This design comes from an exercise in tuning for small area and a short achievable clock period on the open sky130 flow, not from production work. In this exercise RTL edits were held to simulation tests only and were not proved equivalent to the original. Not every run is shown, and edits may drop behaviour that the tests do not exercise.

--- flow/design.v: outline only ---
// module full_add: 10 lines
// module half_add: 9 lines
// module half_add1: 9 lines
// module x2: 3 lines
// module xn2: 3 lines
// module an2: 3 lines
// module or2: 3 lines
// module inv1: 3 lines
// module maj: 3 lines
// module aoi_cell: 3 lines
// module oai_cell: 3 lines
// module nand_cell: 3 lines
// module nor_cell: 3 lines
// module fa_fast: 6 lines
// module ha_fast: 4 lines
// module booth_enc: 12 lines
// module booth_pp: 10 lines
// module booth_ppn: 10 lines
// module booth8_enc: 20 lines
// module booth8_pp: 14 lines
// module booth8_ppn: 14 lines
// module multiply: 3919 lines
module multiply(
    input wire clk,
    input wire resetn,
    input wire[31:0] A,
    input wire[31:0] B,
    input wire sign,
    output wire[63:0] result
);
  // ...
==> flow/flow/run.sh <==
#!/bin/bash
# Own layout flow: the standard synthesis, then every combinational cell set to
# its smallest drive strength (registers untouched), then the standard layout,
# whose repair steps size cells up again where timing needs it.
set -euo pipefail
here=$(pwd)
res=$here/orfs/results/$FLOW_PLATFORM/multiply/base
bash standard.sh synth > $here/log_synth.txt 2>&1
cp $res/1_2_yosys.v $here/1_2_yosys.orig.v
python3 $here/flow/downsize.py $FLOW_HOME/platforms/$FLOW_PLATFORM/lib/sky130_fd_sc_hd__tt_025C_1v80.lib \
    $here/1_2_yosys.orig.v $res/1_2_yosys.v > $here/log_downsize.txt 2>&1
# make the netlist newer than its sources so only the later steps rerun
touch $res/1_2_yosys.v $res/1_2_yosys.sdc
bash standard.sh "BUFFER_PORTS_ARGS=-buffer_cell sky130_fd_sc_hd__buf_1" finish > $here/log_layout.txt 2>&1
==> flow/flow/downsize.py <==
#!/usr/bin/env python3
"""Set each combinational cell of a mapped netlist to the smallest drive strength
of its kind that the library has (registers and special cells untouched)."""
import re, sys
lib, src, dst = sys.argv[1:4]
cells = set(re.findall(r'cell\s*\(\s*"?(sky130_fd_sc_hd__\w+)"?\s*\)', open(lib).read()))
keep = re.compile(r'sky130_fd_sc_hd__(df|edf|sdf|sedf|dl|conb|clk|tap|fill|decap|diode|probe|lpflow)')
text = open(src).read()
count = {}
def repl(m):
    name = m.group(0)
    if keep.match(name):
        return name
    mm = re.match(r'(sky130_fd_sc_hd__\w+?)_(\d+)$', name)
    if not mm:
        return name
    base, size = mm.group(1), int(mm.group(2))
    for s in (1,):
        cand = f"{base}_{s}"
        if s < size and cand in cells:
            count[name] = count.get(name, 0) + 1
            return cand
    return name
out = re.sub(r'sky130_fd_sc_hd__\w+', repl, text)
open(dst, 'w').write(out)
for k, v in sorted(count.items(), key=lambda x: -x[1]):
    print(k, v)
==> flow/standard.sh <==
#!/bin/bash
# synth_recipe.tcl (not shown) runs the flow's synth.tcl, then flattens the netlist and writes it again
# the make line also repeats each setting of config.mk as NAME=value (left out here)
make -C /OpenROAD-flow-scripts/flow DESIGN_CONFIG=/design/flow/config.mk WORK_HOME=/design/flow/orfs CLKGATE_MAP_FILE= SYNTH_SCRIPT=/design/flow/synth_recipe.tcl "${@:-finish}"
==> flow/config.mk <==
export PLATFORM = sky130hd
export DESIGN_NAME = multiply
export DESIGN_NICKNAME = multiply
export VERILOG_FILES = /design/flow/design.v
export SDC_FILE = /design/flow/constraint.sdc
export NUM_CORES = 4
export LEC_CHECK = 0
export CAP_MARGIN = 20
export CORE_MARGIN = 2
export CORE_UTILIZATION = 45
export PLACE_DENSITY = 0.6
export SETUP_SLACK_MARGIN = 0.5
export SLEW_MARGIN = 20
export SYNTH_HIERARCHICAL = 1
==> flow/constraint.sdc <==
create_clock -name core_clock -period 6.5 [get_ports {clk}]
set_input_delay 1.3000 -clock core_clock [delete_from_list [all_inputs] [get_ports {clk}]]
set_output_delay 1.3000 -clock core_clock [all_outputs]
set_load 0.01 [all_outputs]
Figure 1. Signal wires on met1 (run 1).
Cells faint in the background.
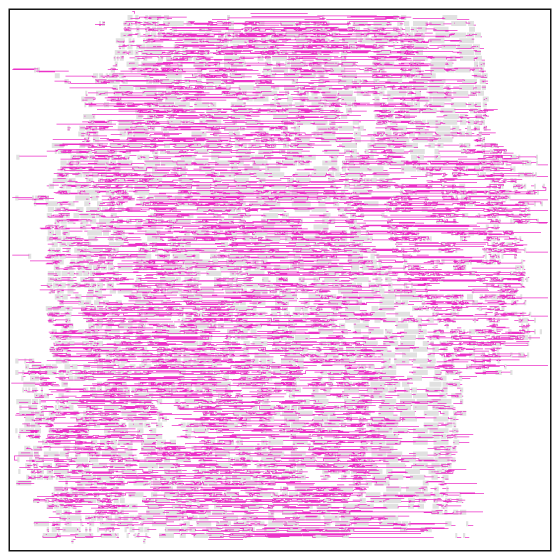
The wires run mostly horizontal. The layer carries 41.4 mm of wire.
via count: 24601
met1 usage: 0.423
routed wire length: 99.8 mm

Figure 2. Congestion heat map (run 1).
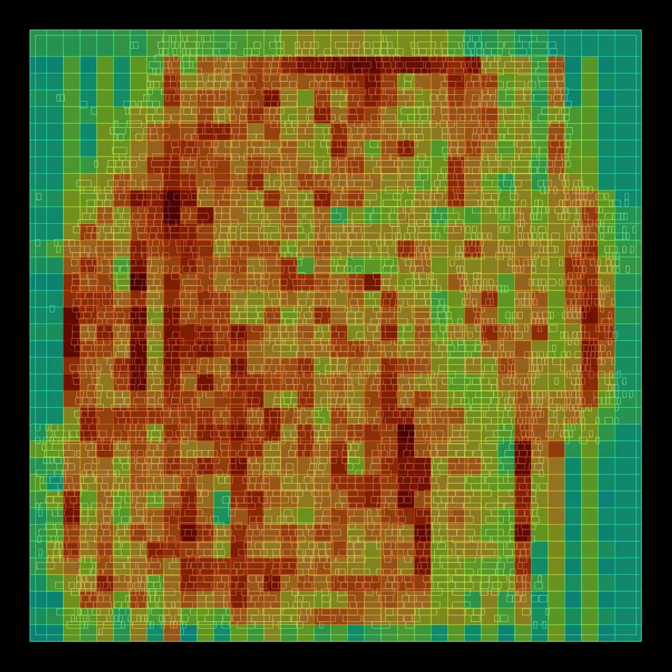
met3 global-route usage: 0.0581
fin util: 0.505

Figure 3. Cell density map (run 1).
The bar under the picture is 100 um long. 25 x 25 tiles, from dark blue (low) to red (high), 0 to 100% covered.
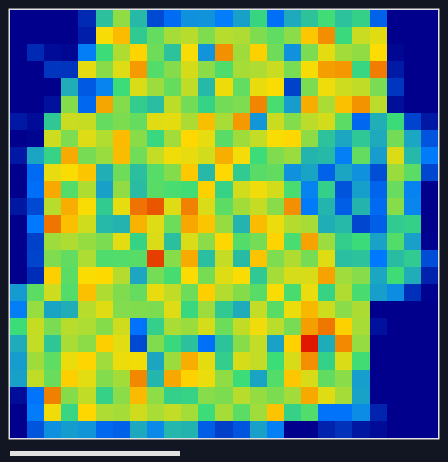
The emptiest ninth of the die: bottom right. The fullest tile reaches 97%. 13% of the tiles are nearly empty. The densest ninth of the die: middle.
Initial Utilization: 0.453
core area: 61400 um2

==> summary.txt, run 1 <==
# placed instances=3903; WP data required=5.20 ns; peak fanout along the critical path=7; Routed Antenna Nets=0; status=finished clean; drt first pass iters=7; Setup Fix Bufs, Post-CTS=0; # nets final=3573; Die H=252 um; Final Wtd Congestion=0.897; Post-CTS Resized=0; Final setup viols=0; CTS root buf=clkbuf_16; final cell count without fillers=3935; CTS Buffer Depth=2; layout cells sized above 1=0.0649; Worst path max stage delay=about 0.46 ns; Final Hold Fails=0; crit path launch type=flip-flop; # diodes=0; H-tree Lvls=4; crit path cell chain=xor2_1 > xor2_1 > xor2_1 > a21oi_1 > inv_1 > inv_1 > o21ai_1 > a21oi_1 > o21ai_1 > inv_1 > o21ai_1 > xor2_1 > buf_1; first-pass GRT wire length=153 mm; Clk pin slew, worst setup/hold paths=0.08 ns; final period utilization=0.803; Rel. slew slack=0.139; Netlist Area Pre-Place=about 28000 um2; DR vias/cell=6.25; CTS tree=done; Clock Sinks=roughly 170; Port Buf Inserts=129; RSZ-0062 raised after global routing=false; measured slew at the worst slew-check pin=~1.3 ns; commonest cells after routing, fill and taps aside=xnor2_1, a22oi_1, xor2_1; CTS Buf Count=17; Final Max Slew Viols=0; most common cell after layout, fill and taps aside=xnor2_1; 1st-iter DRT viols=roughly 2900; slowest CP cell=o21ai_1; Syn Inst Count=2880
run 1: layout make-up:
type | instances | area (um2)
fill | 5726 | 30400
timing repair buffer | 248 | 1400
tap | 790 | 988
sequential | 166 | 3320
clock buffer | 17 | 425
clock inverter | 15 | 199
inverter | 29 | 109
multi-input combinational | 2670 | 24600
run 1: through the flow:
step | hold WS [ns] | instance area, um2 | util | setup WS (ns)
2_1_floorplan | 1.38 | 27800 | - | 0.785
3_3_place_gp | 1.69 | 30300 | 0.494 | 0.997
3_5_place_dp | 1.69 | 30400 | 0.495 | 0.918
4_1_cts | 1.32 | 31000 | 0.505 | 1.23
5_1_grt | 1.37 | 31000 | 0.505 | 0.936
6_report | 1.36 | 31000 | 0.505 | 1.28
run 1: layer usage:
metal	track usage	routed length (um)
met5	0.00541	41
met4	0.125	3630
met3	0.0581	9610
met2	0.499	45100
met1	0.423	41400
run 1: critical path: cells and delay by family, from the launching register on:
family                 cells  cell delay, ns
flip-flops                 1            0.35
XOR/XNOR                   4            0.93
AO/OA/AOI/OAI              5            1.48
buffers and inverters      4            0.67
==> run 1 -> run 2 <==
--- a/flow/config.mk
+++ b/flow/config.mk
@@ -9,6 +9,5 @@
 export CORE_MARGIN = 2
 export CORE_UTILIZATION = 45
 export PLACE_DENSITY = 0.6
-export SETUP_SLACK_MARGIN = 0.5
 export SLEW_MARGIN = 20
 export SYNTH_HIERARCHICAL = 1
Figure 4. M2 wires (run 2).
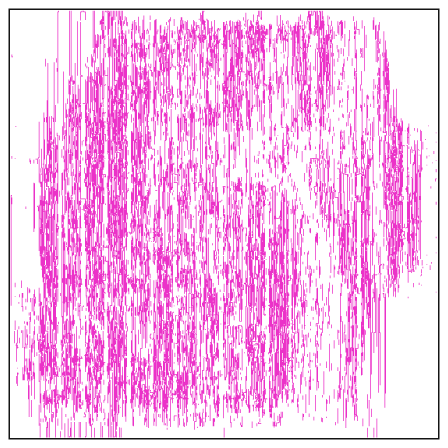
The layer holds 45% of the routed length. 3067 nets have wire on it. The longest straight run is 92.5 um. The wires run mostly vertical. The layer carries 45.1 mm of wire.
met2 Usage GRT: 0.499

==> run 2 against run 1 <==
Still clean on timing, DRC and antenna. Synthesized cell count unchanged. First-iteration DRC count unchanged. Fmax unchanged. Non-clock buffer count unchanged. Final cell count unchanged. Flip-flop and latch count unchanged. Largest cell class unchanged. Highest routed layer unchanged.
==> summary.txt, run 2 <==
most common cell after layout, fill and taps aside=xnor2_1; peak fanout along the critical path=7 (unchanged); CTS Buffer Depth=2 (unchanged); register area=3320 um2 (unchanged); Final Wtd Congestion=0.897 (unchanged); commonest cells after routing, fill and taps aside=xnor2_1, a22oi_1, xor2_1; crit path launch type=flip-flop; CTS Buf Count=17 (unchanged); RSZ-0062 raised after global routing=false; clock period minus worst slack=5.22 ns; Rel. slew slack=0.139 (unchanged); routed wire length=99.8 mm (unchanged); slowest CP cell=o21ai_1; CP bufs+invs=4 (unchanged); status=finished clean; clock-cell share of area=0.0201 (unchanged); Repair and plain buffers=248 (unchanged); Syn Inst Count=2880 (unchanged); Post-CTS Resized=0 (unchanged); via count=24601 (unchanged); non-clk buf share=0.0452 (unchanged); multi-input logic portion of the cell area=0.792 (unchanged); WP data required=5.20 ns (about the same); final period utilization=0.803 (unchanged); H-tree Lvls=4 (unchanged); 1st-iter DRT viols=2868 (unchanged); Inverters=29 (unchanged); layout cells sized above 1=0.0649 (unchanged); Initial Utilization=0.453 (unchanged); vias in the first global route=25358; measured slew at the worst slew-check pin=1.29 ns (unchanged); Final Hold Fails=0 (unchanged); count of clock buffers in the final design=17 (unchanged); io pins=between 100 and 150; Setup Fix Bufs, Post-CTS=0 (unchanged); Final setup viols=0 (unchanged); Worst path max stage delay=0.46 ns (about the same); Clk pin slew, worst setup/hold paths=0.08 ns (about the same); CP Depth=13 (unchanged); Die H=252 um (unchanged); drt first pass iters=7 (unchanged); area of the multi-input gates=24600 um2 (unchanged); Top delay family on crit path=compound AO/OA/AOI/OAI gates; CTS tree=done; first-pass GRT wire length=153 mm (unchanged); Netlist Area Pre-Place=27800 um2 (unchanged); DR vias/cell=6.25 (unchanged); # nets final=3573 (unchanged); Final Max Slew Viols=0 (unchanged); Routed Antenna Nets=0 (unchanged); multi-input logic cell count=2670 (unchanged); Port Buf Inserts=129 (unchanged); core area=61400 um2 (unchanged); Clock Sinks=166 (unchanged)
Figure 5. Placement view (run 2).
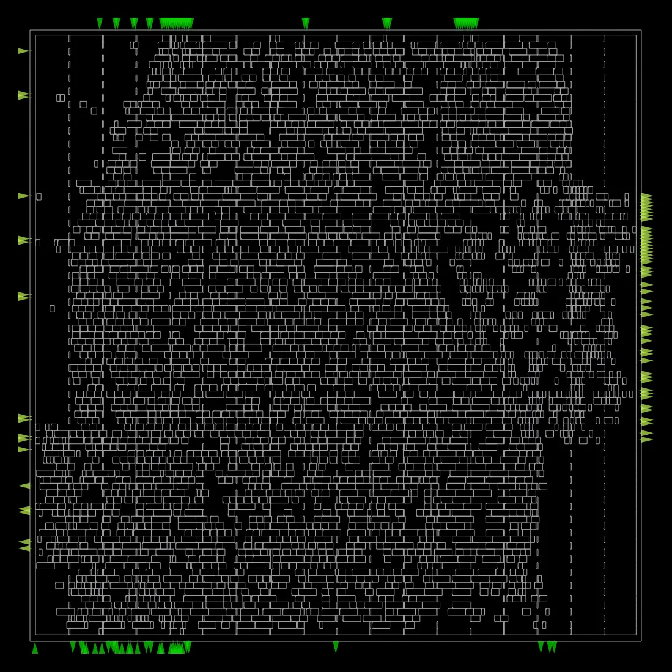
Tap Count: 790
Filler cells: 5726
Core Rows: 91
num sequential: 166
Seq/total area: 0.107

-- run 2: cell counts in the layout (fill, tap and decap cells not counted) --
Identical to the previous run, type by type.
-- run 2: stage by stage --
| step | area, um2 | instances | hold slack (ns) | utilization | setup WS [ns] |
|---|---|---|---|---|---|
| 5_1_grt | 31000 | 3935 | 1.37 | 0.505 | 0.936 |
| 6_report | 31000 | 3935 | 1.36 | 0.505 | 1.28 |
| 4_1_cts | 31000 | 3935 | 1.32 | 0.505 | 1.23 |
| 2_1_floorplan | 27800 | 2898 | 1.38 | - | 0.785 |
| 3_3_place_gp | 30300 | 3903 | 1.69 | 0.494 | 0.997 |
| 3_5_place_dp | 30400 | 3903 | 1.69 | 0.495 | 0.918 |
-- run 2: metal layers --
layer | part of all wire | GRT usage
met1 | 0.41 | 0.423
met2 | 0.45 | 0.499
met3 | 0.096 | 0.0581
met4 | 0.036 | 0.125
met5 | 0.00041 | 0.00541
Figure 6. Wires at chosen ports, followed through buffers (run 2).
The bar under the picture is 100 um long.
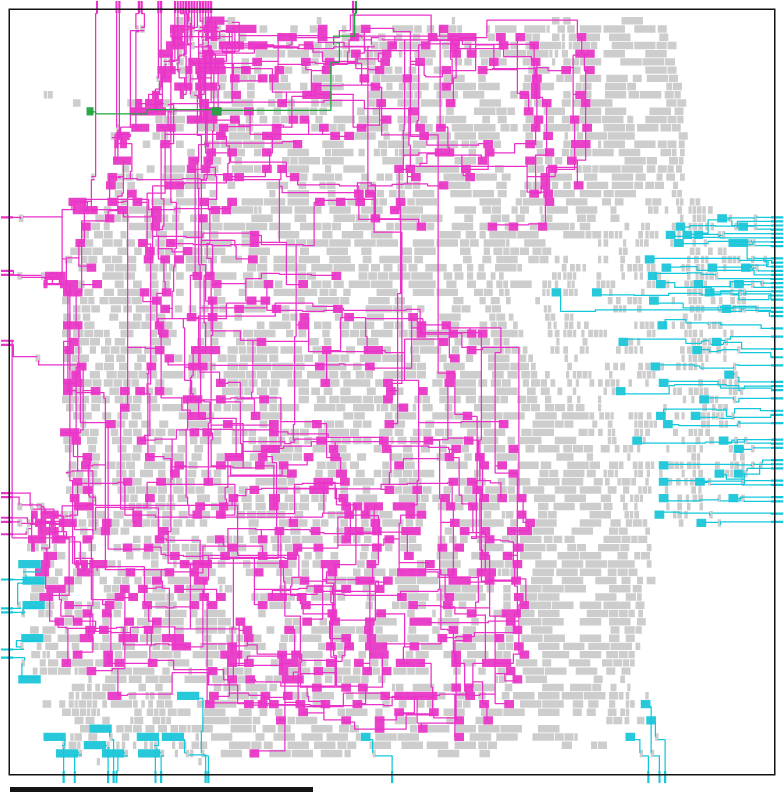

==> run 2 -> run 3 <==
--- a/flow/config.mk
+++ b/flow/config.mk
@@ -9,5 +9,6 @@
 export CORE_MARGIN = 2
 export CORE_UTILIZATION = 45
 export PLACE_DENSITY = 0.6
+export SETUP_SLACK_MARGIN = 1.75
 export SLEW_MARGIN = 20
 export SYNTH_HIERARCHICAL = 1
Figure 7. Wires at chosen ports, followed through buffers (run 3).
The bar under the picture is 100 um long.
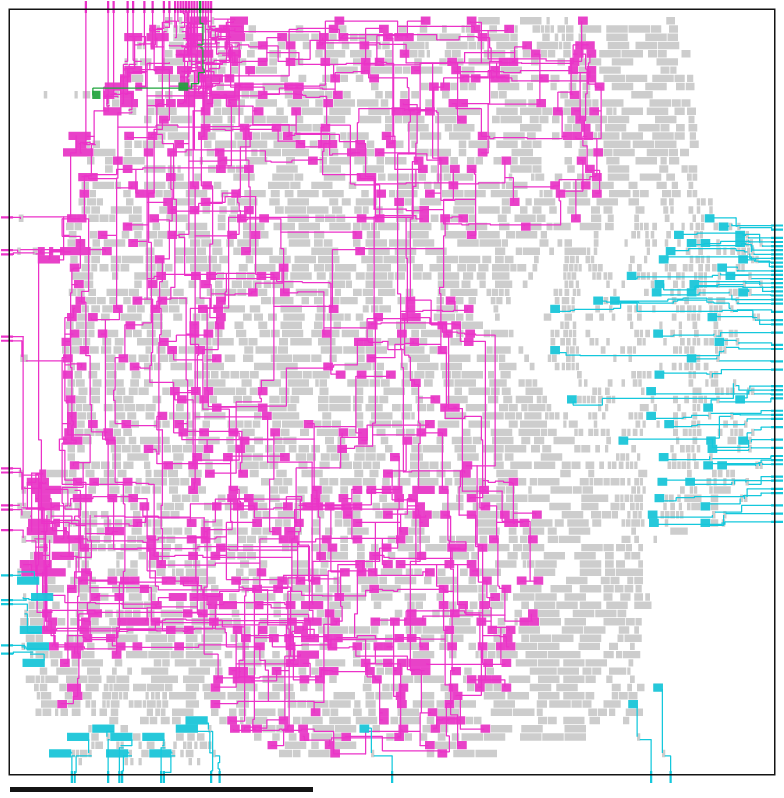
sign: in green, direction input, end cells 2, buffers 1, wire 67.8 um. result: in cyan, direction output, end cells 64, buffers 64, wire 1740 um. B: in magenta, direction input, end cells 633, buffers 53, wire 12800 um.
io pins: 131
Port Buf Inserts: 129

Figure 8. M2 wires (run 3).
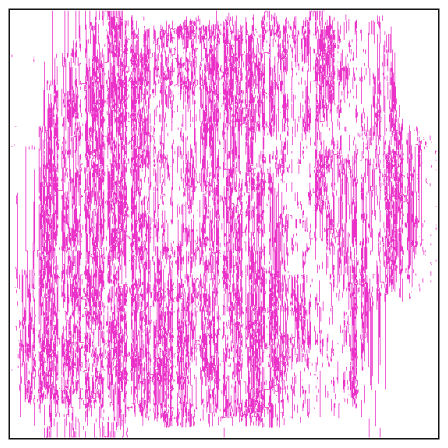
The longest straight run is 77.9 um. The layer carries 48.0 mm of wire. The wires run mostly vertical. 3075 nets have wire on it.
met2 Usage GRT: 0.519
routed wire length: 105 mm
via count: 25043

==> run 3 against run 2 <==
Hold slack got worse by 0.013 ns. Clock-buffer cell count did not move. Routed wire length rose by 5.3%. Critical path type is now in2reg. Core utilization rose by 1.4 points. Cell area rose by 2.7%. Largest cell class unchanged. Fmax rose by 11%. First-iteration DRC count fell by 11%.
==> summary.txt, run 3 <==
Syn Inst Count=2880 (unchanged); Netlist Area Pre-Place=27800 um2 (unchanged); cts hold-fix bufs=0; Post-DP HPWL=72.7 mm; CP Depth=14 (+1); Final Hold Fails=0 (unchanged); Top delay family on crit path=adder cells; Placed Area=30400 um2 (about the same); core area=61400 um2 (unchanged); clock period minus worst slack=4.71 ns (-0.508 ns); CTS Buffer Depth=2 (unchanged); CP bufs+invs=3 (-1); initial antenna violation count=2; measured slew at the worst slew-check pin=1.18 ns (-0.117 ns); GR Overflow Total=0; DR WL/cell=26.6 um; Final Wtd Congestion=0.909 (+1.3%); final period utilization=0.725 (-0.0781); drt first pass iters=7 (unchanged); first-pass GRT wire length=156 mm (+2.6%); largest net degree at the start of global routing=38; Hold Path Class=in2reg; flip-flop count of the largest register after layout=151; CTS tree=done; vias in the first global route=25896 (+2.1%); Clock Sinks=166 (unchanged); Final setup viols=0 (unchanged); WP data required=6.87 ns (+1.67 ns); H-tree Lvls=4 (unchanged); status=finished clean; Worst EP arrival=~5.1 ns; 1st-iter DRT viols=2556 (-11%); peak fanout along the critical path=23 (+16); commonest cells after routing, fill and taps aside=xnor2_1, a22oi_1, xor2_1; syn_area_per_cell=around 9.6 um2; Tot GR Track Use=0.324; Core Rows=91 (unchanged); Finished Cell Area=31800 um2 (+2.7%); # nets final=3587 (+0.39%); Worst Setup End Kind=flip-flop; synth warn=7; Final Max Slew Viols=0 (unchanged); DR vias/cell=6.34 (+1.4%); Rel. slew slack=0.217 (+0.0779); sum of negative setup slack=0 ns; DIE AREA=63700 um2; die width=about 250 um; Die H=252 um (unchanged); CTS root buf=clkbuf_16; RSZ-0062 raised after global routing=true; Crit Path Category=in2reg; # diodes=0; layout cells sized above 1=0.0915 (+0.0266); Hold Path Stages=3; slowest CP cell=fa_1; Area Overhead vs Synth=14.6%; Fmax achieved=212 MHz; max cap viols=0; Routed Antenna Nets=0 (unchanged); crit path cell chain=clkbuf_4 > buf_8 > o22ai_4 > buf_4 > a22oi_1 > xnor2_1 > fa_1 > fa_1 > fa_1 > ha_4 > a21o_1 > a21o_1 > a21oi_1 > o21ai_0; Clk pin slew, worst setup/hold paths=0.08 ns (about the same); most common cell after layout, fill and taps aside=xnor2_1; # DRC=0; crit-path most repeated cell=fa_1; CTS Buf Count=17 (unchanged); Initial Utilization=0.453 (unchanged); crit path launch type=primary input; Worst path max stage delay=0.55 ns (+0.09 ns)
==> run 3: what timing repair did <==
item                       in CTS  in global routing
pin swaps                       5                 19
setup endpoints to repair      63                 64
gates resized for setup        27                 71
buffers inserted                5                 22
gates cloned                    3                  3
==> run 3: area by class of cell <==
class | instances | area (um2)
inverter | 29 | 111
sequential | 166 | 3320
multi-input combinational | 2676 | 25200
timing repair buffer | 256 | 1600
tap | 790 | 988
fill | 5762 | 29500
clock inverter | 15 | 204
clock buffer | 17 | 425
==> run 3: layer usage <==
metal	wire length (um)	up-vias	global-route usage
met2	48000	1598	0.519
met3	11700	317	0.0824
met5	27	-	0
met1	41400	12377	0.416
li1	-	10747	-
met4	4020	4	0.136
==> run 3: per-stage QoR <==
stage          std cells  worst slack (ns)  utilization  hold WS (ns)
4_1_cts             3924              1.75        0.509          1.39
6_report            3949              1.79        0.519          1.35
3_3_place_gp        3884             0.969        0.495          1.69
3_5_place_dp        3884             0.898        0.495          1.69
2_1_floorplan       2898              1.69            -          1.38
5_1_grt             3949              1.67        0.519          1.33
--- run 4: outline of the changes from run 3 ---
flow/design.v: 4067 -> 3759 lines; modules unchanged: 21
  multiply: edited, 3919 -> 3611 lines
Figure 9. Placement view (run 4).
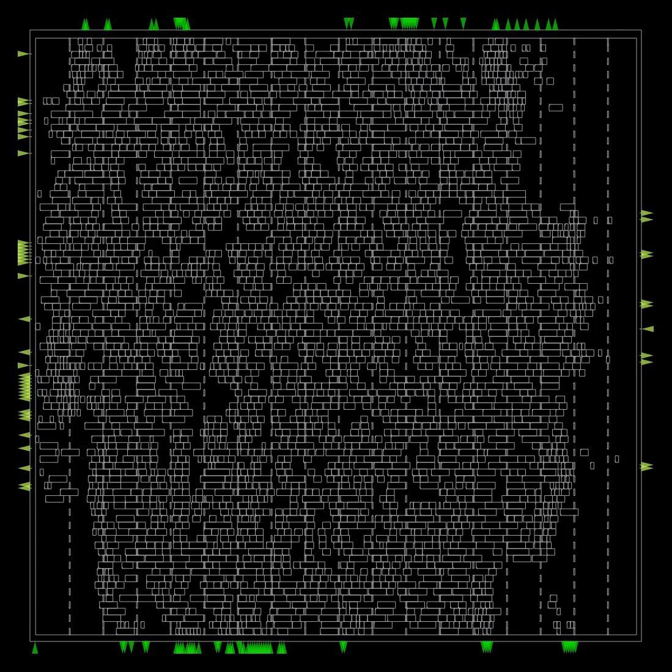
Seq/total area: 0.107
final cell count without fillers: 3841
core area: 60400 um2
Tap Count: 782
Core Rows: 90

==> run 4 against run 3 <==
Routed wire length shrank 15%. Die area down 1.2%. Non-clock buffer count rose by 19. Fmax increased by 0.57%. Final cell count decreased by 2.7%. Flip-flop and latch count unchanged. Via count shrank 6.1%. Synthesized cell count is 3.5% lower. Cell area down 2.1%. Highest routed layer unchanged.
==> summary.txt, run 4 <==
# nets final=3485 (-2.8%); Setup Fix Bufs, Post-CTS=12 (+7); Port Buf Inserts=129 (unchanged); final period utilization=0.721 (-0.00412); Clock Sinks=166 (unchanged); Worst EP arrival=3.38 ns (-1.70 ns); WP data required=5.20 ns (-1.67 ns); via count=23507 (-6.1%); CTS Buf Count=17 (unchanged); DR vias/cell=6.12 (-3.5%); crit path launch type=flip-flop; io pins=131 (unchanged); Rel. slew slack=0.178 (-0.0381); Worst Hold Slack=1.35 ns (+0.00359 ns); Post-CTS Resized=30 (+11%); Filler cells=5554 (-3.6%); largest net degree at the start of global routing=39 (+2.6%); most common cell after layout, fill and taps aside=xnor2_1; Die H=251 um (-0.62%); 1st-iter DRT viols=2259 (-12%); first-pass GRT wire length=139 mm (-11%); Worst Setup End Kind=primary output; Finished Cell Area=31200 um2 (-2.1%); Clk pin slew, worst setup/hold paths=0.07 ns (about the same); # placed instances=3784 (-2.6%); layout cells sized above 1=0.0942 (+0.00273); Routed Antenna Nets=0 (unchanged); DIE AREA=62900 um2 (-1.2%); # DRC=0 (unchanged); Post-DP HPWL=63.9 mm (-12%); RSZ-0062 raised after global routing=true; flip-flop count of the largest register after layout=151 (unchanged); commonest cells after routing, fill and taps aside=xnor2_1, a22oi_1, xor2_1; Top delay family on crit path=compound AO/OA/AOI/OAI gates; CTS tree=done; setup slack at placement=0.902 ns (+0.00472 ns); Area Overhead vs Synth=13.7%; status=finished clean; vias in the first global route=24529 (-5.3%); Hold Path Stages=4 (+1)
Figure 10. Cell density map (run 4).
The bar under the picture is 100 um long. 25 x 25 tiles, from dark blue (low) to red (high), 0 to 100% covered.
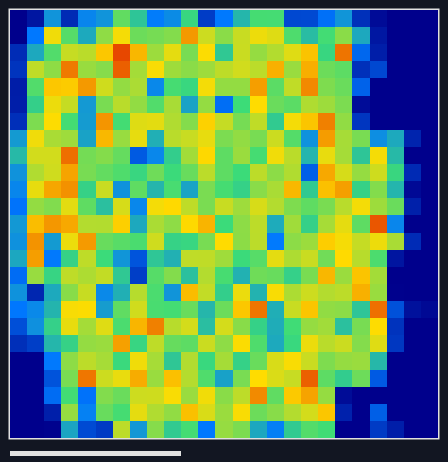
The fullest tile reaches 92%. The emptiest ninth of the die: top right. The mean over all tiles is 48%. 11% of the tiles are over 75% full. 13% of the tiles are nearly empty.
fin util: 0.516
Initial Utilization: 0.454

## run 4: cell type report
cell class | instances | share of cell area
Multi-Input combinational cell | 2535 | 0.778
Sequential cell | 166 | 0.107
Timing Repair Buffer | 275 | 0.0563
Tap cell | 782 | 0.0314
Clock buffer | 20 | 0.0147
Clock inverter | 12 | 0.00618
Inverter | 49 | 0.00614
Antenna cell | 2 | 0.000161
## run 4: tightest hold or removal path, cell delays in order
cell and delay (ns):
buf_1 0.09, nor2b_1 0.05, buf_4 0.24, nand2_1 0.13
## run 4: per-layer routing
metal | up-vias | track usage | wire [um]
met1 | 11747 | 0.360 | 35700
met2 | 1199 | 0.473 | 42000
met3 | 221 | 0.0590 | 8130
met4 | 8 | 0.123 | 3120
met5 | - | 0 | 50
li1 | 10332 | - | -
Figure 11. Wires at chosen ports, followed through buffers (run 4).
The bar under the picture is 100 um long.
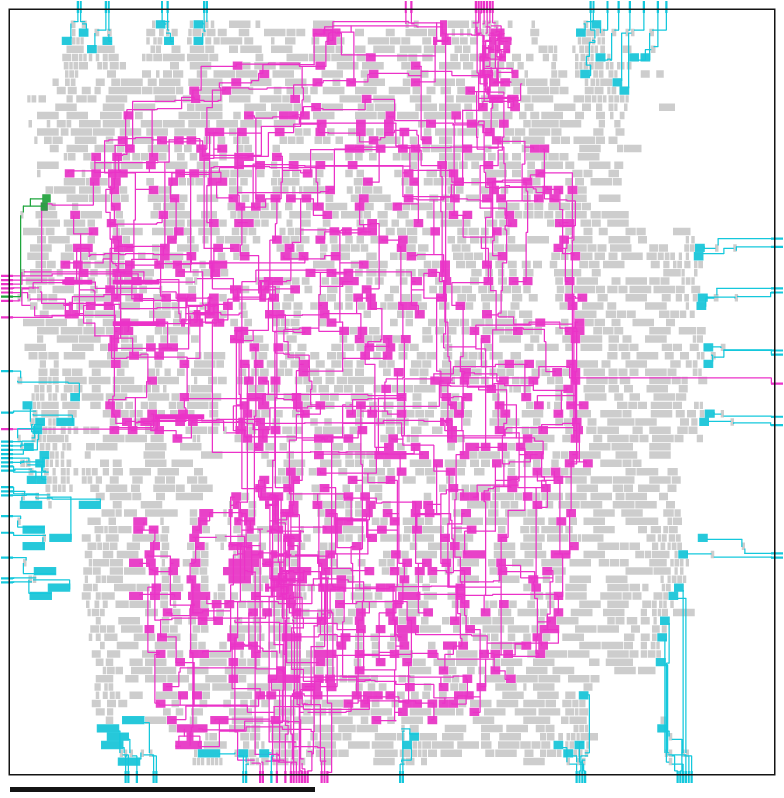

==> run 4 -> run 5 <==
--- a/flow/config.mk
+++ b/flow/config.mk
@@ -8,7 +8,7 @@
 export CAP_MARGIN = 20
 export CORE_MARGIN = 2
 export CORE_UTILIZATION = 45
-export PLACE_DENSITY = 0.6
+export PLACE_DENSITY = 0.8
 export SETUP_SLACK_MARGIN = 1.75
 export SLEW_MARGIN = 20
 export SYNTH_HIERARCHICAL = 1
Figure 12. Wires at chosen ports, followed through buffers (run 5).
The bar under the picture is 100 um long.
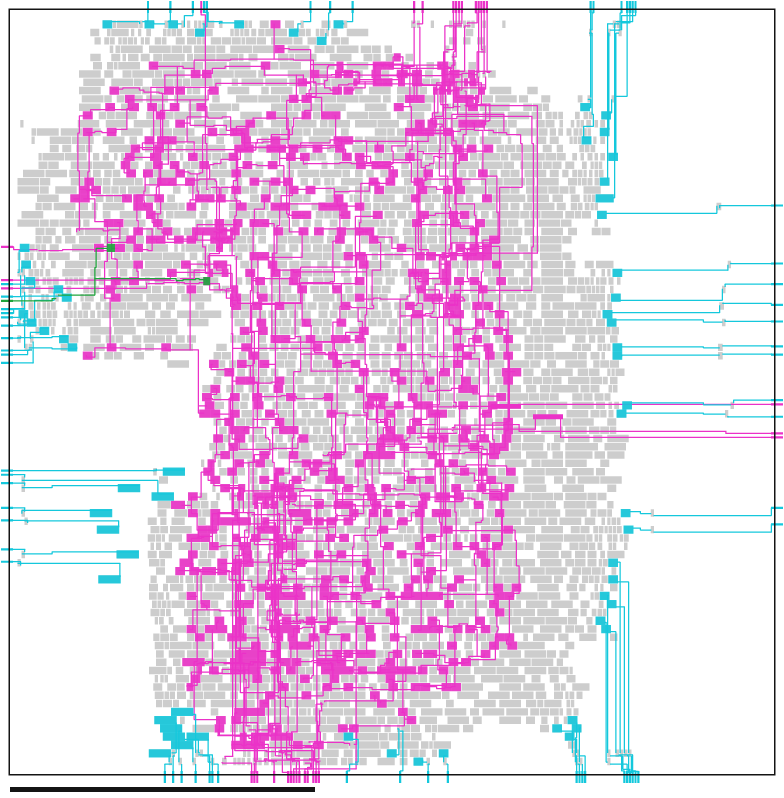
B: in magenta, direction input, end cells 691, buffers 56, wire 12000 um. sign: in green, direction input, end cells 2, buffers 1, wire 85.9 um. result: in cyan, direction output, end cells 64, buffers 64, wire 2090 um.

Figure 13. Congestion heat map (run 5).
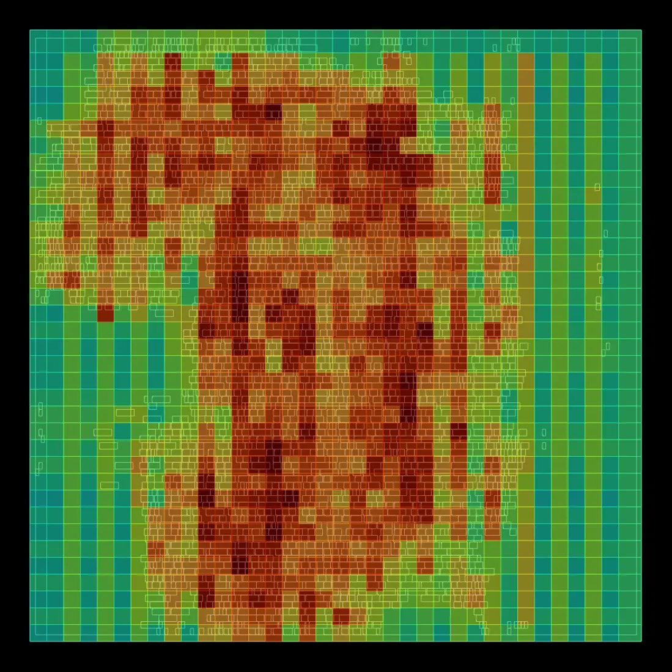
met1 usage: 0.328
Tot GR Track Use: 0.265
met2 Usage GRT: 0.431
fin util: 0.515

==> run 5 against run 4 <==
Final cell count is 0.29% higher. Flip-flop and latch count stayed put. Cell area decreased by 0.26%. Non-clock buffer count increased by 10. Clock-buffer cell count decreased by 2. Fmax barely moved. Sequential share of layout area hardly changed. Routed wire length fell by 5.2%. Largest cell class unchanged. Highest routed layer unchanged.
==> summary.txt, run 5 <==
io pins=131 (unchanged); crit path launch type=primary input; via count=23994 (+2.1%); # DRC=0 (unchanged); Worst Setup End Kind=flip-flop; first-pass GRT wire length=132 mm (-5.5%); DIE AREA=62900 um2 (unchanged); Hold Path Stages=4 (unchanged); RSZ-0062 raised after global routing=false; # placed instances=3796 (+0.32%); WP data required=6.86 ns (+1.66 ns); Die H=251 um (unchanged); largest net degree at the start of global routing=42 (+7.7%); # nets final=3495 (+0.29%); DR vias/cell=6.23 (+1.8%); Filler cells=5283 (-4.9%); Post-CTS Resized=23 (-23%); global route hottest layer=met2; Post-DP HPWL=61.0 mm (-4.5%); Setup Fix Bufs, Post-CTS=5 (-7); 1st-iter DRT viols=3184 (+41%); layout cells sized above 1=0.0864 (-0.00781); Worst EP arrival=5.04 ns (+1.66 ns); Port Buf Inserts=129 (unchanged); met3 WL=10.1 mm (+25%); met2 WL post-DR=39.2 mm (-6.7%); final period utilization=0.720 (about the same); core area=60400 um2 (unchanged); wl on met1=30.7 mm (-14%); Finished Cell Area=31100 um2 (-0.26%); Top delay family on crit path=adder cells; Initial Utilization=0.454 (unchanged); status=finished clean; met3 global-route usage=0.0674 (+0.00839); commonest cells after routing, fill and taps aside=xnor2_1, a22oi_1, xor2_1; most common cell after layout, fill and taps aside=xnor2_1; flip-flop count of the largest register after layout=151 (unchanged); Clock Sinks=166 (unchanged); Area Overhead vs Synth=13.4%; Rel. slew slack=0.129 (-0.0498); final cell count without fillers=3852 (+0.29%)
## run 5: cell types whose count changed in the layout (fill, tap and decap cells not counted), sizes merged
| cell | delta |
|---|---|
| buf | +13 |
| clkinvlp | -3 |
| inv | +4 |
| clkinv | +2 |
| diode | +1 |
| clkbuf | -5 |
| bufinv | -1 |
## run 5: tightest hold or removal path: cells and delay by family
| family | cells | cell delay (ns) |
|---|---|---|
| buf+inv | 2 | 0.38 |
| simple gates | 2 | 0.18 |
## run 5: through the flow
stage	hold WS, ns	setup WS [ns]
finish	1.40	1.82
global route	1.40	1.72
CTS	1.36	1.75
detailed placement	1.69	0.988
global placement	1.69	1.04
floorplan	1.38	1.72
## run 5: cell type report
class / count / share of cell area
repair buffers: 285 / 0.0575
well taps: 782 / 0.0315
clock inverters: 14 / 0.00600
clock buffers: 18 / 0.0138
inverters: 49 / 0.00612
multi-input cells: 2535 / 0.778
flip-flops and latches: 166 / 0.107
diodes: 3 / 0.000241
==> run 5 -> run 6 <==
--- a/flow/config.mk
+++ b/flow/config.mk
@@ -7,8 +7,8 @@
 export LEC_CHECK = 0
 export CAP_MARGIN = 20
 export CORE_MARGIN = 2
-export CORE_UTILIZATION = 45
-export PLACE_DENSITY = 0.8
+export CORE_UTILIZATION = 55
+export PLACE_DENSITY = 0.68
 export SETUP_SLACK_MARGIN = 1.75
 export SLEW_MARGIN = 20
 export SYNTH_HIERARCHICAL = 1
==> run 6 against run 5 <==
Routed wire length increased by 3.5%. Synthesized area unchanged. Die area shrank 18%. Sequential share of layout area about the same. Worst setup slack lost 0.15 ns. Clock-buffer cell count increased by 1. Still clean on timing, DRC and antenna. Largest cell class unchanged. Flip-flop and latch count unchanged. Synthesized cell count unchanged.
==> summary.txt, run 6 <==
Final Wtd Congestion=0.904; initial antenna violation count=6; largest net degree at the start of global routing=39 (-7.1%); cts hold-fix bufs=0; GR Overflow Total=0; DIE AREA=51700 um2 (-18%); Rel. slew slack=0.235 (+0.106); Tot GR Track Use=0.344 (+0.0786); # nets final=3496 (+0.029%); io pins=131 (unchanged); Routed Antenna Nets=0; crit-path most repeated cell=a21oi_4; 1st-iter DRT viols=2661 (-16%); # placed instances=3673 (-3.2%); met3 global-route usage=0.0804 (+0.0130); Worst Setup End Kind=primary output; fin util=0.631 (+0.116); CTS tree=done; Worst EP arrival=3.53 ns (-1.51 ns); vias in the first global route=around 24000; commonest cells after routing, fill and taps aside=xnor2_1, a22oi_1, xor2_1; Clk pin slew, worst setup/hold paths=0.07 ns; final period utilization=0.743 (+0.0225); crit path launch type=flip-flop; met1 usage=0.439 (+0.111); Filler cells=4177 (-21%); routed wire length=87.3 mm; Netlist Area Pre-Place=27400 um2; sum of negative setup slack=0 ns; CTS Buf Count=17; Clock Sinks=166 (unchanged); Core Rows=81; met3 WL=9.82 mm (-3.0%); slowest CP cell=dfxtp_2; Port Buf Inserts=129 (unchanged); peak fanout along the critical path=8; Crit Path Category=reg2out; Final Hold Fails=0; Worst path max stage delay=between 0.3 and 0.4 ns; syn_area_per_cell=9.87 um2; Hold Path Stages=4 (unchanged); CTS root buf=clkbuf_16; Area Overhead vs Synth=12.9%; Syn Inst Count=2778; Final setup viols=0; layout cells sized above 1=0.0932 (+0.00682); RSZ-0062 raised after global routing=true; wl on met1=33.1 mm (+7.9%); drt first pass iters=7; Max Used Layer=met5; # DRC=0 (unchanged); Final Max Slew Viols=0; Hold Path Class=in2reg; H-tree Lvls=4; measured slew at the worst slew-check pin=1.15 ns; most common cell after layout, fill and taps aside=xnor2_1; first-pass GRT wire length=136 mm (+2.9%); status=finished clean; met2 WL post-DR=39.9 mm (+1.8%); Fmax achieved=about 210 MHz; WP data required=5.20 ns (-1.66 ns); synth warn=7; DR WL/cell=about 23 um; Initial Utilization=0.559 (+0.105); max cap viols=0; crit path cell chain=xor2_2 > xor2_2 > xor2_1 > a21oi_1 > inv_1 > a21oi_4 > o21ai_4 > a21oi_4 > o21ai_4 > buf_12 > a21oi_4 > clkinvlp_4 > buf_12 > a21oi_1 > xnor2_1 > buf_2; CP Depth=16; Post-DP HPWL=61.6 mm (+1.0%); core area=49100 um2 (-19%); global route hottest layer=met2; flip-flop count of the largest register after layout=151 (unchanged); Die H=227 um (-9.4%); final cell count without fillers=3735 (-3.0%); CTS Buffer Depth=2; clock period minus worst slack=4.83 ns; DR vias/cell=6.38 (+2.4%); die width=227 um; Top delay family on crit path=compound AO/OA/AOI/OAI gates; CP bufs+invs=5
## run 6: what timing repair did
item / in CTS / in global routing
endpoints found under the setup margin: 57 / 48
setup buffers: 9 / 18
pin swaps: 10 / 23
gates resized for setup: 55 / 61
endpoints found under the hold margin: 0 / 0
cloned: 0 / 0
## run 6: per-stage QoR
stage / hold slack [ns] / cell area (um2) / worst slack, ns
finish: 1.38 / 31000 / 1.67
global route: 1.41 / 31000 / 1.59
CTS: 1.36 / 30600 / 1.70
detailed placement: 1.68 / 29700 / 0.929
global placement: 1.69 / 29700 / 0.986
floorplan: 1.38 / 27600 / 1.72
## run 6: final cells by class
type / count / area, um2 / share of cell area
timing repair buffer: 286 / 1810 / 0.0584
tap: 664 / 831 / 0.0268
inverter: 49 / 191 / 0.00618
antenna: 3 / 7.51 / 0.000242
multi-input combinational: 2535 / 24200 / 0.781
clock buffer: 19 / 433 / 0.0140
sequential: 166 / 3330 / 0.107
clock inverter: 13 / 169 / 0.00545
Figure 14. Cell density map (run 6).
The bar under the picture is 50 um long. 23 x 23 tiles, from dark blue (low) to red (high), 0 to 100% covered.
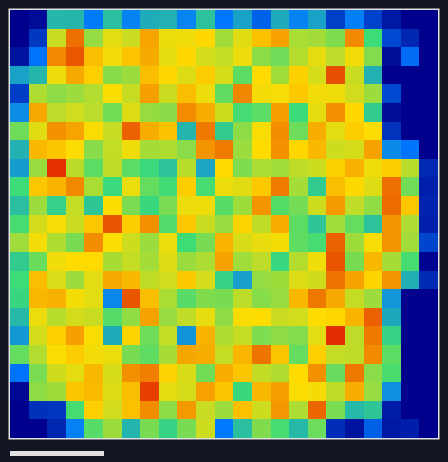
The fullest tile reaches 95%. 27% of the tiles are over 75% full. The mean over all tiles is 58%. 6.8% of the tiles are nearly empty.

Figure 15. M2 wires (run 6).
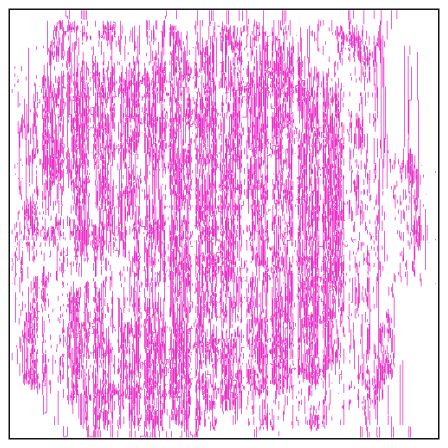
The wires run mostly vertical. The layer holds 46% of the routed length.
met2 Usage GRT: 0.538
via count: 23817

==> run 6 -> run 7 <==
--- a/flow/config.mk
+++ b/flow/config.mk
@@ -7,8 +7,9 @@
 export LEC_CHECK = 0
 export CAP_MARGIN = 20
 export CORE_MARGIN = 2
-export CORE_UTILIZATION = 55
-export PLACE_DENSITY = 0.68
+export CORE_UTILIZATION = 45
+export CTS_BUF_LIST = sky130_fd_sc_hd__clkbuf_8
+export PLACE_DENSITY = 0.6
 export SETUP_SLACK_MARGIN = 1.75
 export SLEW_MARGIN = 20
 export SYNTH_HIERARCHICAL = 1
Figure 16. Cell density map (run 7).
The bar under the picture is 100 um long. 25 x 25 tiles, from dark blue (low) to red (high), 0 to 100% covered.
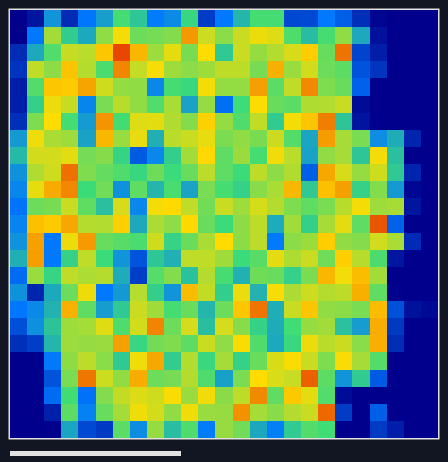
10% of the tiles are over 75% full. The mean over all tiles is 48%. 13% of the tiles are nearly empty.
fin util: 0.512

Figure 17. Placement view (run 7).
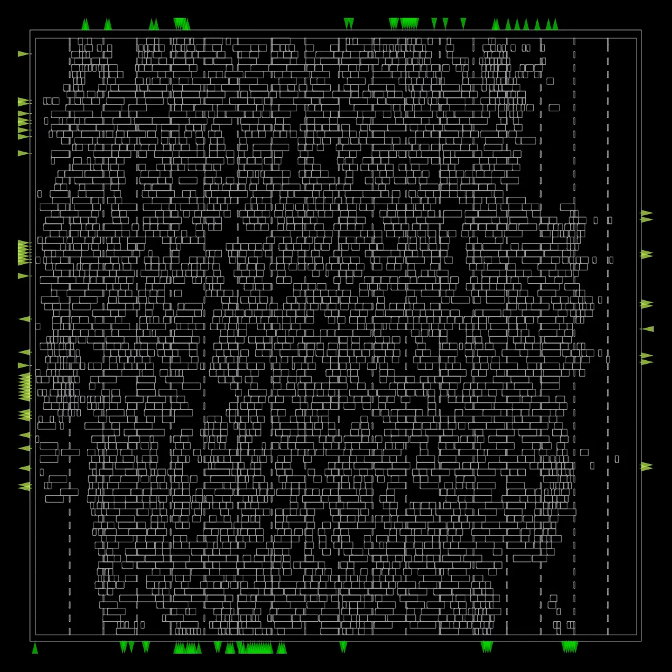
final cell count without fillers: 3845
Filler cells: 5581
Seq/total area: 0.108

==> run 7 against run 6 <==
Still clean on timing, DRC and antenna. Die area up 22%. Core utilization down 12 points. Global-route usage down 5.9 points. Final cell count up 2.9%. Fmax up 2.2%. First-iteration DRC count down 15%. Flip-flop and latch count unchanged. Cell area down 0.28%. Synthesized area unchanged.
==> summary.txt, run 7 <==
area of the multi-input gates=24200 um2 (-0.15%); # DRC=0 (unchanged); Post-DP HPWL=63.9 mm (+3.7%); CTS Buf Count=17 (unchanged); cts hold-fix bufs=0 (unchanged); Fmax achieved=212 MHz (+2.2%); # nets final=3488 (-0.23%); peak fanout along the critical path=8 (unchanged); Netlist Area Pre-Place=27400 um2 (unchanged); CP Depth=17 (+1); io pins=131 (unchanged); crit path launch type=flip-flop; flip-flop count of the largest register after layout=151 (unchanged); CTS root buf=clkbuf_8; H-tree Lvls=4 (unchanged); max cap viols=0 (unchanged); RSZ-0062 raised after global routing=true; core area=60400 um2 (+23%); Final Hold Fails=0 (unchanged); Port Buf Inserts=129 (unchanged); die width=251 um (+10%); Area Overhead vs Synth=12.6%; Worst EP arrival=3.42 ns (-0.11 ns); register area=3330 um2 (unchanged); Tot GR Track Use=0.285 (-0.0593); commonest cells after routing, fill and taps aside=xnor2_1, a22oi_1, xor2_1; vias in the first global route=24554 (+0.33%); largest net degree at the start of global routing=39 (unchanged); sum of negative setup slack=0 ns (unchanged); clock period minus worst slack=4.72 ns (-0.106 ns); 1st-iter DRT viols=2275 (-15%); crit path cell chain=xor2_1 > xor2_1 > xor2_1 > a21oi_1 > inv_1 > a21oi_4 > o21ai_4 > a21oi_4 > o21ai_4 > buf_12 > a21oi_2 > buf_6 > clkinvlp_4 > buf_12 > a21oi_2 > xnor2_1 > buf_2; CTS Buffer Depth=2 (unchanged); Final Max Slew Viols=0 (unchanged); Final setup viols=0 (unchanged); DR vias/cell=6.13 (-3.8%); most common cell after layout, fill and taps aside=xnor2_1; Worst path max stage delay=0.35 ns (about the same); CP bufs+invs=6 (+1); measured slew at the worst slew-check pin=1.22 ns (+0.0687 ns); via count=23576 (-1.0%); drt first pass iters=6 (-1); Top delay family on crit path=compound AO/OA/AOI/OAI gates; Clk pin slew, worst setup/hold paths=0.10 ns (+0.03 ns); routed wire length=88.7 mm (+1.6%); slowest CP cell=dfxtp_2; syn_area_per_cell=9.87 um2 (unchanged); Rel. slew slack=0.189 (-0.0458); CTS tree=done; Worst Hold Slack=1.27 ns (-0.118 ns); initial antenna violation count=7 (+1); final period utilization=0.726 (-0.0163); status=finished clean; Syn Inst Count=2778 (unchanged); Initial Utilization=0.454 (-0.105); Hold Path Class=in2reg; synth warn=7 (unchanged); layout cells sized above 1=0.0886 (-0.00466); Crit Path Category=reg2out; Worst Setup End Kind=primary output; Clock Sinks=166 (unchanged); Routed Antenna Nets=0 (unchanged); crit-path most repeated cell=xor2_1; DR WL/cell=23.1 um (-1.3%); Hold Path Stages=4 (unchanged); DIE AREA=62900 um2 (+22%); first-pass GRT wire length=139 mm (+2.7%); Die H=251 um (+10%); Final Wtd Congestion=0.888 (-1.7%); WP data required=5.20 ns (about the same); Core Rows=90 (+11%); GR Overflow Total=0 (unchanged)
## run 7: final cells by class
type / count / area share
antenna: 3 / 0.000243
clock buffer: 19 / 0.00847
clock inverter: 13 / 0.00636
inverter: 49 / 0.00620
multi-input combinational: 2535 / 0.782
sequential: 166 / 0.108
tap: 782 / 0.0317
timing repair buffer: 278 / 0.0568
## run 7: through the flow
stage               std cells  cell area (um2)  setup WS, ns
global route             3844            30900          1.54
detailed placement       3784            29800         0.902
global placement         3784            29800         0.977
floorplan                2799            27600          1.72
finish                   3845            30900          1.78
CTS                      3828            30600          1.73
## run 7: layer usage
| metal | vias to the layer above | share of wire | global-route usage |
|---|---|---|---|
| met1 | 11761 | 0.40 | 0.360 |
| met3 | 236 | 0.091 | 0.0650 |
| li1 | 10344 | - | - |
| met2 | 1225 | 0.47 | 0.467 |
| met4 | 10 | 0.034 | 0.123 |
| met5 | - | 0.00065 | 0 |
## run 7: what timing repair did
action,CTS,global route
gates resized for setup,46,44
pin swaps,13,18
setup buffers,12,14
setup endpoints to repair,61,38
endpoints found under the hold margin,0,0
==> run 7 -> run 8 <==
==> flow/flow/run.sh (replaced) <==
#!/bin/bash
# Own layout flow: the standard synthesis, then every combinational cell set to
# its smallest drive strength (registers untouched), then the standard layout
# (with power recovery, which downsizes cells off the critical paths),
# whose repair steps size cells up again where timing needs it.
set -euo pipefail
here=$(pwd)
res=$here/orfs/results/$FLOW_PLATFORM/multiply/base
bash standard.sh synth > $here/log_synth.txt 2>&1
cp $res/1_2_yosys.v $here/1_2_yosys.orig.v
python3 $here/flow/downsize.py $FLOW_HOME/platforms/$FLOW_PLATFORM/lib/sky130_fd_sc_hd__tt_025C_1v80.lib \
    $here/1_2_yosys.orig.v $res/1_2_yosys.v > $here/log_downsize.txt 2>&1
# make the netlist newer than its sources so only the later steps rerun
touch $res/1_2_yosys.v $res/1_2_yosys.sdc
bash standard.sh "BUFFER_PORTS_ARGS=-buffer_cell sky130_fd_sc_hd__buf_1" RECOVER_POWER=100 finish > $here/log_layout.txt 2>&1
--- a/flow/config.mk
+++ b/flow/config.mk
@@ -8,7 +8,6 @@
 export CAP_MARGIN = 20
 export CORE_MARGIN = 2
 export CORE_UTILIZATION = 45
-export CTS_BUF_LIST = sky130_fd_sc_hd__clkbuf_8
 export PLACE_DENSITY = 0.6
 export SETUP_SLACK_MARGIN = 1.75
 export SLEW_MARGIN = 20
Figure 18. Placement view (run 8).
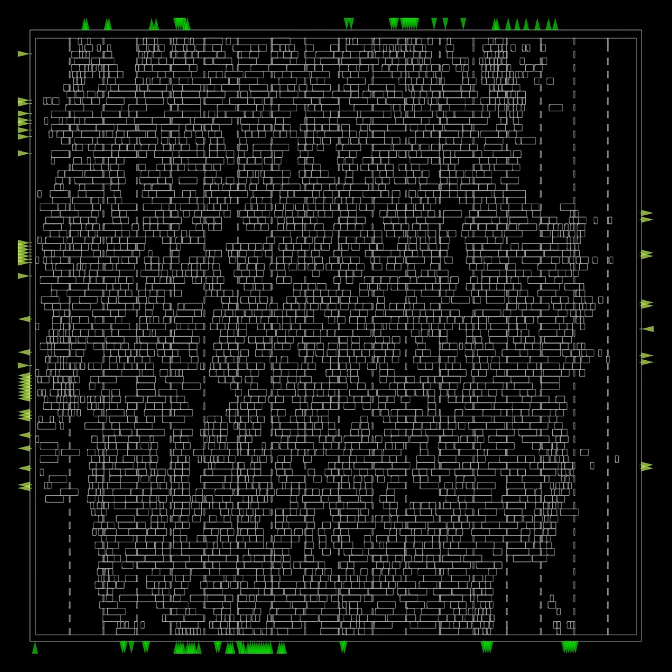
Filler cells: 5578
final cell count without fillers: 3841
Seq/total area: 0.107
fin util: 0.514

Figure 19. Signal wires on met1 (run 8).
Cells faint in the background.
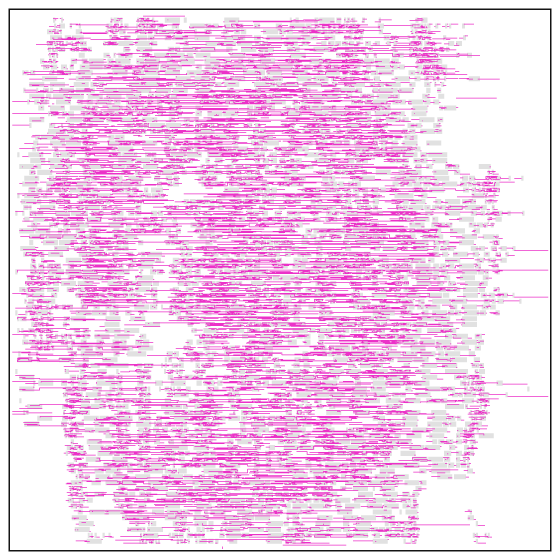
The layer holds 40% of the routed length. 3093 nets have wire on it. The layer carries 35.7 mm of wire.
met1 usage: 0.360
routed wire length: 89.0 mm

==> run 8 against run 7 <==
Die area is the same. Synthesized cell count is the same. Fmax shrank 13%. Cell area grew 0.45%. Now fails the layout checks on max-capacitance violations, max-slew violations. Highest routed layer unchanged. Sequential share of layout area shrank 0.052 points. Synthesized area is the same. Critical path type is now in2reg.
==> summary.txt, run 8 <==
setup ws final=1.08 ns (-0.700 ns); core area=60400 um2 (unchanged); DR WL/cell=23.2 um (+0.42%); DIE AREA=62900 um2 (unchanged); die width=251 um (unchanged); cts hold-fix bufs=0 (unchanged); Post-DP HPWL=63.9 mm (unchanged); final period utilization=0.834 (+0.108); initial antenna violation count=6 (-1); Tot GR Track Use=0.285 (+0.000407); vias in the first global route=24529 (-0.10%); peak fanout along the critical path=17 (+9); # placed instances=3784 (unchanged); Worst Setup End Kind=flip-flop; layout cells sized above 1=0.0815 (-0.00711); Worst Hold Slack=1.38 ns (+0.115 ns); # DRC=0 (unchanged); RSZ-0062 raised after global routing=true; drt first pass iters=6 (unchanged); CTS tree=done; Post-CTS Resized=30 (-35%); first-pass GRT wire length=139 mm (+0.16%); synth warn=7 (unchanged); Die H=251 um (unchanged); wl on met1=35.7 mm (-0.66%); GR Overflow Total=0 (unchanged); WP data required=6.87 ns (+1.67 ns); crit path launch type=primary input; Max Used Layer=met5; clock period minus worst slack=5.42 ns (+0.700 ns); Finished Cell Area=31000 um2 (+0.45%); Routed Antenna Nets=0 (unchanged); Area Overhead vs Synth=13.1%; Netlist Area Pre-Place=27400 um2 (unchanged); io pins=131 (unchanged); met3 WL=7.99 mm (-1.4%); flip-flop count of the largest register after layout=151 (unchanged); Hold Path Stages=3 (-1); setup slack at placement=0.902 ns (unchanged); SO Faults=max-capacitance violations, max-slew violations; Setup Fix Bufs, Post-CTS=12 (unchanged); Final setup viols=0 (unchanged); CTS root buf=clkbuf_16; H-tree Lvls=4 (unchanged); 1st-iter DRT viols=2104 (-7.5%); Syn Inst Count=2778 (unchanged); Crit Path Category=in2reg; via count=23543 (-0.14%); max cap viols=1 (+1); syn_area_per_cell=9.87 um2 (unchanged); Rel. slew slack=-0.0301 (-0.219); Port Buf Inserts=129 (unchanged); largest net degree at the start of global routing=39 (unchanged); met2 WL post-DR=42.3 mm (+1.5%); most common cell after layout, fill and taps aside=xnor2_1; CTS Buffer Depth=2 (unchanged); Worst EP arrival=5.79 ns (+2.37 ns); measured slew at the worst slew-check pin=1.55 ns (+0.328 ns); Final Max Slew Viols=33 (+33); commonest cells after routing, fill and taps aside=xnor2_1, a22oi_1, xor2_1; # nets final=3485 (-0.086%); Clock Sinks=166 (unchanged); status=complete, but fails checks; Clk pin slew, worst setup/hold paths=0.07 ns (-0.03 ns); Initial Utilization=0.454 (unchanged); DR vias/cell=6.13 (about the same); Final Wtd Congestion=0.888 (unchanged); sum of negative setup slack=0 ns (unchanged); Hold Path Class=in2reg; CTS Buf Count=17 (unchanged); Core Rows=90 (unchanged); Fmax achieved=184 MHz (-13%); Final Hold Fails=0 (unchanged); Placed Area=29800 um2 (unchanged)
[run 8: routing by layer]
| metal | up-vias | track usage |
|---|---|---|
| met3 | 230 | 0.0590 |
| li1 | 10341 | - |
| met1 | 11793 | 0.360 |
| met4 | 8 | 0.123 |
| met2 | 1171 | 0.473 |
| met5 | - | 0 |
[run 8: critical path, stage by stage]
cell      delay [ns]
clkbuf_1        0.94
nand2b_1        0.24
o22ai_4         0.34
a22oi_1         0.13
xnor2_1         0.16
ha_1            0.33
fa_1            0.40
fa_1            0.53
fa_1            0.42
ha_1            0.38
a21o_1          0.21
a21o_1          0.17
a21oi_1         0.12
o21ai_0         0.11
[run 8: layout make-up]
cell class | count | area, um2
clock buffer | 20 | 457
timing repair buffer | 275 | 1710
inverter | 49 | 191
tap | 782 | 978
sequential | 166 | 3330
antenna | 2 | 5.00
multi-input combinational | 2535 | 24200
clock inverter | 12 | 193
fill | 5578 | 29300
==> run 9: too many edits to list; what changed since run 8 <==
flow/design.v: 3759 -> 3809 lines; modules unchanged: 21
  multiply: edited, 3611 -> 3661 lines
==> flow/flow/run.sh (replaced) <==
#!/bin/bash
# Own layout flow: the standard synthesis, then every combinational cell set to
# its smallest drive strength (registers untouched), then the standard layout,
# whose repair steps size cells up again where timing needs it.
set -euo pipefail
here=$(pwd)
res=$here/orfs/results/$FLOW_PLATFORM/multiply/base
bash standard.sh synth > $here/log_synth.txt 2>&1
cp $res/1_2_yosys.v $here/1_2_yosys.orig.v
python3 $here/flow/downsize.py $FLOW_HOME/platforms/$FLOW_PLATFORM/lib/sky130_fd_sc_hd__tt_025C_1v80.lib \
    $here/1_2_yosys.orig.v $res/1_2_yosys.v > $here/log_downsize.txt 2>&1
# make the netlist newer than its sources so only the later steps rerun
touch $res/1_2_yosys.v $res/1_2_yosys.sdc
bash standard.sh "BUFFER_PORTS_ARGS=-buffer_cell sky130_fd_sc_hd__buf_1" finish > $here/log_layout.txt 2>&1
--- a/flow/config.mk
+++ b/flow/config.mk
@@ -10,5 +10,5 @@
 export CORE_UTILIZATION = 45
 export PLACE_DENSITY = 0.6
-export SETUP_SLACK_MARGIN = 1.75
+export SETUP_SLACK_MARGIN = 1.9
 export SLEW_MARGIN = 20
 export SYNTH_HIERARCHICAL = 1
Figure 20. Congestion heat map (run 9).
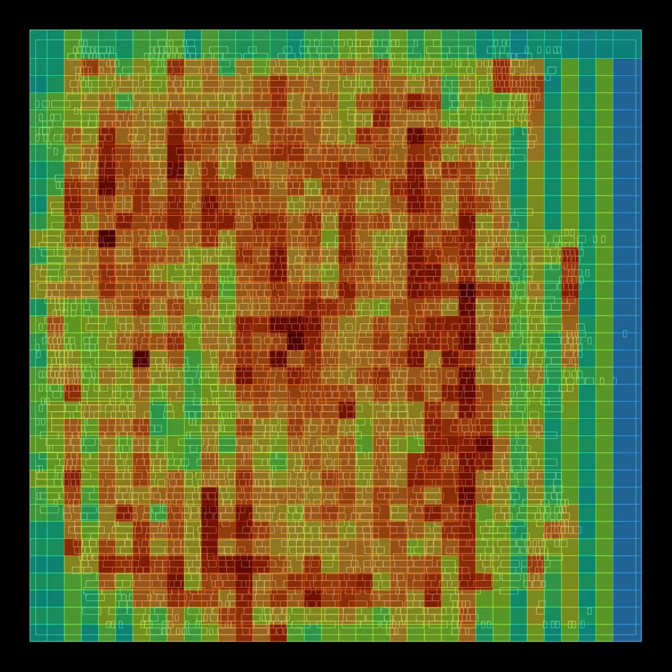
met3 global-route usage: 0.0619
met2 Usage GRT: 0.469
DR WL/cell: 23.2 um
met1 usage: 0.394

Figure 21. Wires at chosen ports, followed through buffers (run 9).
The bar under the picture is 50 um long.
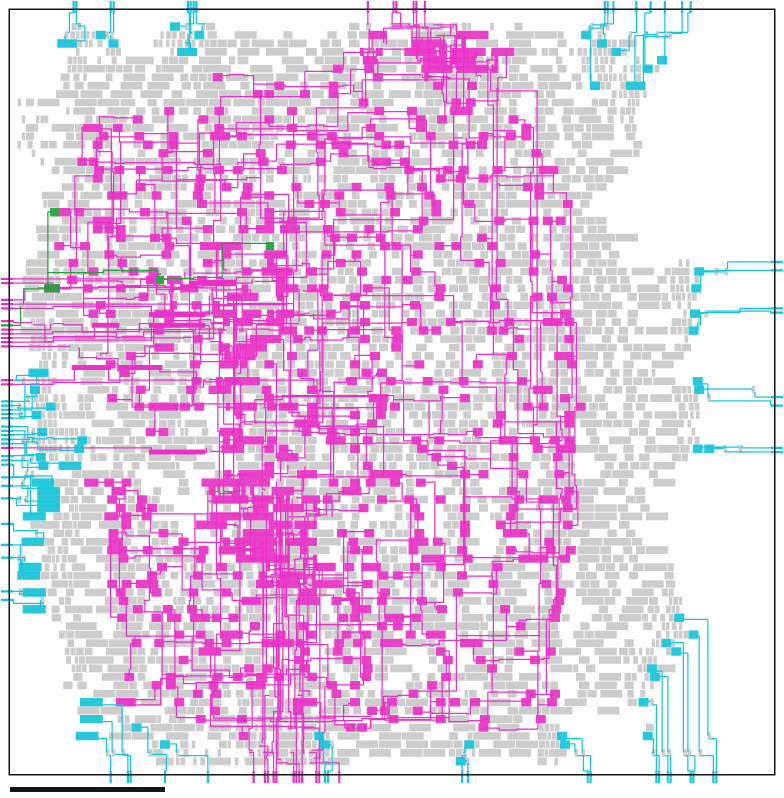
sign: in green, direction input, end cells 4, buffers 1, wire 135 um. B: in magenta, direction input, end cells 692, buffers 70, wire 13400 um. result: in cyan, direction output, end cells 64, buffers 64, wire 1370 um.

==> run 9 against run 8 <==
The run now finishes clean. Routed wire length is 0.78% higher. First-iteration DRC count is 22% higher. Sequential share of layout area is 3.5 points lower. Critical endpoint is now rup[44].
==> summary.txt, run 9 <==
peak fanout along the critical path=17 (unchanged); Clk pin slew, worst setup/hold paths=0.05 ns (-0.02 ns); most common cell after layout, fill and taps aside=xnor2_1; status=finished clean; largest net degree at the start of global routing=49 (+26%); Final Max Slew Viols=0 (-100%); CTS root buf=clkbuf_16; via count=23636 (+0.40%); met3 WL=8.92 mm (+12%); final period utilization=0.698 (-0.136); vias in the first global route=23691 (-3.4%); clock period minus worst slack=4.54 ns (-0.882 ns); Rel. slew slack=0.461 (+0.491); RSZ-0062 raised after global routing=true; layout cells sized above 1=0.140 (+0.0585); first-pass GRT wire length=138 mm (-1.1%); Crit Path Category=in2reg; wl on met1=36.4 mm (+2.1%); initial antenna violation count=8 (+2); Hold Path Stages=4 (+1); H-tree Lvls=4 (unchanged); Fmax achieved=220 MHz (+19%); CTS tree=done; Routed Antenna Nets=0 (unchanged); # DRC=0 (unchanged); DR vias/cell=6.12 (about the same); Tot GR Track Use=0.296 (+0.0108); global route hottest layer=met2; Hold Path Class=in2reg; CTS Buffer Depth=2 (unchanged); Die H=246 um (-1.9%); GR Overflow Total=0 (unchanged); Netlist Area Pre-Place=26400 um2 (-3.9%); 1st-iter DRT viols=2561 (+22%); # diodes=0 (-2); Port Buf Inserts=129 (unchanged); die width=246 um (-1.9%); Worst Setup End Kind=flip-flop; Final setup viols=0 (unchanged); Syn Inst Count=2715 (-2.3%); Max Used Layer=met5; core area=57800 um2 (-4.2%); Clock Sinks=115 (-31%); WP data required=6.86 ns (about the same); flip-flop count of the largest register after layout=100 (-34%); max cap viols=0 (-1); Area Overhead vs Synth=21.6%; routed wire length=89.7 mm (+0.78%); Initial Utilization=0.456 (+0.00175); commonest cells after routing, fill and taps aside=xnor2_1, a22oi_1, xor2_1; sum of negative setup slack=0 ns (unchanged); # nets final=3529 (+1.3%)
==> run 9: metrics by stage <==
step | setup WS, ns | instance area (um2) | instances | utilization | hold slack [ns]
after floorplan | 1.86 | 27300 | 2736 | - | 1.57
after global placement | 0.907 | 29300 | 3695 | 0.507 | 1.69
after detailed placement | 0.843 | 29300 | 3695 | 0.507 | 1.68
after CTS | 1.90 | 31300 | 3821 | 0.541 | 1.49
after global routing | 1.84 | 32000 | 3859 | 0.554 | 1.55
final | 1.96 | 32000 | 3859 | 0.554 | 1.54
==> run 9: critical path, stage by stage <==
cell	delay, ns
clkbuf_8	0.19
buf_12	0.19
xor2_2	0.16
buf_6	0.20
a22oi_1	0.12
xnor2_1	0.20
maj3_1	0.41
xor2_1	0.19
xor2_1	0.34
xor2_1	0.21
xor2_1	0.14
fa_1	0.45
maj3_1	0.41
maj3_1	0.35
==> run 9: area by class of cell <==
class,count,area [um2]
fillers,5178,25800
multi-input cells,2526,25000
repair buffers,372,3060
flip-flops and latches,115,2300
well taps,765,957
clock buffers,24,512
inverters,49,188
clock inverters,8,73.8
==> run 9: repair_timing <==
item,CTS,global route
endpoints found under the setup margin,113,82
buffers inserted,93,34
resized for setup,99,105
pin swaps,37,46
gates cloned,1,4
Figure 22. Cell density map (run 9).
The bar under the picture is 50 um long. 25 x 25 tiles, from dark blue (low) to red (high), 0 to 100% covered.
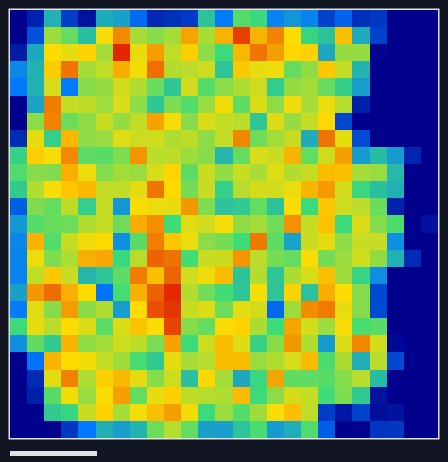

==> run 9 -> run 10 <==
--- a/flow/config.mk
+++ b/flow/config.mk
@@ -9,6 +9,6 @@
 export CORE_MARGIN = 2
 export CORE_UTILIZATION = 45
 export PLACE_DENSITY = 0.6
-export SETUP_SLACK_MARGIN = 1.9
+export SETUP_SLACK_MARGIN = 2.1
 export SLEW_MARGIN = 20
 export SYNTH_HIERARCHICAL = 1
Figure 23. Cell density map (run 10).
The bar under the picture is 50 um long. 25 x 25 tiles, from dark blue (low) to red (high), 0 to 100% covered.
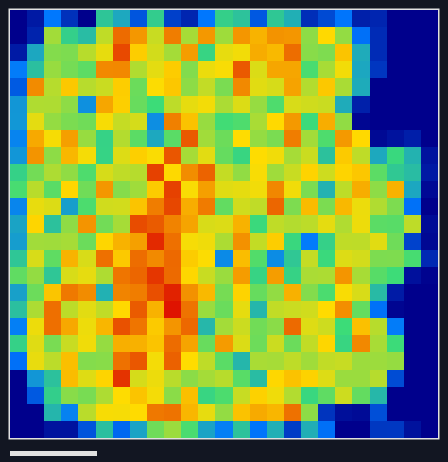
9.9% of the tiles are nearly empty. 25% of the tiles are over 75% full. The fullest tile reaches 98%. The mean over all tiles is 55%. The densest ninth of the die: middle.

==> run 10 against run 9 <==
Highest routed layer unchanged. Synthesized cell count stayed put. Still clean. Critical endpoint is now rlo[13]. Critical path depth is 1 higher. Global-route usage is 1.0 points higher. Sequential share of layout area is 0.49 points lower. Non-clock buffer count is 60 higher. Via count is 1.8% higher. Cell area is 7.3% higher. Fmax is 3.5% higher. First-iteration DRC count is 15% lower. Clock-buffer cell count is 1 higher.
==> summary.txt, run 10 <==
# DRC=0 (unchanged); commonest cells after routing, fill and taps aside=xnor2_1, a22oi_1, xor2_1; flip-flop count of the largest register after layout=100 (unchanged); # diodes=0 (unchanged); Final Max Slew Viols=0 (unchanged); crit path launch type=primary input; cts hold-fix bufs=0; DR WL/cell=23.8 um (+2.3%); fin util=0.595 (+0.0406); peak fanout along the critical path=6 (-11); largest net degree at the start of global routing=36 (-27%); Area Overhead vs Synth=30.4%; clock period minus worst slack=4.38 ns (-0.154 ns); Tot GR Track Use=0.306 (+0.0103); Clock Sinks=115 (unchanged); first-pass GRT wire length=143 mm (+3.4%); Worst EP arrival=4.76 ns; syn_area_per_cell=9.71 um2; Clk pin slew, worst setup/hold paths=0.06 ns (about the same); layout cells sized above 1=0.247 (+0.107); Netlist Area Pre-Place=26400 um2 (unchanged); Filler cells=4825 (-6.8%); wl on met1=37.3 mm (+2.4%); Worst Setup End Kind=flip-flop; Routed Antenna Nets=0 (unchanged); RSZ-0062 raised after global routing=true; Fmax achieved=228 MHz (+3.5%); Max Used Layer=met5; Post-DP HPWL=63.0 mm; Die H=246 um (unchanged); Final Hold Fails=0; GR Overflow Total=0 (unchanged); WP data required=6.87 ns (about the same); final period utilization=0.674 (-0.0237); drt first pass iters=10; Port Buf Inserts=129 (unchanged); routed wire length=93.1 mm (+3.8%); Initial Utilization=0.456 (unchanged); # placed instances=3659 (-0.97%); Hold Path Stages=4 (unchanged); status=finished clean; DIE AREA=approximately 61000 um2; initial antenna violation count=5 (-3); Crit Path Category=in2reg; Placed Area=30000 um2 (+2.3%); Final Wtd Congestion=about 0.87; Syn Inst Count=2715 (unchanged); Rel. slew slack=0.496 (+0.0346); core area=57800 um2 (unchanged); CTS root buf=clkbuf_16; io pins=131; CTS Buffer Depth=2 (unchanged); CTS tree=done; Final setup viols=0 (unchanged); 1st-iter DRT viols=2174 (-15%); sum of negative setup slack=0 ns (unchanged); max cap viols=0 (unchanged); Worst Hold Slack=1.54 ns (+0.00708 ns); Hold Path Class=in2reg; setup ws final=2.12 ns (+0.154 ns); met3 WL=8.92 mm (about the same); H-tree Lvls=4 (unchanged); synth warn=7; Core Rows=88; DR vias/cell=6.15 (+0.36%); setup slack at placement=0.866 ns (+0.0225 ns); vias in the first global route=24550 (+3.6%); Finished Cell Area=34400 um2 (+7.3%); most common cell after layout, fill and taps aside=xnor2_1; CTS Buf Count=17; die width=246 um (unchanged); via count=24066 (+1.8%); met2 WL post-DR=43.1 mm; final cell count without fillers=3915 (+1.5%); # nets final=3588 (+1.7%); measured slew at the worst slew-check pin=0.757 ns
Figure 24. M2 wires (run 10).
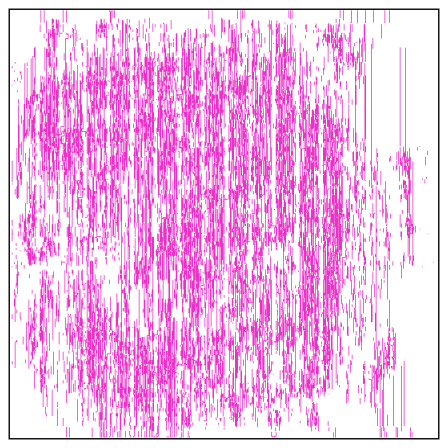
The layer carries 43.1 mm of wire. 3118 nets have wire on it. The wires run mostly vertical.

run 10: layout make-up:
type,instances,area (um2),area share
multi-input combinational,2525,26200,0.761
timing repair buffer,432,4150,0.121
sequential,115,2300,0.0670
tap,765,957,0.0278
clock buffer,25,515,0.0150
inverter,49,191,0.00557
clock inverter,4,95.1,0.00276
run 10: critical path, cell delays in order:
cell and delay [ns]:
buf_12 0.11, nand2b_4 0.14, o22ai_4 0.29, buf_6 0.15, a22oi_2 0.05, xnor2_1 0.17, ha_1 0.34, fa_2 0.37
fa_1 0.56, fa_2 0.47, ha_4 0.28, a21o_1 0.16, a21oi_1 0.11, o21ai_1 0.09, xor2_1 0.15
run 10: metal layers:
metal	vias to the layer above	track usage
li1	10448	-
met1	12047	0.400
met5	-	0
met2	1304	0.484
met4	10	0.136
met3	257	0.0685
run 10: what timing repair did:
item	CTS	global route
setup endpoints to repair	131	96
setup buffers	149	68
gates resized for setup	106	223
pin swaps	63	188
gates cloned	3	7
Figure 25. Placement view (run 10).
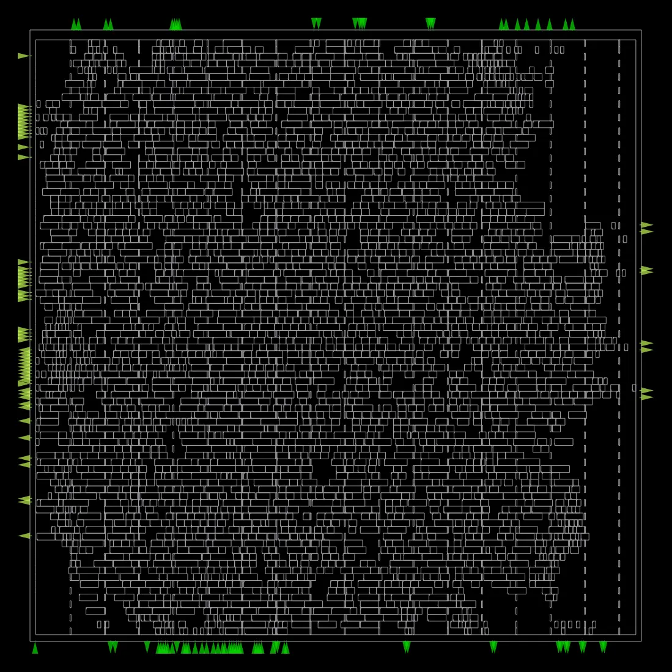

==> run 10 -> run 11 <==
--- a/flow/config.mk
+++ b/flow/config.mk
@@ -9,6 +9,6 @@
 export CORE_MARGIN = 2
 export CORE_UTILIZATION = 45
 export PLACE_DENSITY = 0.6
-export SETUP_SLACK_MARGIN = 2.1
+export SETUP_SLACK_MARGIN = 2.3
 export SLEW_MARGIN = 20
 export SYNTH_HIERARCHICAL = 1
Figure 26. Placement view (run 11).
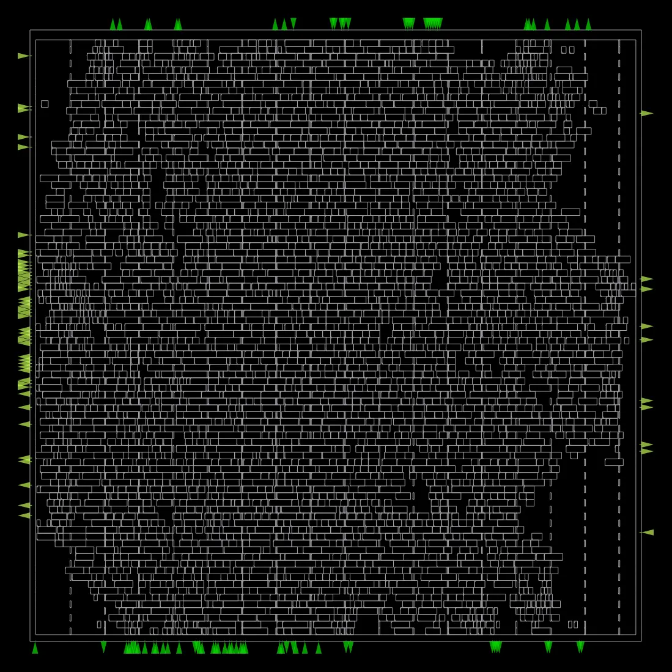
final cell count without fillers: 4147
fin util: 0.692

Figure 27. M2 wires (run 11).
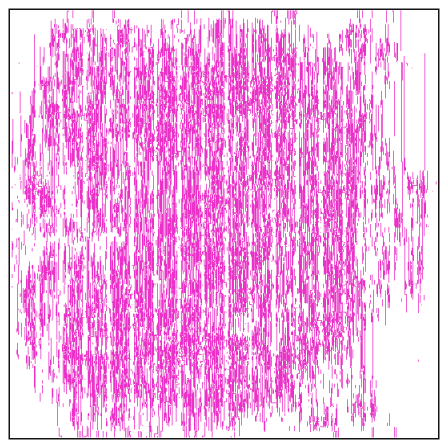
3457 nets have wire on it. The wires run mostly vertical. The layer carries 52.2 mm of wire.
via count: 26388
met2 Usage GRT: 0.549

==> run 11 against run 10 <==
Still clean on timing, DRC and antenna. Sequential share of layout area shrank 0.94 points. Via count up 9.6%. Fmax hardly changed. Non-clock buffer count increased by 227. Synthesized area did not move. Critical path depth unchanged. Global-route usage up 3.2 points. Cell area grew 16%. Flip-flop and latch count unchanged. Synthesized cell count is the same. Critical path type unchanged. Highest routed layer is now met4.
==> summary.txt, run 11 <==
first-pass GRT wire length=156 mm (+9.3%); final period utilization=0.674 (about the same); area of the multi-input gates=28700 um2 (+9.7%); Crit Path Category=in2reg; crit path cell chain=buf_12 > nand2b_4 > o22ai_4 > clkbuf_16 > a22oi_2 > xnor2_2 > xor2_1 > xor2_1 > buf_4 > maj3_2 > xor2_2 > xor2_2 > fa_2 > maj3_2 > maj3_2; CTS root buf=clkbuf_16; Netlist Area Pre-Place=26400 um2 (unchanged); # DRC=0 (unchanged); DIE AREA=60500 um2 (unchanged); peak fanout along the critical path=7 (+1); Core Rows=88 (unchanged); CP Depth=15 (unchanged); commonest cells after routing, fill and taps aside=xnor2_1, a22oi_1, buf_4; drt first pass iters=7 (-3); Hold Path Stages=3 (-1); core area=57800 um2 (unchanged); Die H=246 um (unchanged); Finished Cell Area=40000 um2 (+16%); Worst path max stage delay=0.42 ns (-0.14 ns); # diodes=0 (unchanged); layout cells sized above 1=0.446 (+0.199); Port Buf Inserts=129 (unchanged); Tot GR Track Use=0.338 (+0.0319); CTS Buf Count=17 (unchanged); CP bufs+invs=3 (+1); die width=246 um (unchanged); register area=2300 um2 (about the same); Final Max Slew Viols=0 (unchanged); crit path launch type=primary input; Syn Inst Count=2715 (unchanged); vias in the first global route=26208 (+6.8%); setup slack at placement=0.888 ns (+0.0220 ns); Initial Utilization=0.456 (unchanged); Final Wtd Congestion=0.878 (+1.0%); DR vias/cell=6.36 (+3.5%); max cap viols=0 (unchanged); setup ws final=2.12 ns (+0.0000600 ns); GR Overflow Total=0 (unchanged); # placed instances=3658 (-0.027%); most common cell after layout, fill and taps aside=xnor2_1; H-tree Lvls=4 (unchanged); flip-flop count of the largest register after layout=100 (unchanged); RSZ-0062 raised after global routing=true; CTS tree=done; Post-DP HPWL=65.3 mm (+3.6%); Routed Antenna Nets=0 (unchanged); # nets final=3817 (+6.4%); Worst Hold Slack=1.34 ns (-0.199 ns); DR WL/cell=27.0 um (+14%); CTS Buffer Depth=2 (unchanged); largest net degree at the start of global routing=36 (unchanged); Placed Area=30700 um2 (+2.5%); Area Overhead vs Synth=51.7%; slowest CP cell=fa_2; Clock Sinks=115 (unchanged); io pins=131 (unchanged); Final setup viols=0 (unchanged); sum of negative setup slack=0 ns (unchanged); Top delay family on crit path=adder cells; Worst EP arrival=4.77 ns (about the same); status=finished clean
==> run 11: layout make-up <==
type,instances,share of cell area
well taps,765,0.0239
repair buffers,659,0.181
flip-flops and latches,115,0.0576
multi-input cells,2527,0.718
inverters,49,0.00479
clock inverters,9,0.00322
clock buffers,23,0.0117
==> run 11: per-layer routing <==
| metal | vias to the layer above | track usage | routed length (um) |
|---|---|---|---|
| li1 | 10888 | - | - |
| met4 | 0 | 0.163 | 7260 |
| met3 | 535 | 0.0703 | 11700 |
| met2 | 1802 | 0.549 | 52200 |
| met5 | - | 0 | 0 |
| met1 | 13163 | 0.428 | 40900 |
==> run 11: timing repair <==
item	in CTS	in global routing
endpoints found under the setup margin	139	107
pin swaps	200	534
hold buffers	0	0
cloned	14	14
setup buffers	279	150
resized for setup	346	505
==> run 11 -> run 12 <==
--- a/flow/flow/run.sh
+++ b/flow/flow/run.sh
@@ -11,4 +11,4 @@
     $here/1_2_yosys.orig.v $res/1_2_yosys.v > $here/log_downsize.txt 2>&1
 # make the netlist newer than its sources so only the later steps rerun
 touch $res/1_2_yosys.v $res/1_2_yosys.sdc
-bash standard.sh "BUFFER_PORTS_ARGS=-buffer_cell sky130_fd_sc_hd__buf_1" finish > $here/log_layout.txt 2>&1
+bash standard.sh "BUFFER_PORTS_ARGS=-buffer_cell sky130_fd_sc_hd__buf_2" finish > $here/log_layout.txt 2>&1
--- a/flow/config.mk
+++ b/flow/config.mk
@@ -9,6 +9,6 @@
 export CORE_MARGIN = 2
 export CORE_UTILIZATION = 45
 export PLACE_DENSITY = 0.6
-export SETUP_SLACK_MARGIN = 2.3
+export SETUP_SLACK_MARGIN = 2.0
 export SLEW_MARGIN = 20
 export SYNTH_HIERARCHICAL = 1
==> run 12 against run 11 <==
Still clean. Sequential share of layout area increased by 1.2 points. Global-route usage decreased by 3.7 points. Flip-flop and latch count unchanged. Critical endpoint is now rup[38]. Largest cell class unchanged. Highest routed layer is now met5.
==> summary.txt, run 12 <==
measured slew at the worst slew-check pin=between 0.8 and 0.9 ns; 1st-iter DRT viols=2535; DR vias/cell=6.16 (-3.2%); area of the multi-input gates=25300 um2 (-12%); layout cells sized above 1=0.194 (-0.252); multi-input logic portion of the cell area=0.768 (+0.0497); Netlist Area Pre-Place=26400 um2 (unchanged); Seq/total area=0.0698 (+0.0122); core area=57800 um2 (unchanged); Final Max Slew Viols=0 (unchanged); WP data required=6.86 ns; flip-flop count of the largest register after layout=100 (unchanged); Filler cells=5033; Top delay family on crit path=adder cells; # DRC=0 (unchanged); DIE AREA=60500 um2 (unchanged); Post-DP HPWL=63.2 mm (-3.3%); crit-path most repeated cell=maj3_1; num sequential=115 (unchanged); # diodes=3 (+3); Port Buf Inserts=129 (unchanged); Final setup viols=0 (unchanged); synth warn=7; routed wire length=91.9 mm; Clk pin slew, worst setup/hold paths=around 0.06 ns; Hold Path Class=in2reg; CTS Buf Count=17 (unchanged); Final Wtd Congestion=0.855 (-2.6%); dominant kind of cell=multi-input combinational cells; most common cell after layout, fill and taps aside=xnor2_1; RSZ-0062 raised after global routing=true; largest net degree at the start of global routing=49 (+36%); via count=23723 (-10%); max cap viols=0 (unchanged); CTS root buf=clkbuf_16; Worst EP arrival=4.86 ns (+0.09 ns); Rel. slew slack=0.455; crit path cell chain=buf_8 > buf_12 > buf_4 > o22ai_4 > clkbuf_16 > a22oi_1 > xnor2_1 > ha_1 > maj3_1 > fa_1 > fa_2 > maj3_1 > maj3_1; GR Overflow Total=0 (unchanged); Die H=246 um (unchanged); non-clk buf share=0.108 (-0.0726); drt first pass iters=6 (-1); # nets final=3520 (-7.8%); initial antenna violation count=7; setup slack at placement=0.817 ns (-0.0705 ns); slowest CP cell=fa_1; syn_area_per_cell=slightly below 10 um2; CTS tree=done; crit path launch type=primary input; peak fanout along the critical path=8 (+1); Repair and plain buffers=364 (-45%); Inverters=49 (unchanged); Area Overhead vs Synth=25.1%; Initial Utilization=0.456 (unchanged); Clock Sinks=115 (unchanged); commonest cells after routing, fill and taps aside=xnor2_1, a22oi_1, xor2_1; Worst path max stage delay=0.48 ns (+0.06 ns); first-pass GRT wire length=139 mm (-10%); Hold Path Stages=3 (unchanged); Fmax achieved=between 200 and 250 MHz; multi-input logic cell count=2525 (-0.079%); Routed Antenna Nets=0 (unchanged); sum of negative setup slack=0 ns (unchanged); Core Rows=88 (unchanged); fin util=0.571 (-0.121); status=finished clean; clock period minus worst slack=roughly 4.5 ns; clock-cell share of area=0.0193 (+0.00439); Tap Count=765 (unchanged); CTS Buffer Depth=2 (unchanged); io pins=131 (unchanged); vias in the first global route=23711 (-9.5%); Syn Inst Count=2715 (unchanged); setup ws final=2.00 ns (-0.116 ns); die width=246 um (unchanged); H-tree Lvls=4 (unchanged); final period utilization=0.692 (+0.0178); Final Hold Fails=0; CP Depth=13 (-2); count of clock buffers in the final design=23 (unchanged); CP bufs+invs=4 (+1); Worst Setup End Kind=flip-flop; register area=2300 um2 (-0.11%); Crit Path Category=in2reg
[run 12: what timing repair did]
action | in CTS | in global routing
gates cloned | 4 | 7
buffers inserted | 108 | 40
gates resized for setup | 88 | 112
pin swaps | 44 | 82
hold buffers | 0 | 0
endpoints found under the setup margin | 122 | 83
[run 12: layer usage]
layer  vias to the layer above  GRT usage  routed length [um]
met5                         -          0                  58
met4                        10      0.131                3580
met3                       232     0.0608                9150
met2                      1276      0.481               42500
met1                     11870      0.392               36600
li1                      10335          -                   -
[run 12: per-stage QoR]
step	cells	instance area, um2	hold WS [ns]
after detailed placement	3659	29500	1.69
after global placement	3659	29500	1.70
final	3852	33000	1.57
after global routing	3851	33000	1.58
after floorplan	2736	27700	1.57
after CTS	3802	31900	1.57
Figure 28. Cell density map (run 12).
The bar under the picture is 50 um long. 25 x 25 tiles, from dark blue (low) to red (high), 0 to 100% covered.
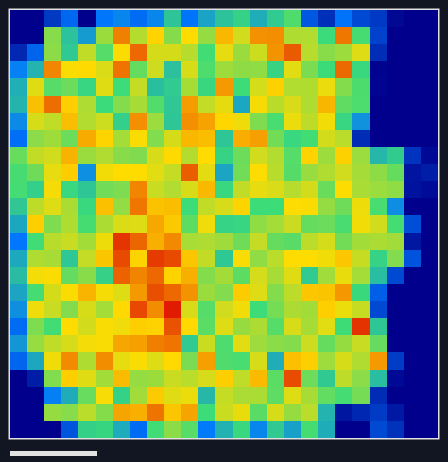
The mean over all tiles is 53%. 17% of the tiles are over 75% full. The fullest tile reaches 97%. 12% of the tiles are nearly empty. The emptiest ninth of the die: top right.

Figure 29. Congestion heat map (run 12).
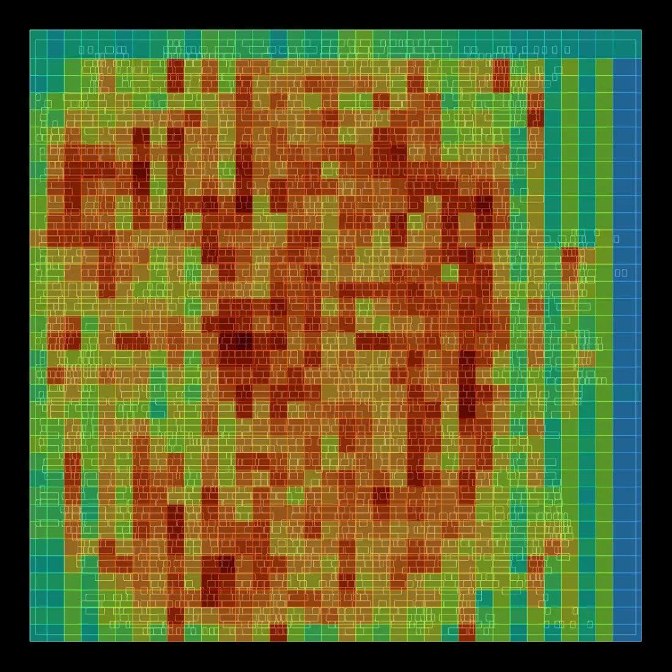
DR WL/cell: 23.9 um
global route hottest layer: met2
met2 Usage GRT: 0.481
Tot GR Track Use: 0.301

Figure 30. Placement view (run 12).
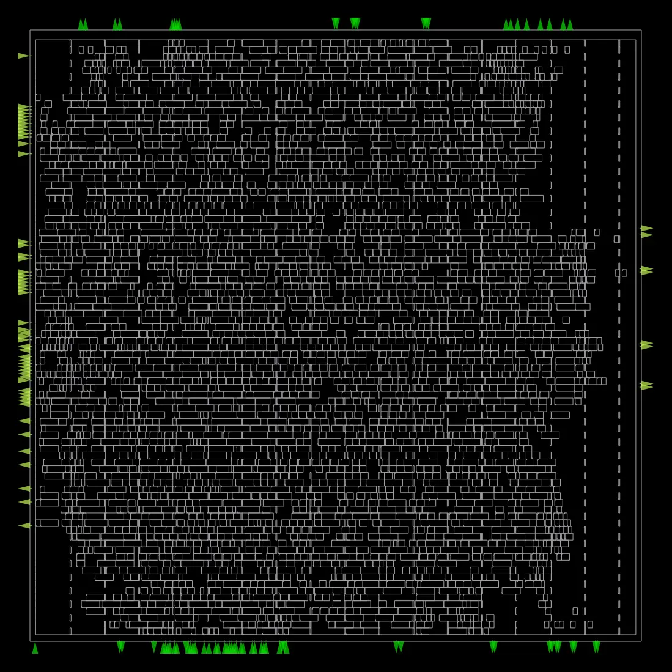

--- run 13: outline of the changes from run 12 ---
flow/design.v: 3809 -> 3759 lines; modules unchanged: 21
  multiply: edited, 3661 -> 3611 lines
--- a/flow/flow/run.sh
+++ b/flow/flow/run.sh
@@ -12,3 +12,3 @@
 # make the netlist newer than its sources so only the later steps rerun
 touch $res/1_2_yosys.v $res/1_2_yosys.sdc
-bash standard.sh "BUFFER_PORTS_ARGS=-buffer_cell sky130_fd_sc_hd__buf_2" finish > $here/log_layout.txt 2>&1
+bash standard.sh "BUFFER_PORTS_ARGS=-buffer_cell sky130_fd_sc_hd__buf_4" finish > $here/log_layout.txt 2>&1
--- a/flow/config.mk
+++ b/flow/config.mk
@@ -10,5 +10,5 @@
 export CORE_UTILIZATION = 45
 export PLACE_DENSITY = 0.6
-export SETUP_SLACK_MARGIN = 2.0
+export SETUP_SLACK_MARGIN = 2.1
 export SLEW_MARGIN = 20
 export SYNTH_HIERARCHICAL = 1
Figure 31. Placement view (run 13).
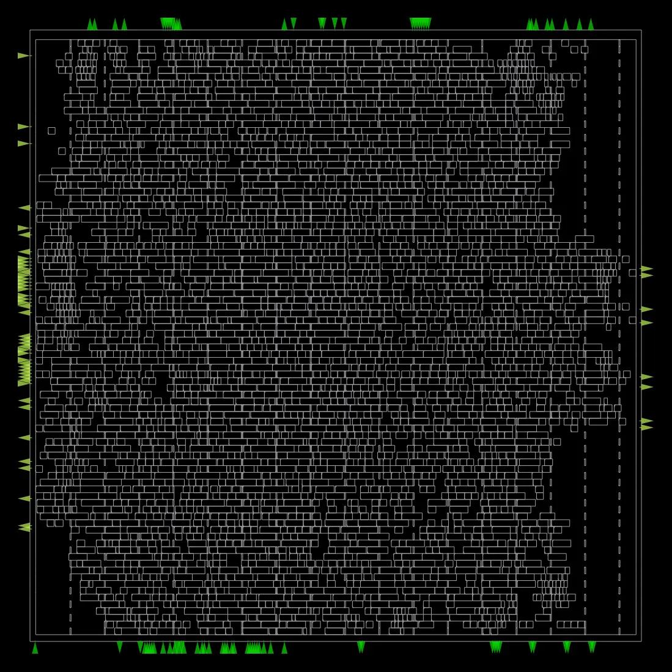
num sequential: 114
Tap Count: 765
Filler cells: 4457
fin util: 0.650
final cell count without fillers: 4021

==> run 13 against run 12 <==
Critical path type unchanged. Die area about the same. Largest cell class unchanged. Worst setup slack got worse by 0.12 ns. Core utilization increased by 7.9 points. Non-clock buffer count increased by 174. Cell area increased by 14%. Clock-buffer cell count decreased by 1. First-iteration DRC count increased by 6.7%.
==> summary.txt, run 13 <==
Final setup viols=0 (unchanged); crit path launch type=primary input; Top delay family on crit path=adder cells; clock period minus worst slack=4.62 ns (+0.120 ns); CP Depth=15 (+2); 1st-iter DRT viols=2706 (+6.7%); GR Overflow Total=0 (unchanged); DIE AREA=60500 um2 (about the same); Fmax achieved=216 MHz (-2.6%); Setup Fix Bufs, Post-CTS=210 (+94%); Placed Area=30200 um2 (+2.3%); measured slew at the worst slew-check pin=0.686 ns (-0.132 ns); Port Buf Inserts=129 (unchanged); Worst EP arrival=5.00 ns (+0.14 ns); DR vias/cell=6.36 (+3.3%); largest net degree at the start of global routing=36 (-27%); Hold Path Class=in2reg; first-pass GRT wire length=151 mm (+8.5%); Tot GR Track Use=0.329 (+0.0284); CTS Buf Count=17 (unchanged); # nets final=3692 (+4.9%); CTS tree=done; sum of negative setup slack=0 ns (unchanged); CP bufs+invs=2 (-2); Core Rows=88 (unchanged); Finished Cell Area=37600 um2 (+14%); status=finished clean; commonest cells after routing, fill and taps aside=xnor2_1, a22oi_1, buf_4; flip-flop count of the largest register after layout=99 (-1.0%); drt first pass iters=6 (unchanged); Final Max Slew Viols=0 (unchanged); H-tree Lvls=4 (unchanged); slowest CP cell=fa_2; met1 usage=0.428 (+0.0354); peak fanout along the critical path=6 (-2); Initial Utilization=0.456 (about the same); Rel. slew slack=0.543 (+0.0879); syn_area_per_cell=9.71 um2 (about the same); Worst Setup End Kind=flip-flop; via count=25576 (+7.8%); routed wire length=106 mm (+15%); RSZ-0062 raised after global routing=true; WP data required=6.88 ns (+0.02 ns); die width=246 um (about the same); met2 Usage GRT=0.526 (+0.0445)
Figure 32. M2 wires (run 13).
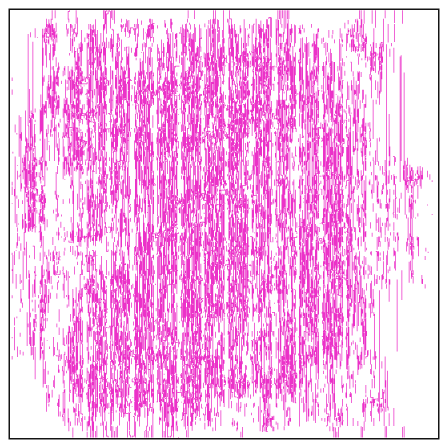
The longest straight run is 91.3 um. 3331 nets have wire on it. The layer holds 46% of the routed length.

run 13: area by class of cell:
cell class	instances	area [um2]	share of cell area
timing repair buffer	538	6300	0.168
inverter	49	188	0.00499
clock inverter	9	176	0.00469
sequential	114	2280	0.0607
tap	765	957	0.0255
multi-input combinational	2524	27200	0.724
clock buffer	22	484	0.0129
run 13: through the flow:
stage | util | hold WS (ns) | std cells | worst slack, ns
floorplan | - | 1.64 | 2735 | 1.84
global placement | 0.523 | 1.70 | 3623 | 0.851
detailed placement | 0.523 | 1.69 | 3623 | 0.777
CTS | 0.595 | 1.29 | 3876 | 2.08
global route | 0.650 | 1.33 | 4021 | 1.82
finish | 0.650 | 1.33 | 4021 | 1.88
run 13: routing by layer:
| metal | part of all wire | vias to the layer above |
|---|---|---|
| met2 | 0.46 | 1729 |
| met4 | 0.061 | 0 |
| met5 | 0 | - |
| met1 | 0.38 | 12757 |
| li1 | - | 10648 |
| met3 | 0.11 | 442 |
--- run 14: outline of the changes from run 13 ---
flow/design.v: 3759 -> 3433 lines; modules unchanged: 21
  multiply: edited, 3611 -> 3285 lines
==> flow/run.sh (new file) <==
#!/bin/bash
# synth_recipe.tcl (not shown) runs the flow's synth.tcl, then flattens the netlist and writes it again
# the make line also repeats each setting of config.mk as NAME=value (left out here)
make -C /OpenROAD-flow-scripts/flow DESIGN_CONFIG=/design/flow/config.mk WORK_HOME=/design/flow/orfs CLKGATE_MAP_FILE= SYNTH_SCRIPT=/design/flow/synth_recipe.tcl finish
--- a/flow/config.mk
+++ b/flow/config.mk
@@ -8,7 +8,7 @@
 export CAP_MARGIN = 20
 export CORE_MARGIN = 2
-export CORE_UTILIZATION = 45
-export PLACE_DENSITY = 0.6
-export SETUP_SLACK_MARGIN = 2.1
+export CORE_UTILIZATION = 50
+export PLACE_DENSITY = 0.65
+export SETUP_SLACK_MARGIN = 2.0
 export SLEW_MARGIN = 20
 export SYNTH_HIERARCHICAL = 1
removed: flow/flow/run.sh
removed: flow/flow/downsize.py
removed: flow/standard.sh
Figure 33. Cell density map (run 14).
The bar under the picture is 50 um long. 24 x 24 tiles, from dark blue (low) to red (high), 0 to 100% covered.
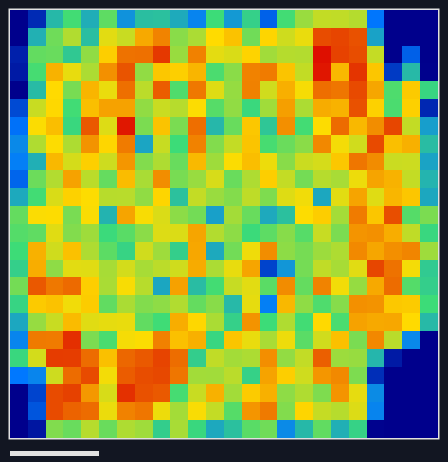
The mean over all tiles is 62%. 5.4% of the tiles are nearly empty. The fullest tile reaches 98%. 32% of the tiles are over 75% full.
fin util: 0.663
core area: 55000 um2

Figure 34. Signal wires on met1 (run 14).
Cells faint in the background.
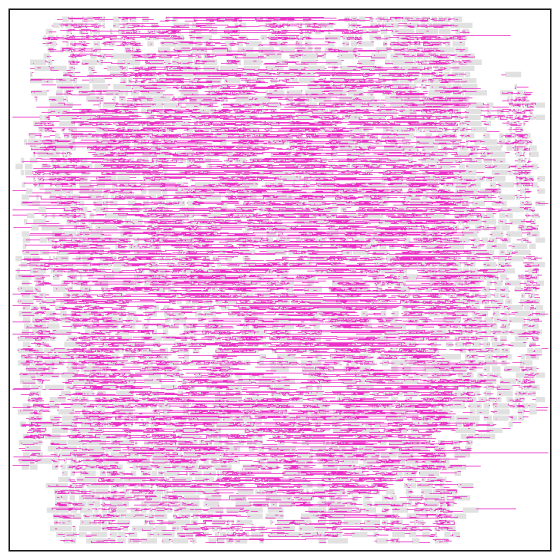
The wires run mostly horizontal. 3254 nets have wire on it.
routed wire length: 109 mm
via count: 26580

==> run 14 against run 13 <==
Still clean on timing, DRC and antenna. Flip-flop and latch count up 1. Largest cell class unchanged. First-iteration DRC count up 7.8%. Critical path type unchanged. Highest routed layer is now met5. Non-clock buffer count down 52. Hold slack worse by 0.17 ns. Routed wire length up 3.2%. Cell area down 3.0%. Global-route usage up 5.1 points. Core utilization up 1.3 points. Fmax down 13%.
==> summary.txt, run 14 <==
status=finished clean; 1st-iter DRT viols=2916 (+7.8%); Final setup viols=0 (unchanged); CTS root buf=clkbuf_16; Final Max Slew Viols=0 (unchanged); Worst path max stage delay=about 0.56 ns; Placed Area=32200 um2 (+6.7%); Die H=239 um; synth warn=7; final cell count without fillers=3975 (-1.1%); largest net degree at the start of global routing=46 (+28%); Worst Hold Slack=1.16 ns (-0.169 ns); post-synth top area cell=a221oi_2; mux share of post-synthesis cell area=0; Clock Sinks=115; # diodes=0; Tot GR Track Use=0.380 (+0.0513); Seq/Total Area, Yosys=0.0831; Core Rows=86 (-2.3%); crit path launch type=primary input; Compound-Gate Fraction of Synth Area=0.396; Post-synth top cells=xnor2_1, a221oi_2, a22o_1; Netlist Area Pre-Place=27700 um2; Hold Path Class=in2reg; first-pass GRT wire length=164 mm (+8.1%); peak fanout along the critical path=7 (+1); DR WL/cell=27.4 um; Synth Area in Simple Gates=0.0589; Initial Utilization=0.504 (+0.0481); WP data required=6.90 ns (+0.02 ns); Post-synth ARST share=0; die width=239 um (-2.7%); Fmax achieved=188 MHz (-13%); Rel. slew slack=0.305 (-0.238); Port Buf Inserts=129 (unchanged); measured slew at the worst slew-check pin=1.04 ns (+0.357 ns); # nets final=3540 (-4.1%); drt first pass iters=6 (unchanged); Crit Path Category=in2reg; Clk pin slew, worst setup/hold paths=around 0.070 ns; DIE AREA=57300 um2 (-5.3%); CTS tree=done; Hold Path Stages=2; syn_area_per_cell=10.3 um2 (+6.0%); commonest cells after routing, fill and taps aside=xnor2_1, a22o_1, a221oi_2; H-tree Lvls=4 (unchanged); Finished Cell Area=36400 um2 (-3.0%); area of the multi-input gates=27500 um2 (+1.0%); Top delay family on crit path=adder cells; Syn Inst Count=2693; io pins=131; number of synthesized flops with an enable pin=0; Filler cells=4267 (-4.3%); Worst Setup End Kind=flip-flop; # placed instances=3762 (+3.8%); CTS Buf Count=17 (unchanged); Worst EP arrival=5.72 ns (+0.72 ns); Final Wtd Congestion=0.939; sum of negative setup slack=0 ns (unchanged); synth top area cells=a221oi_2, fa_1, xnor2_1; most common cell after layout, fill and taps aside=xnor2_1; slowest CP cell=fa_2; Synth Area in Adders=0.202; register area=2300 um2 (+0.88%); RSZ-0062 raised after global routing=true; GR Overflow Total=0 (unchanged); clock period minus worst slack=5.32 ns (+0.704 ns); Final Hold Fails=0; most frequent cell after synthesis=xnor2_1; synth unique cells=40; vias in the first global route=about 26000; setup slack at placement=-0.268 ns (-1.04 ns); CP bufs+invs=7 (+5); # DRC=0; DR vias/cell=6.69 (+5.1%); Area Overhead vs Synth=31.6%; max cap viols=0; CP Depth=21 (+6); setup ws final=1.18 ns (-0.704 ns)
run 14: layout make-up:
class,count,share of cell area
clock buffer,22,0.0125
clock inverter,10,0.00299
inverter,144,0.0152
multi-input combinational,2450,0.754
sequential,115,0.0632
tap,748,0.0257
timing repair buffer,486,0.127
run 14: per-stage QoR:
| step | util |
|---|---|
| floorplan | - |
| global placement | 0.586 |
| finish | 0.663 |
| CTS | 0.646 |
| global route | 0.663 |
| detailed placement | 0.586 |
run 14: what timing repair did:
action,CTS,global route
buffers inserted,136,36
pin swaps,196,145
endpoints found under the setup margin,140,113
cloned,9,0
resized for setup,266,124
run 14: routing by layer:
metal  vias to the layer above  GRT usage  wire length (um)
met5                         -          0                 9
met4                         2      0.204              5830
met3                       356      0.108             12300
met2                      1681      0.573             48000
met1                     13165      0.492             42900
li1                      11376          -                 -
Figure 35. Placement view (run 14).
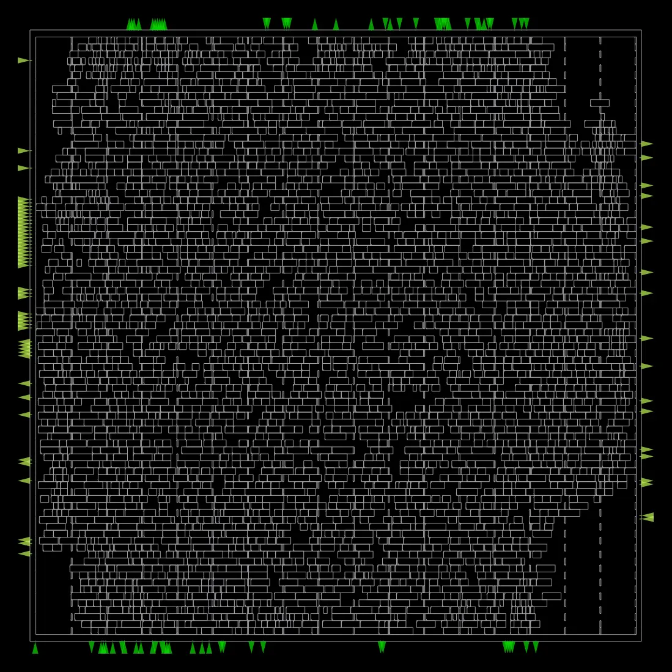

## Run 15: large edit since run 14, in outline
flow/design.v: 3433 -> 3379 lines; modules unchanged: 21
  multiply: edited, 3285 -> 3231 lines
==> flow/flow/run.sh (new file) <==
#!/bin/bash
# Own layout flow: the standard synthesis, then every combinational cell set to
# its smallest drive strength (registers untouched), then the standard layout,
# whose repair steps size cells up again where timing needs it.
set -euo pipefail
here=$(pwd)
res=$here/orfs/results/$FLOW_PLATFORM/multiply/base
bash standard.sh synth > $here/log_synth.txt 2>&1
cp $res/1_2_yosys.v $here/1_2_yosys.orig.v
python3 $here/flow/downsize.py $FLOW_HOME/platforms/$FLOW_PLATFORM/lib/sky130_fd_sc_hd__tt_025C_1v80.lib \
    $here/1_2_yosys.orig.v $res/1_2_yosys.v > $here/log_downsize.txt 2>&1
# make the netlist newer than its sources so only the later steps rerun
touch $res/1_2_yosys.v $res/1_2_yosys.sdc
bash standard.sh "BUFFER_PORTS_ARGS=-buffer_cell sky130_fd_sc_hd__buf_1" finish > $here/log_layout.txt 2>&1
==> flow/flow/downsize.py (new file) <==
#!/usr/bin/env python3
"""Set each combinational cell of a mapped netlist to the smallest drive strength
of its kind that the library has (registers and special cells untouched)."""
import re, sys
lib, src, dst = sys.argv[1:4]
cells = set(re.findall(r'cell\s*\(\s*"?(sky130_fd_sc_hd__\w+)"?\s*\)', open(lib).read()))
keep = re.compile(r'sky130_fd_sc_hd__(df|edf|sdf|sedf|dl|conb|clk|tap|fill|decap|diode|probe|lpflow)')
text = open(src).read()
count = {}
def repl(m):
    name = m.group(0)
    if keep.match(name):
        return name
    mm = re.match(r'(sky130_fd_sc_hd__\w+?)_(\d+)$', name)
    if not mm:
        return name
    base, size = mm.group(1), int(mm.group(2))
    for s in (1,):
        cand = f"{base}_{s}"
        if s < size and cand in cells:
            count[name] = count.get(name, 0) + 1
            return cand
    return name
out = re.sub(r'sky130_fd_sc_hd__\w+', repl, text)
open(dst, 'w').write(out)
for k, v in sorted(count.items(), key=lambda x: -x[1]):
    print(k, v)
==> flow/standard.sh (new file) <==
#!/bin/bash
# synth_recipe.tcl (not shown) runs the flow's synth.tcl, then flattens the netlist and writes it again
# the make line also repeats each setting of config.mk as NAME=value (left out here)
make -C /OpenROAD-flow-scripts/flow DESIGN_CONFIG=/design/flow/config.mk WORK_HOME=/design/flow/orfs CLKGATE_MAP_FILE= SYNTH_SCRIPT=/design/flow/synth_recipe.tcl "${@:-finish}"
--- a/flow/config.mk
+++ b/flow/config.mk
@@ -8,7 +8,7 @@
 export CAP_MARGIN = 20
 export CORE_MARGIN = 2
-export CORE_UTILIZATION = 50
-export PLACE_DENSITY = 0.65
-export SETUP_SLACK_MARGIN = 2.0
+export CORE_UTILIZATION = 45
+export PLACE_DENSITY = 0.6
+export SETUP_SLACK_MARGIN = 1.5
 export SLEW_MARGIN = 20
 export SYNTH_HIERARCHICAL = 1
removed: flow/run.sh
Figure 36. Placement view (run 15).
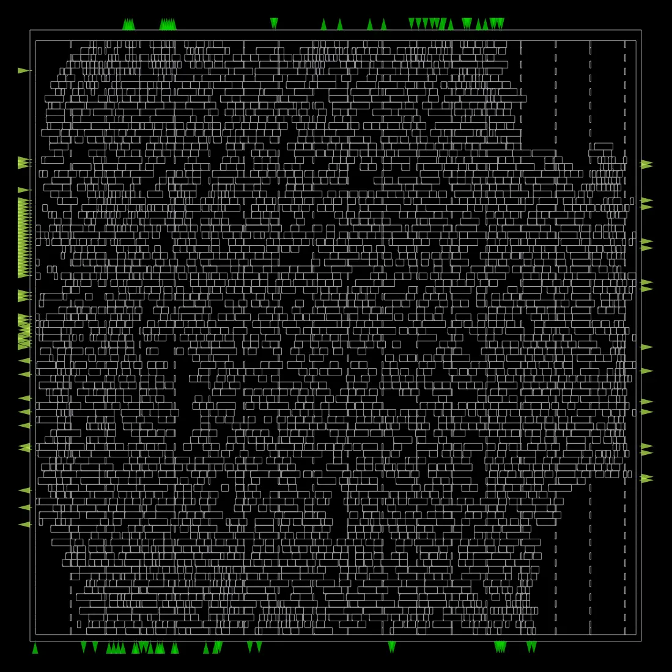
Core Rows: 87
num sequential: 162
Filler cells: 5177

Figure 37. M2 wires (run 15).
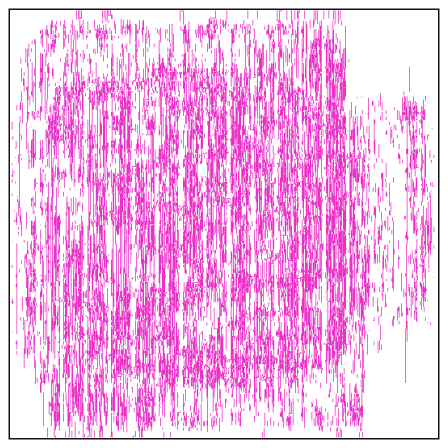
The layer carries 45.7 mm of wire. 2909 nets have wire on it. The longest straight run is 83.9 um. The layer holds 43% of the routed length. The wires run mostly vertical.
met2 Usage GRT: 0.510
via count: 26510

==> run 15 against run 14 <==
Synthesized area down 6.7%. Sequential share of layout area up 3.8 points. Worst setup slack better by 0.22 ns. Core utilization down 9.5 points. Via count down 0.26%. Highest routed layer unchanged.
==> summary.txt, run 15 <==
Final Hold Fails=0 (unchanged); CTS Buf Count=17 (unchanged); # DRC=0 (unchanged); peak fanout along the critical path=11 (+4); drt first pass iters=10 (+4); Rel. slew slack=0.214 (-0.0908); Port Buf Inserts=129 (unchanged); 1st-iter DRT viols=3464 (+19%); Top delay family on crit path=adder cells; die width=244 um (+1.8%); Netlist Area Pre-Place=25800 um2 (-6.7%); DIE AREA=59400 um2 (+3.6%); Die H=244 um (+1.8%); vias in the first global route=25648 (-3.2%); syn_area_per_cell=9.18 um2 (-11%); CTS tree=done; max cap viols=0 (unchanged); H-tree Lvls=4 (unchanged); Syn Inst Count=2814 (+4.5%); # nets final=3506 (-0.96%); routed wire length=105 mm (-3.5%); Area Overhead vs Synth=24.3%; Clock Sinks=162 (+41%); Worst EP arrival=5.47 ns (-0.25 ns); measured slew at the worst slew-check pin=1.18 ns (+0.136 ns); sum of negative setup slack=0 ns (unchanged); WP data required=6.87 ns (-0.03 ns); clock period minus worst slack=5.10 ns (-0.223 ns); Tot GR Track Use=0.341 (-0.0397); commonest cells after routing, fill and taps aside=xnor2_1, a22o_1, a221oi_1; Worst path max stage delay=0.54 ns (-0.02 ns); CP bufs+invs=5 (-2); Crit Path Category=in2reg; Initial Utilization=0.457 (-0.0472); final cell count without fillers=3982 (+0.18%); CTS root buf=clkbuf_16; slowest CP cell=fa_1; largest net degree at the start of global routing=68 (+48%); Clk pin slew, worst setup/hold paths=0.07 ns (about the same); DR vias/cell=6.66 (-0.44%); crit path launch type=primary input; CP Depth=19 (-9.5%); io pins=131 (unchanged); Final setup viols=0 (unchanged); # placed instances=3890 (+3.4%); RSZ-0062 raised after global routing=true; GR Overflow Total=0 (unchanged); DR WL/cell=26.4 um (-3.6%); Worst Setup End Kind=flip-flop; synth warn=7 (unchanged); status=finished clean
[run 15: timing repair]
item / 4_1_cts / 5_1_grt
resized for setup: 73 / 251
setup buffers: 16 / 40
pin swaps: 20 / 66
setup endpoints to repair: 96 / 97
cloned: 0 / 3
[run 15: metrics by stage]
stage / area [um2] / util / setup slack, ns / hold slack [ns]
2_1_floorplan: 26600 / - / 1.36 / 1.50
3_3_place_gp: 29500 / 0.521 / 0.686 / 1.69
3_5_place_dp: 29500 / 0.521 / 0.639 / 1.68
4_1_cts: 30600 / 0.540 / 1.48 / 1.32
5_1_grt: 32100 / 0.568 / 1.31 / 1.37
6_report: 32100 / 0.568 / 1.40 / 1.35
[run 15: per-layer routing]
metal  up-vias  share of wire  global-route usage
li1      11457              -                   -
met1     12917           0.39               0.451
met2      1748           0.43               0.510
met3       386           0.13               0.103
met4         2          0.048               0.152
met5         -        0.00011                   0
[run 15: final cells by class]
cell class	instances	area, um2
fillers	5177	24500
clock buffers	20	457
clock inverters	12	100
repair buffers	367	2650
multi-input cells	2521	24200
flip-flops and latches	162	3240
inverters	144	546
well taps	756	946

## Gallery

Placement view.
image #1
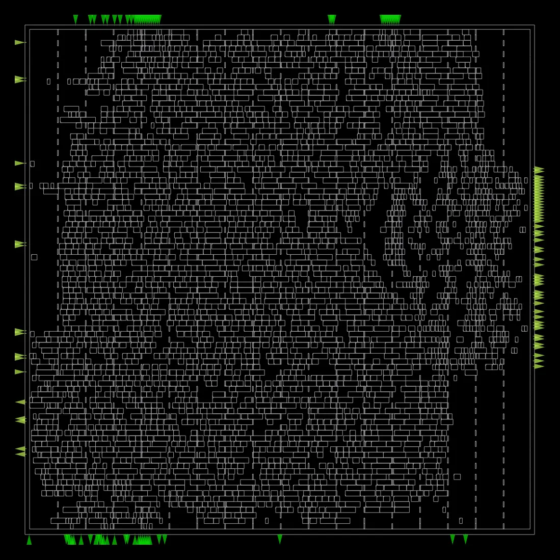
image #2
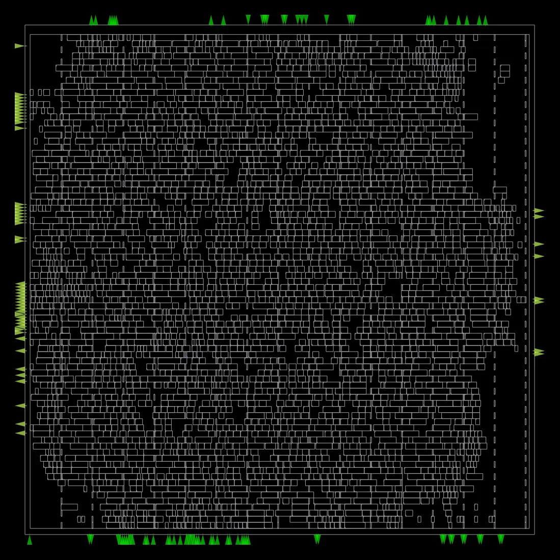
image #3
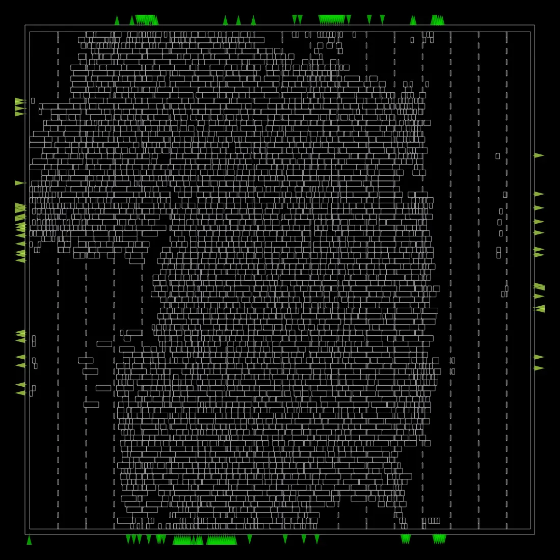
The one with the highest utilization is image #2.
- image #1 = run 3
- image #3 = run 5
- image #2 = run 6


==> layout pictures side by side <==
Signal wires on met1.
Cells faint in the background.
panel A
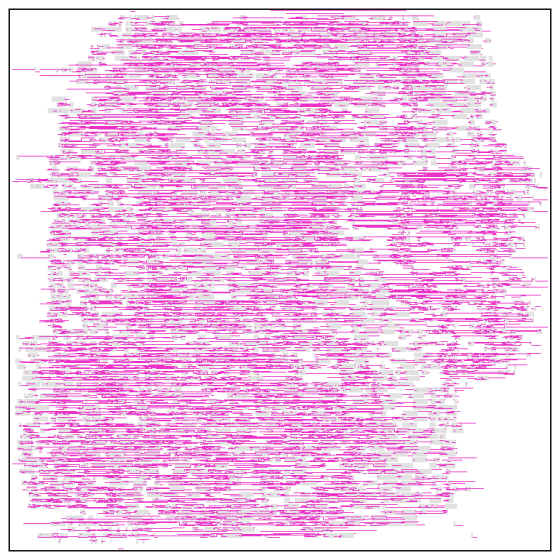
panel B
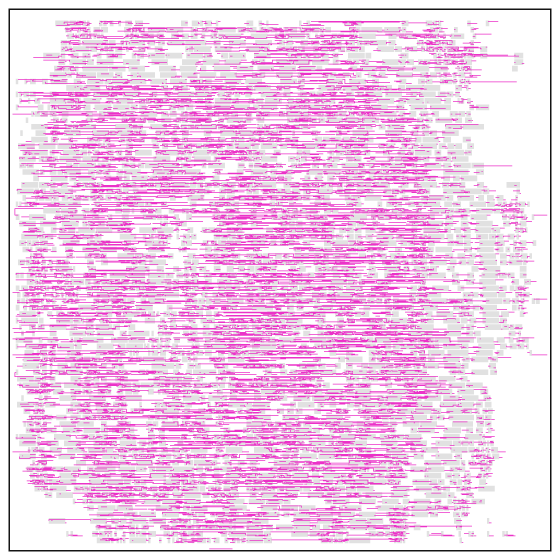
panel C
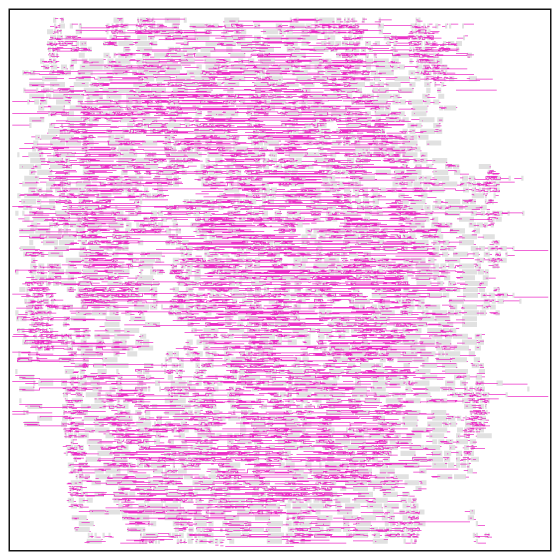
panel D
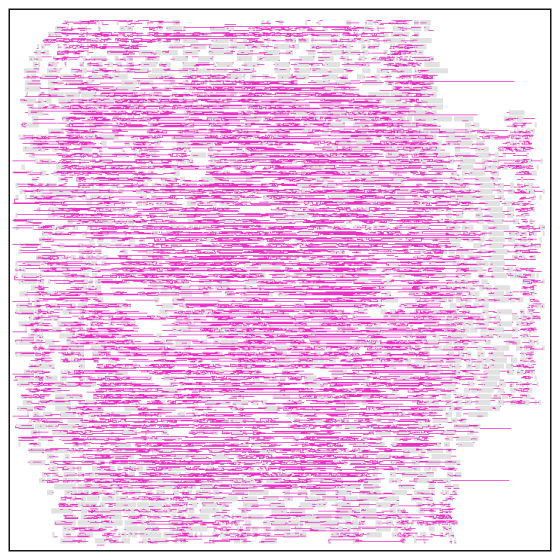
panel E
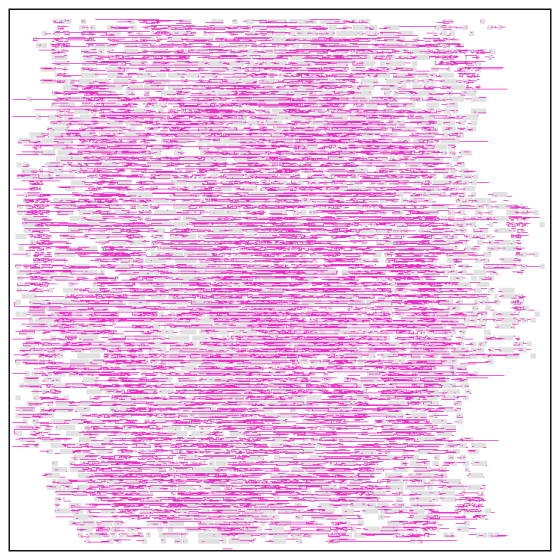
panel F
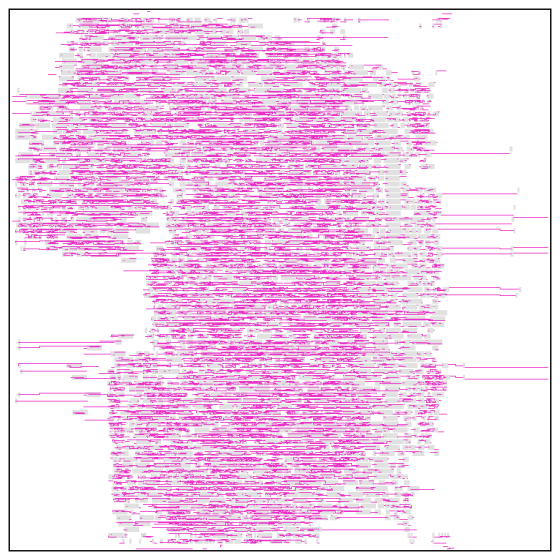
run 3 -> panel A
run 6 -> panel B
run 15 -> panel D
run 13 -> panel E
run 5 -> panel F
run 7 -> panel C

Key to panel D:
The layer holds 39% of the routed length. The longest straight run is 110 um. The layer carries 40.8 mm of wire. 3251 nets have wire on it. The wires run mostly horizontal.

==> what the ideal ports hide <==
The results above use ideal ports. As a check the final layouts listed here were re-extracted and re-timed, cells and wires unchanged. Step 1: set_driving_cell puts a clkbuf_16 on clk and a buf_2 on each other input, an assumption about the parent block. Step 2 adds t to the input delays and takes it off the output delays; t is the mean of the earliest and latest rising clock arrival at the registers after step 1. Input paths then give back, and output paths get back, about the clock's delay inside the block. a / b / c = ideal / step 1 / step 2; a / b = the first two.
run | shift t [ns] | setup slack, ns | worst hold slack (ns) | worst setup path after step 2 | worst slew at a driven data input, ns
run 1 | 0.547 | 1.281 / 1.219 / 0.833 | 1.364 / 1.330 / 1.712 | input to register | 0.09
run 2 | 0.547 | 1.281 / 1.219 / 0.833 | 1.364 / 1.330 / 1.712 | input to register | 0.09
run 3 | 0.546 | 1.788 / 1.811 / 1.277 | 1.351 / 1.327 / 1.717 | input to register | 0.06
run 4 | 0.556 | 1.815 / 1.753 / 1.344 | 1.354 / 1.331 / 1.715 | input to register | 0.12
run 5 | 0.542 | 1.820 / 1.760 / 1.218 | 1.404 / 1.377 / 1.710 | input to register | 0.13
run 6 | 0.556 | 1.673 / 1.613 / 1.244 | 1.385 / 1.347 / 1.720 | input to register | 0.09
run 7 | 0.639 | 1.779 / 1.718 / 1.185 | 1.267 / 1.244 / 1.723 | input to register | 0.11
run 8 | 0.553 | 1.080 / 1.112 / 0.559 | 1.382 / 1.339 / 1.716 | input to register | 0.12
run 9 | 0.546 | 1.962 / 1.974 / 1.428 | 1.536 / 1.498 / 1.713 | input to register | 0.11
run 10 | 0.552 | 2.116 / 2.072 / 1.520 | 1.543 / 1.500 / 1.708 | input to register | 0.18
run 11 | 0.564 | 2.116 / 2.018 / 1.454 | 1.345 / 1.318 / 1.714 | input to register | 0.25
run 12 | 0.551 | 2.000 / 1.998 / 1.447 | 1.569 / 1.553 / 1.718 | input to register | 0.11
run 13 | 0.548 | 1.880 / 1.686 / 1.137 | 1.332 / 1.454 / 1.718 | input to register | 0.30
run 14 | 0.564 | 1.176 / 1.083 / 0.519 | 1.162 / 1.124 / 1.688 | input to register | 0.17
run 15 | 0.552 | 1.399 / 1.428 / 0.875 | 1.353 / 1.316 / 1.712 | input to register | 0.09
The setup slack of run 13, which loses most, moves by -0.194 ns with the drivers and by -0.743 ns with both steps.
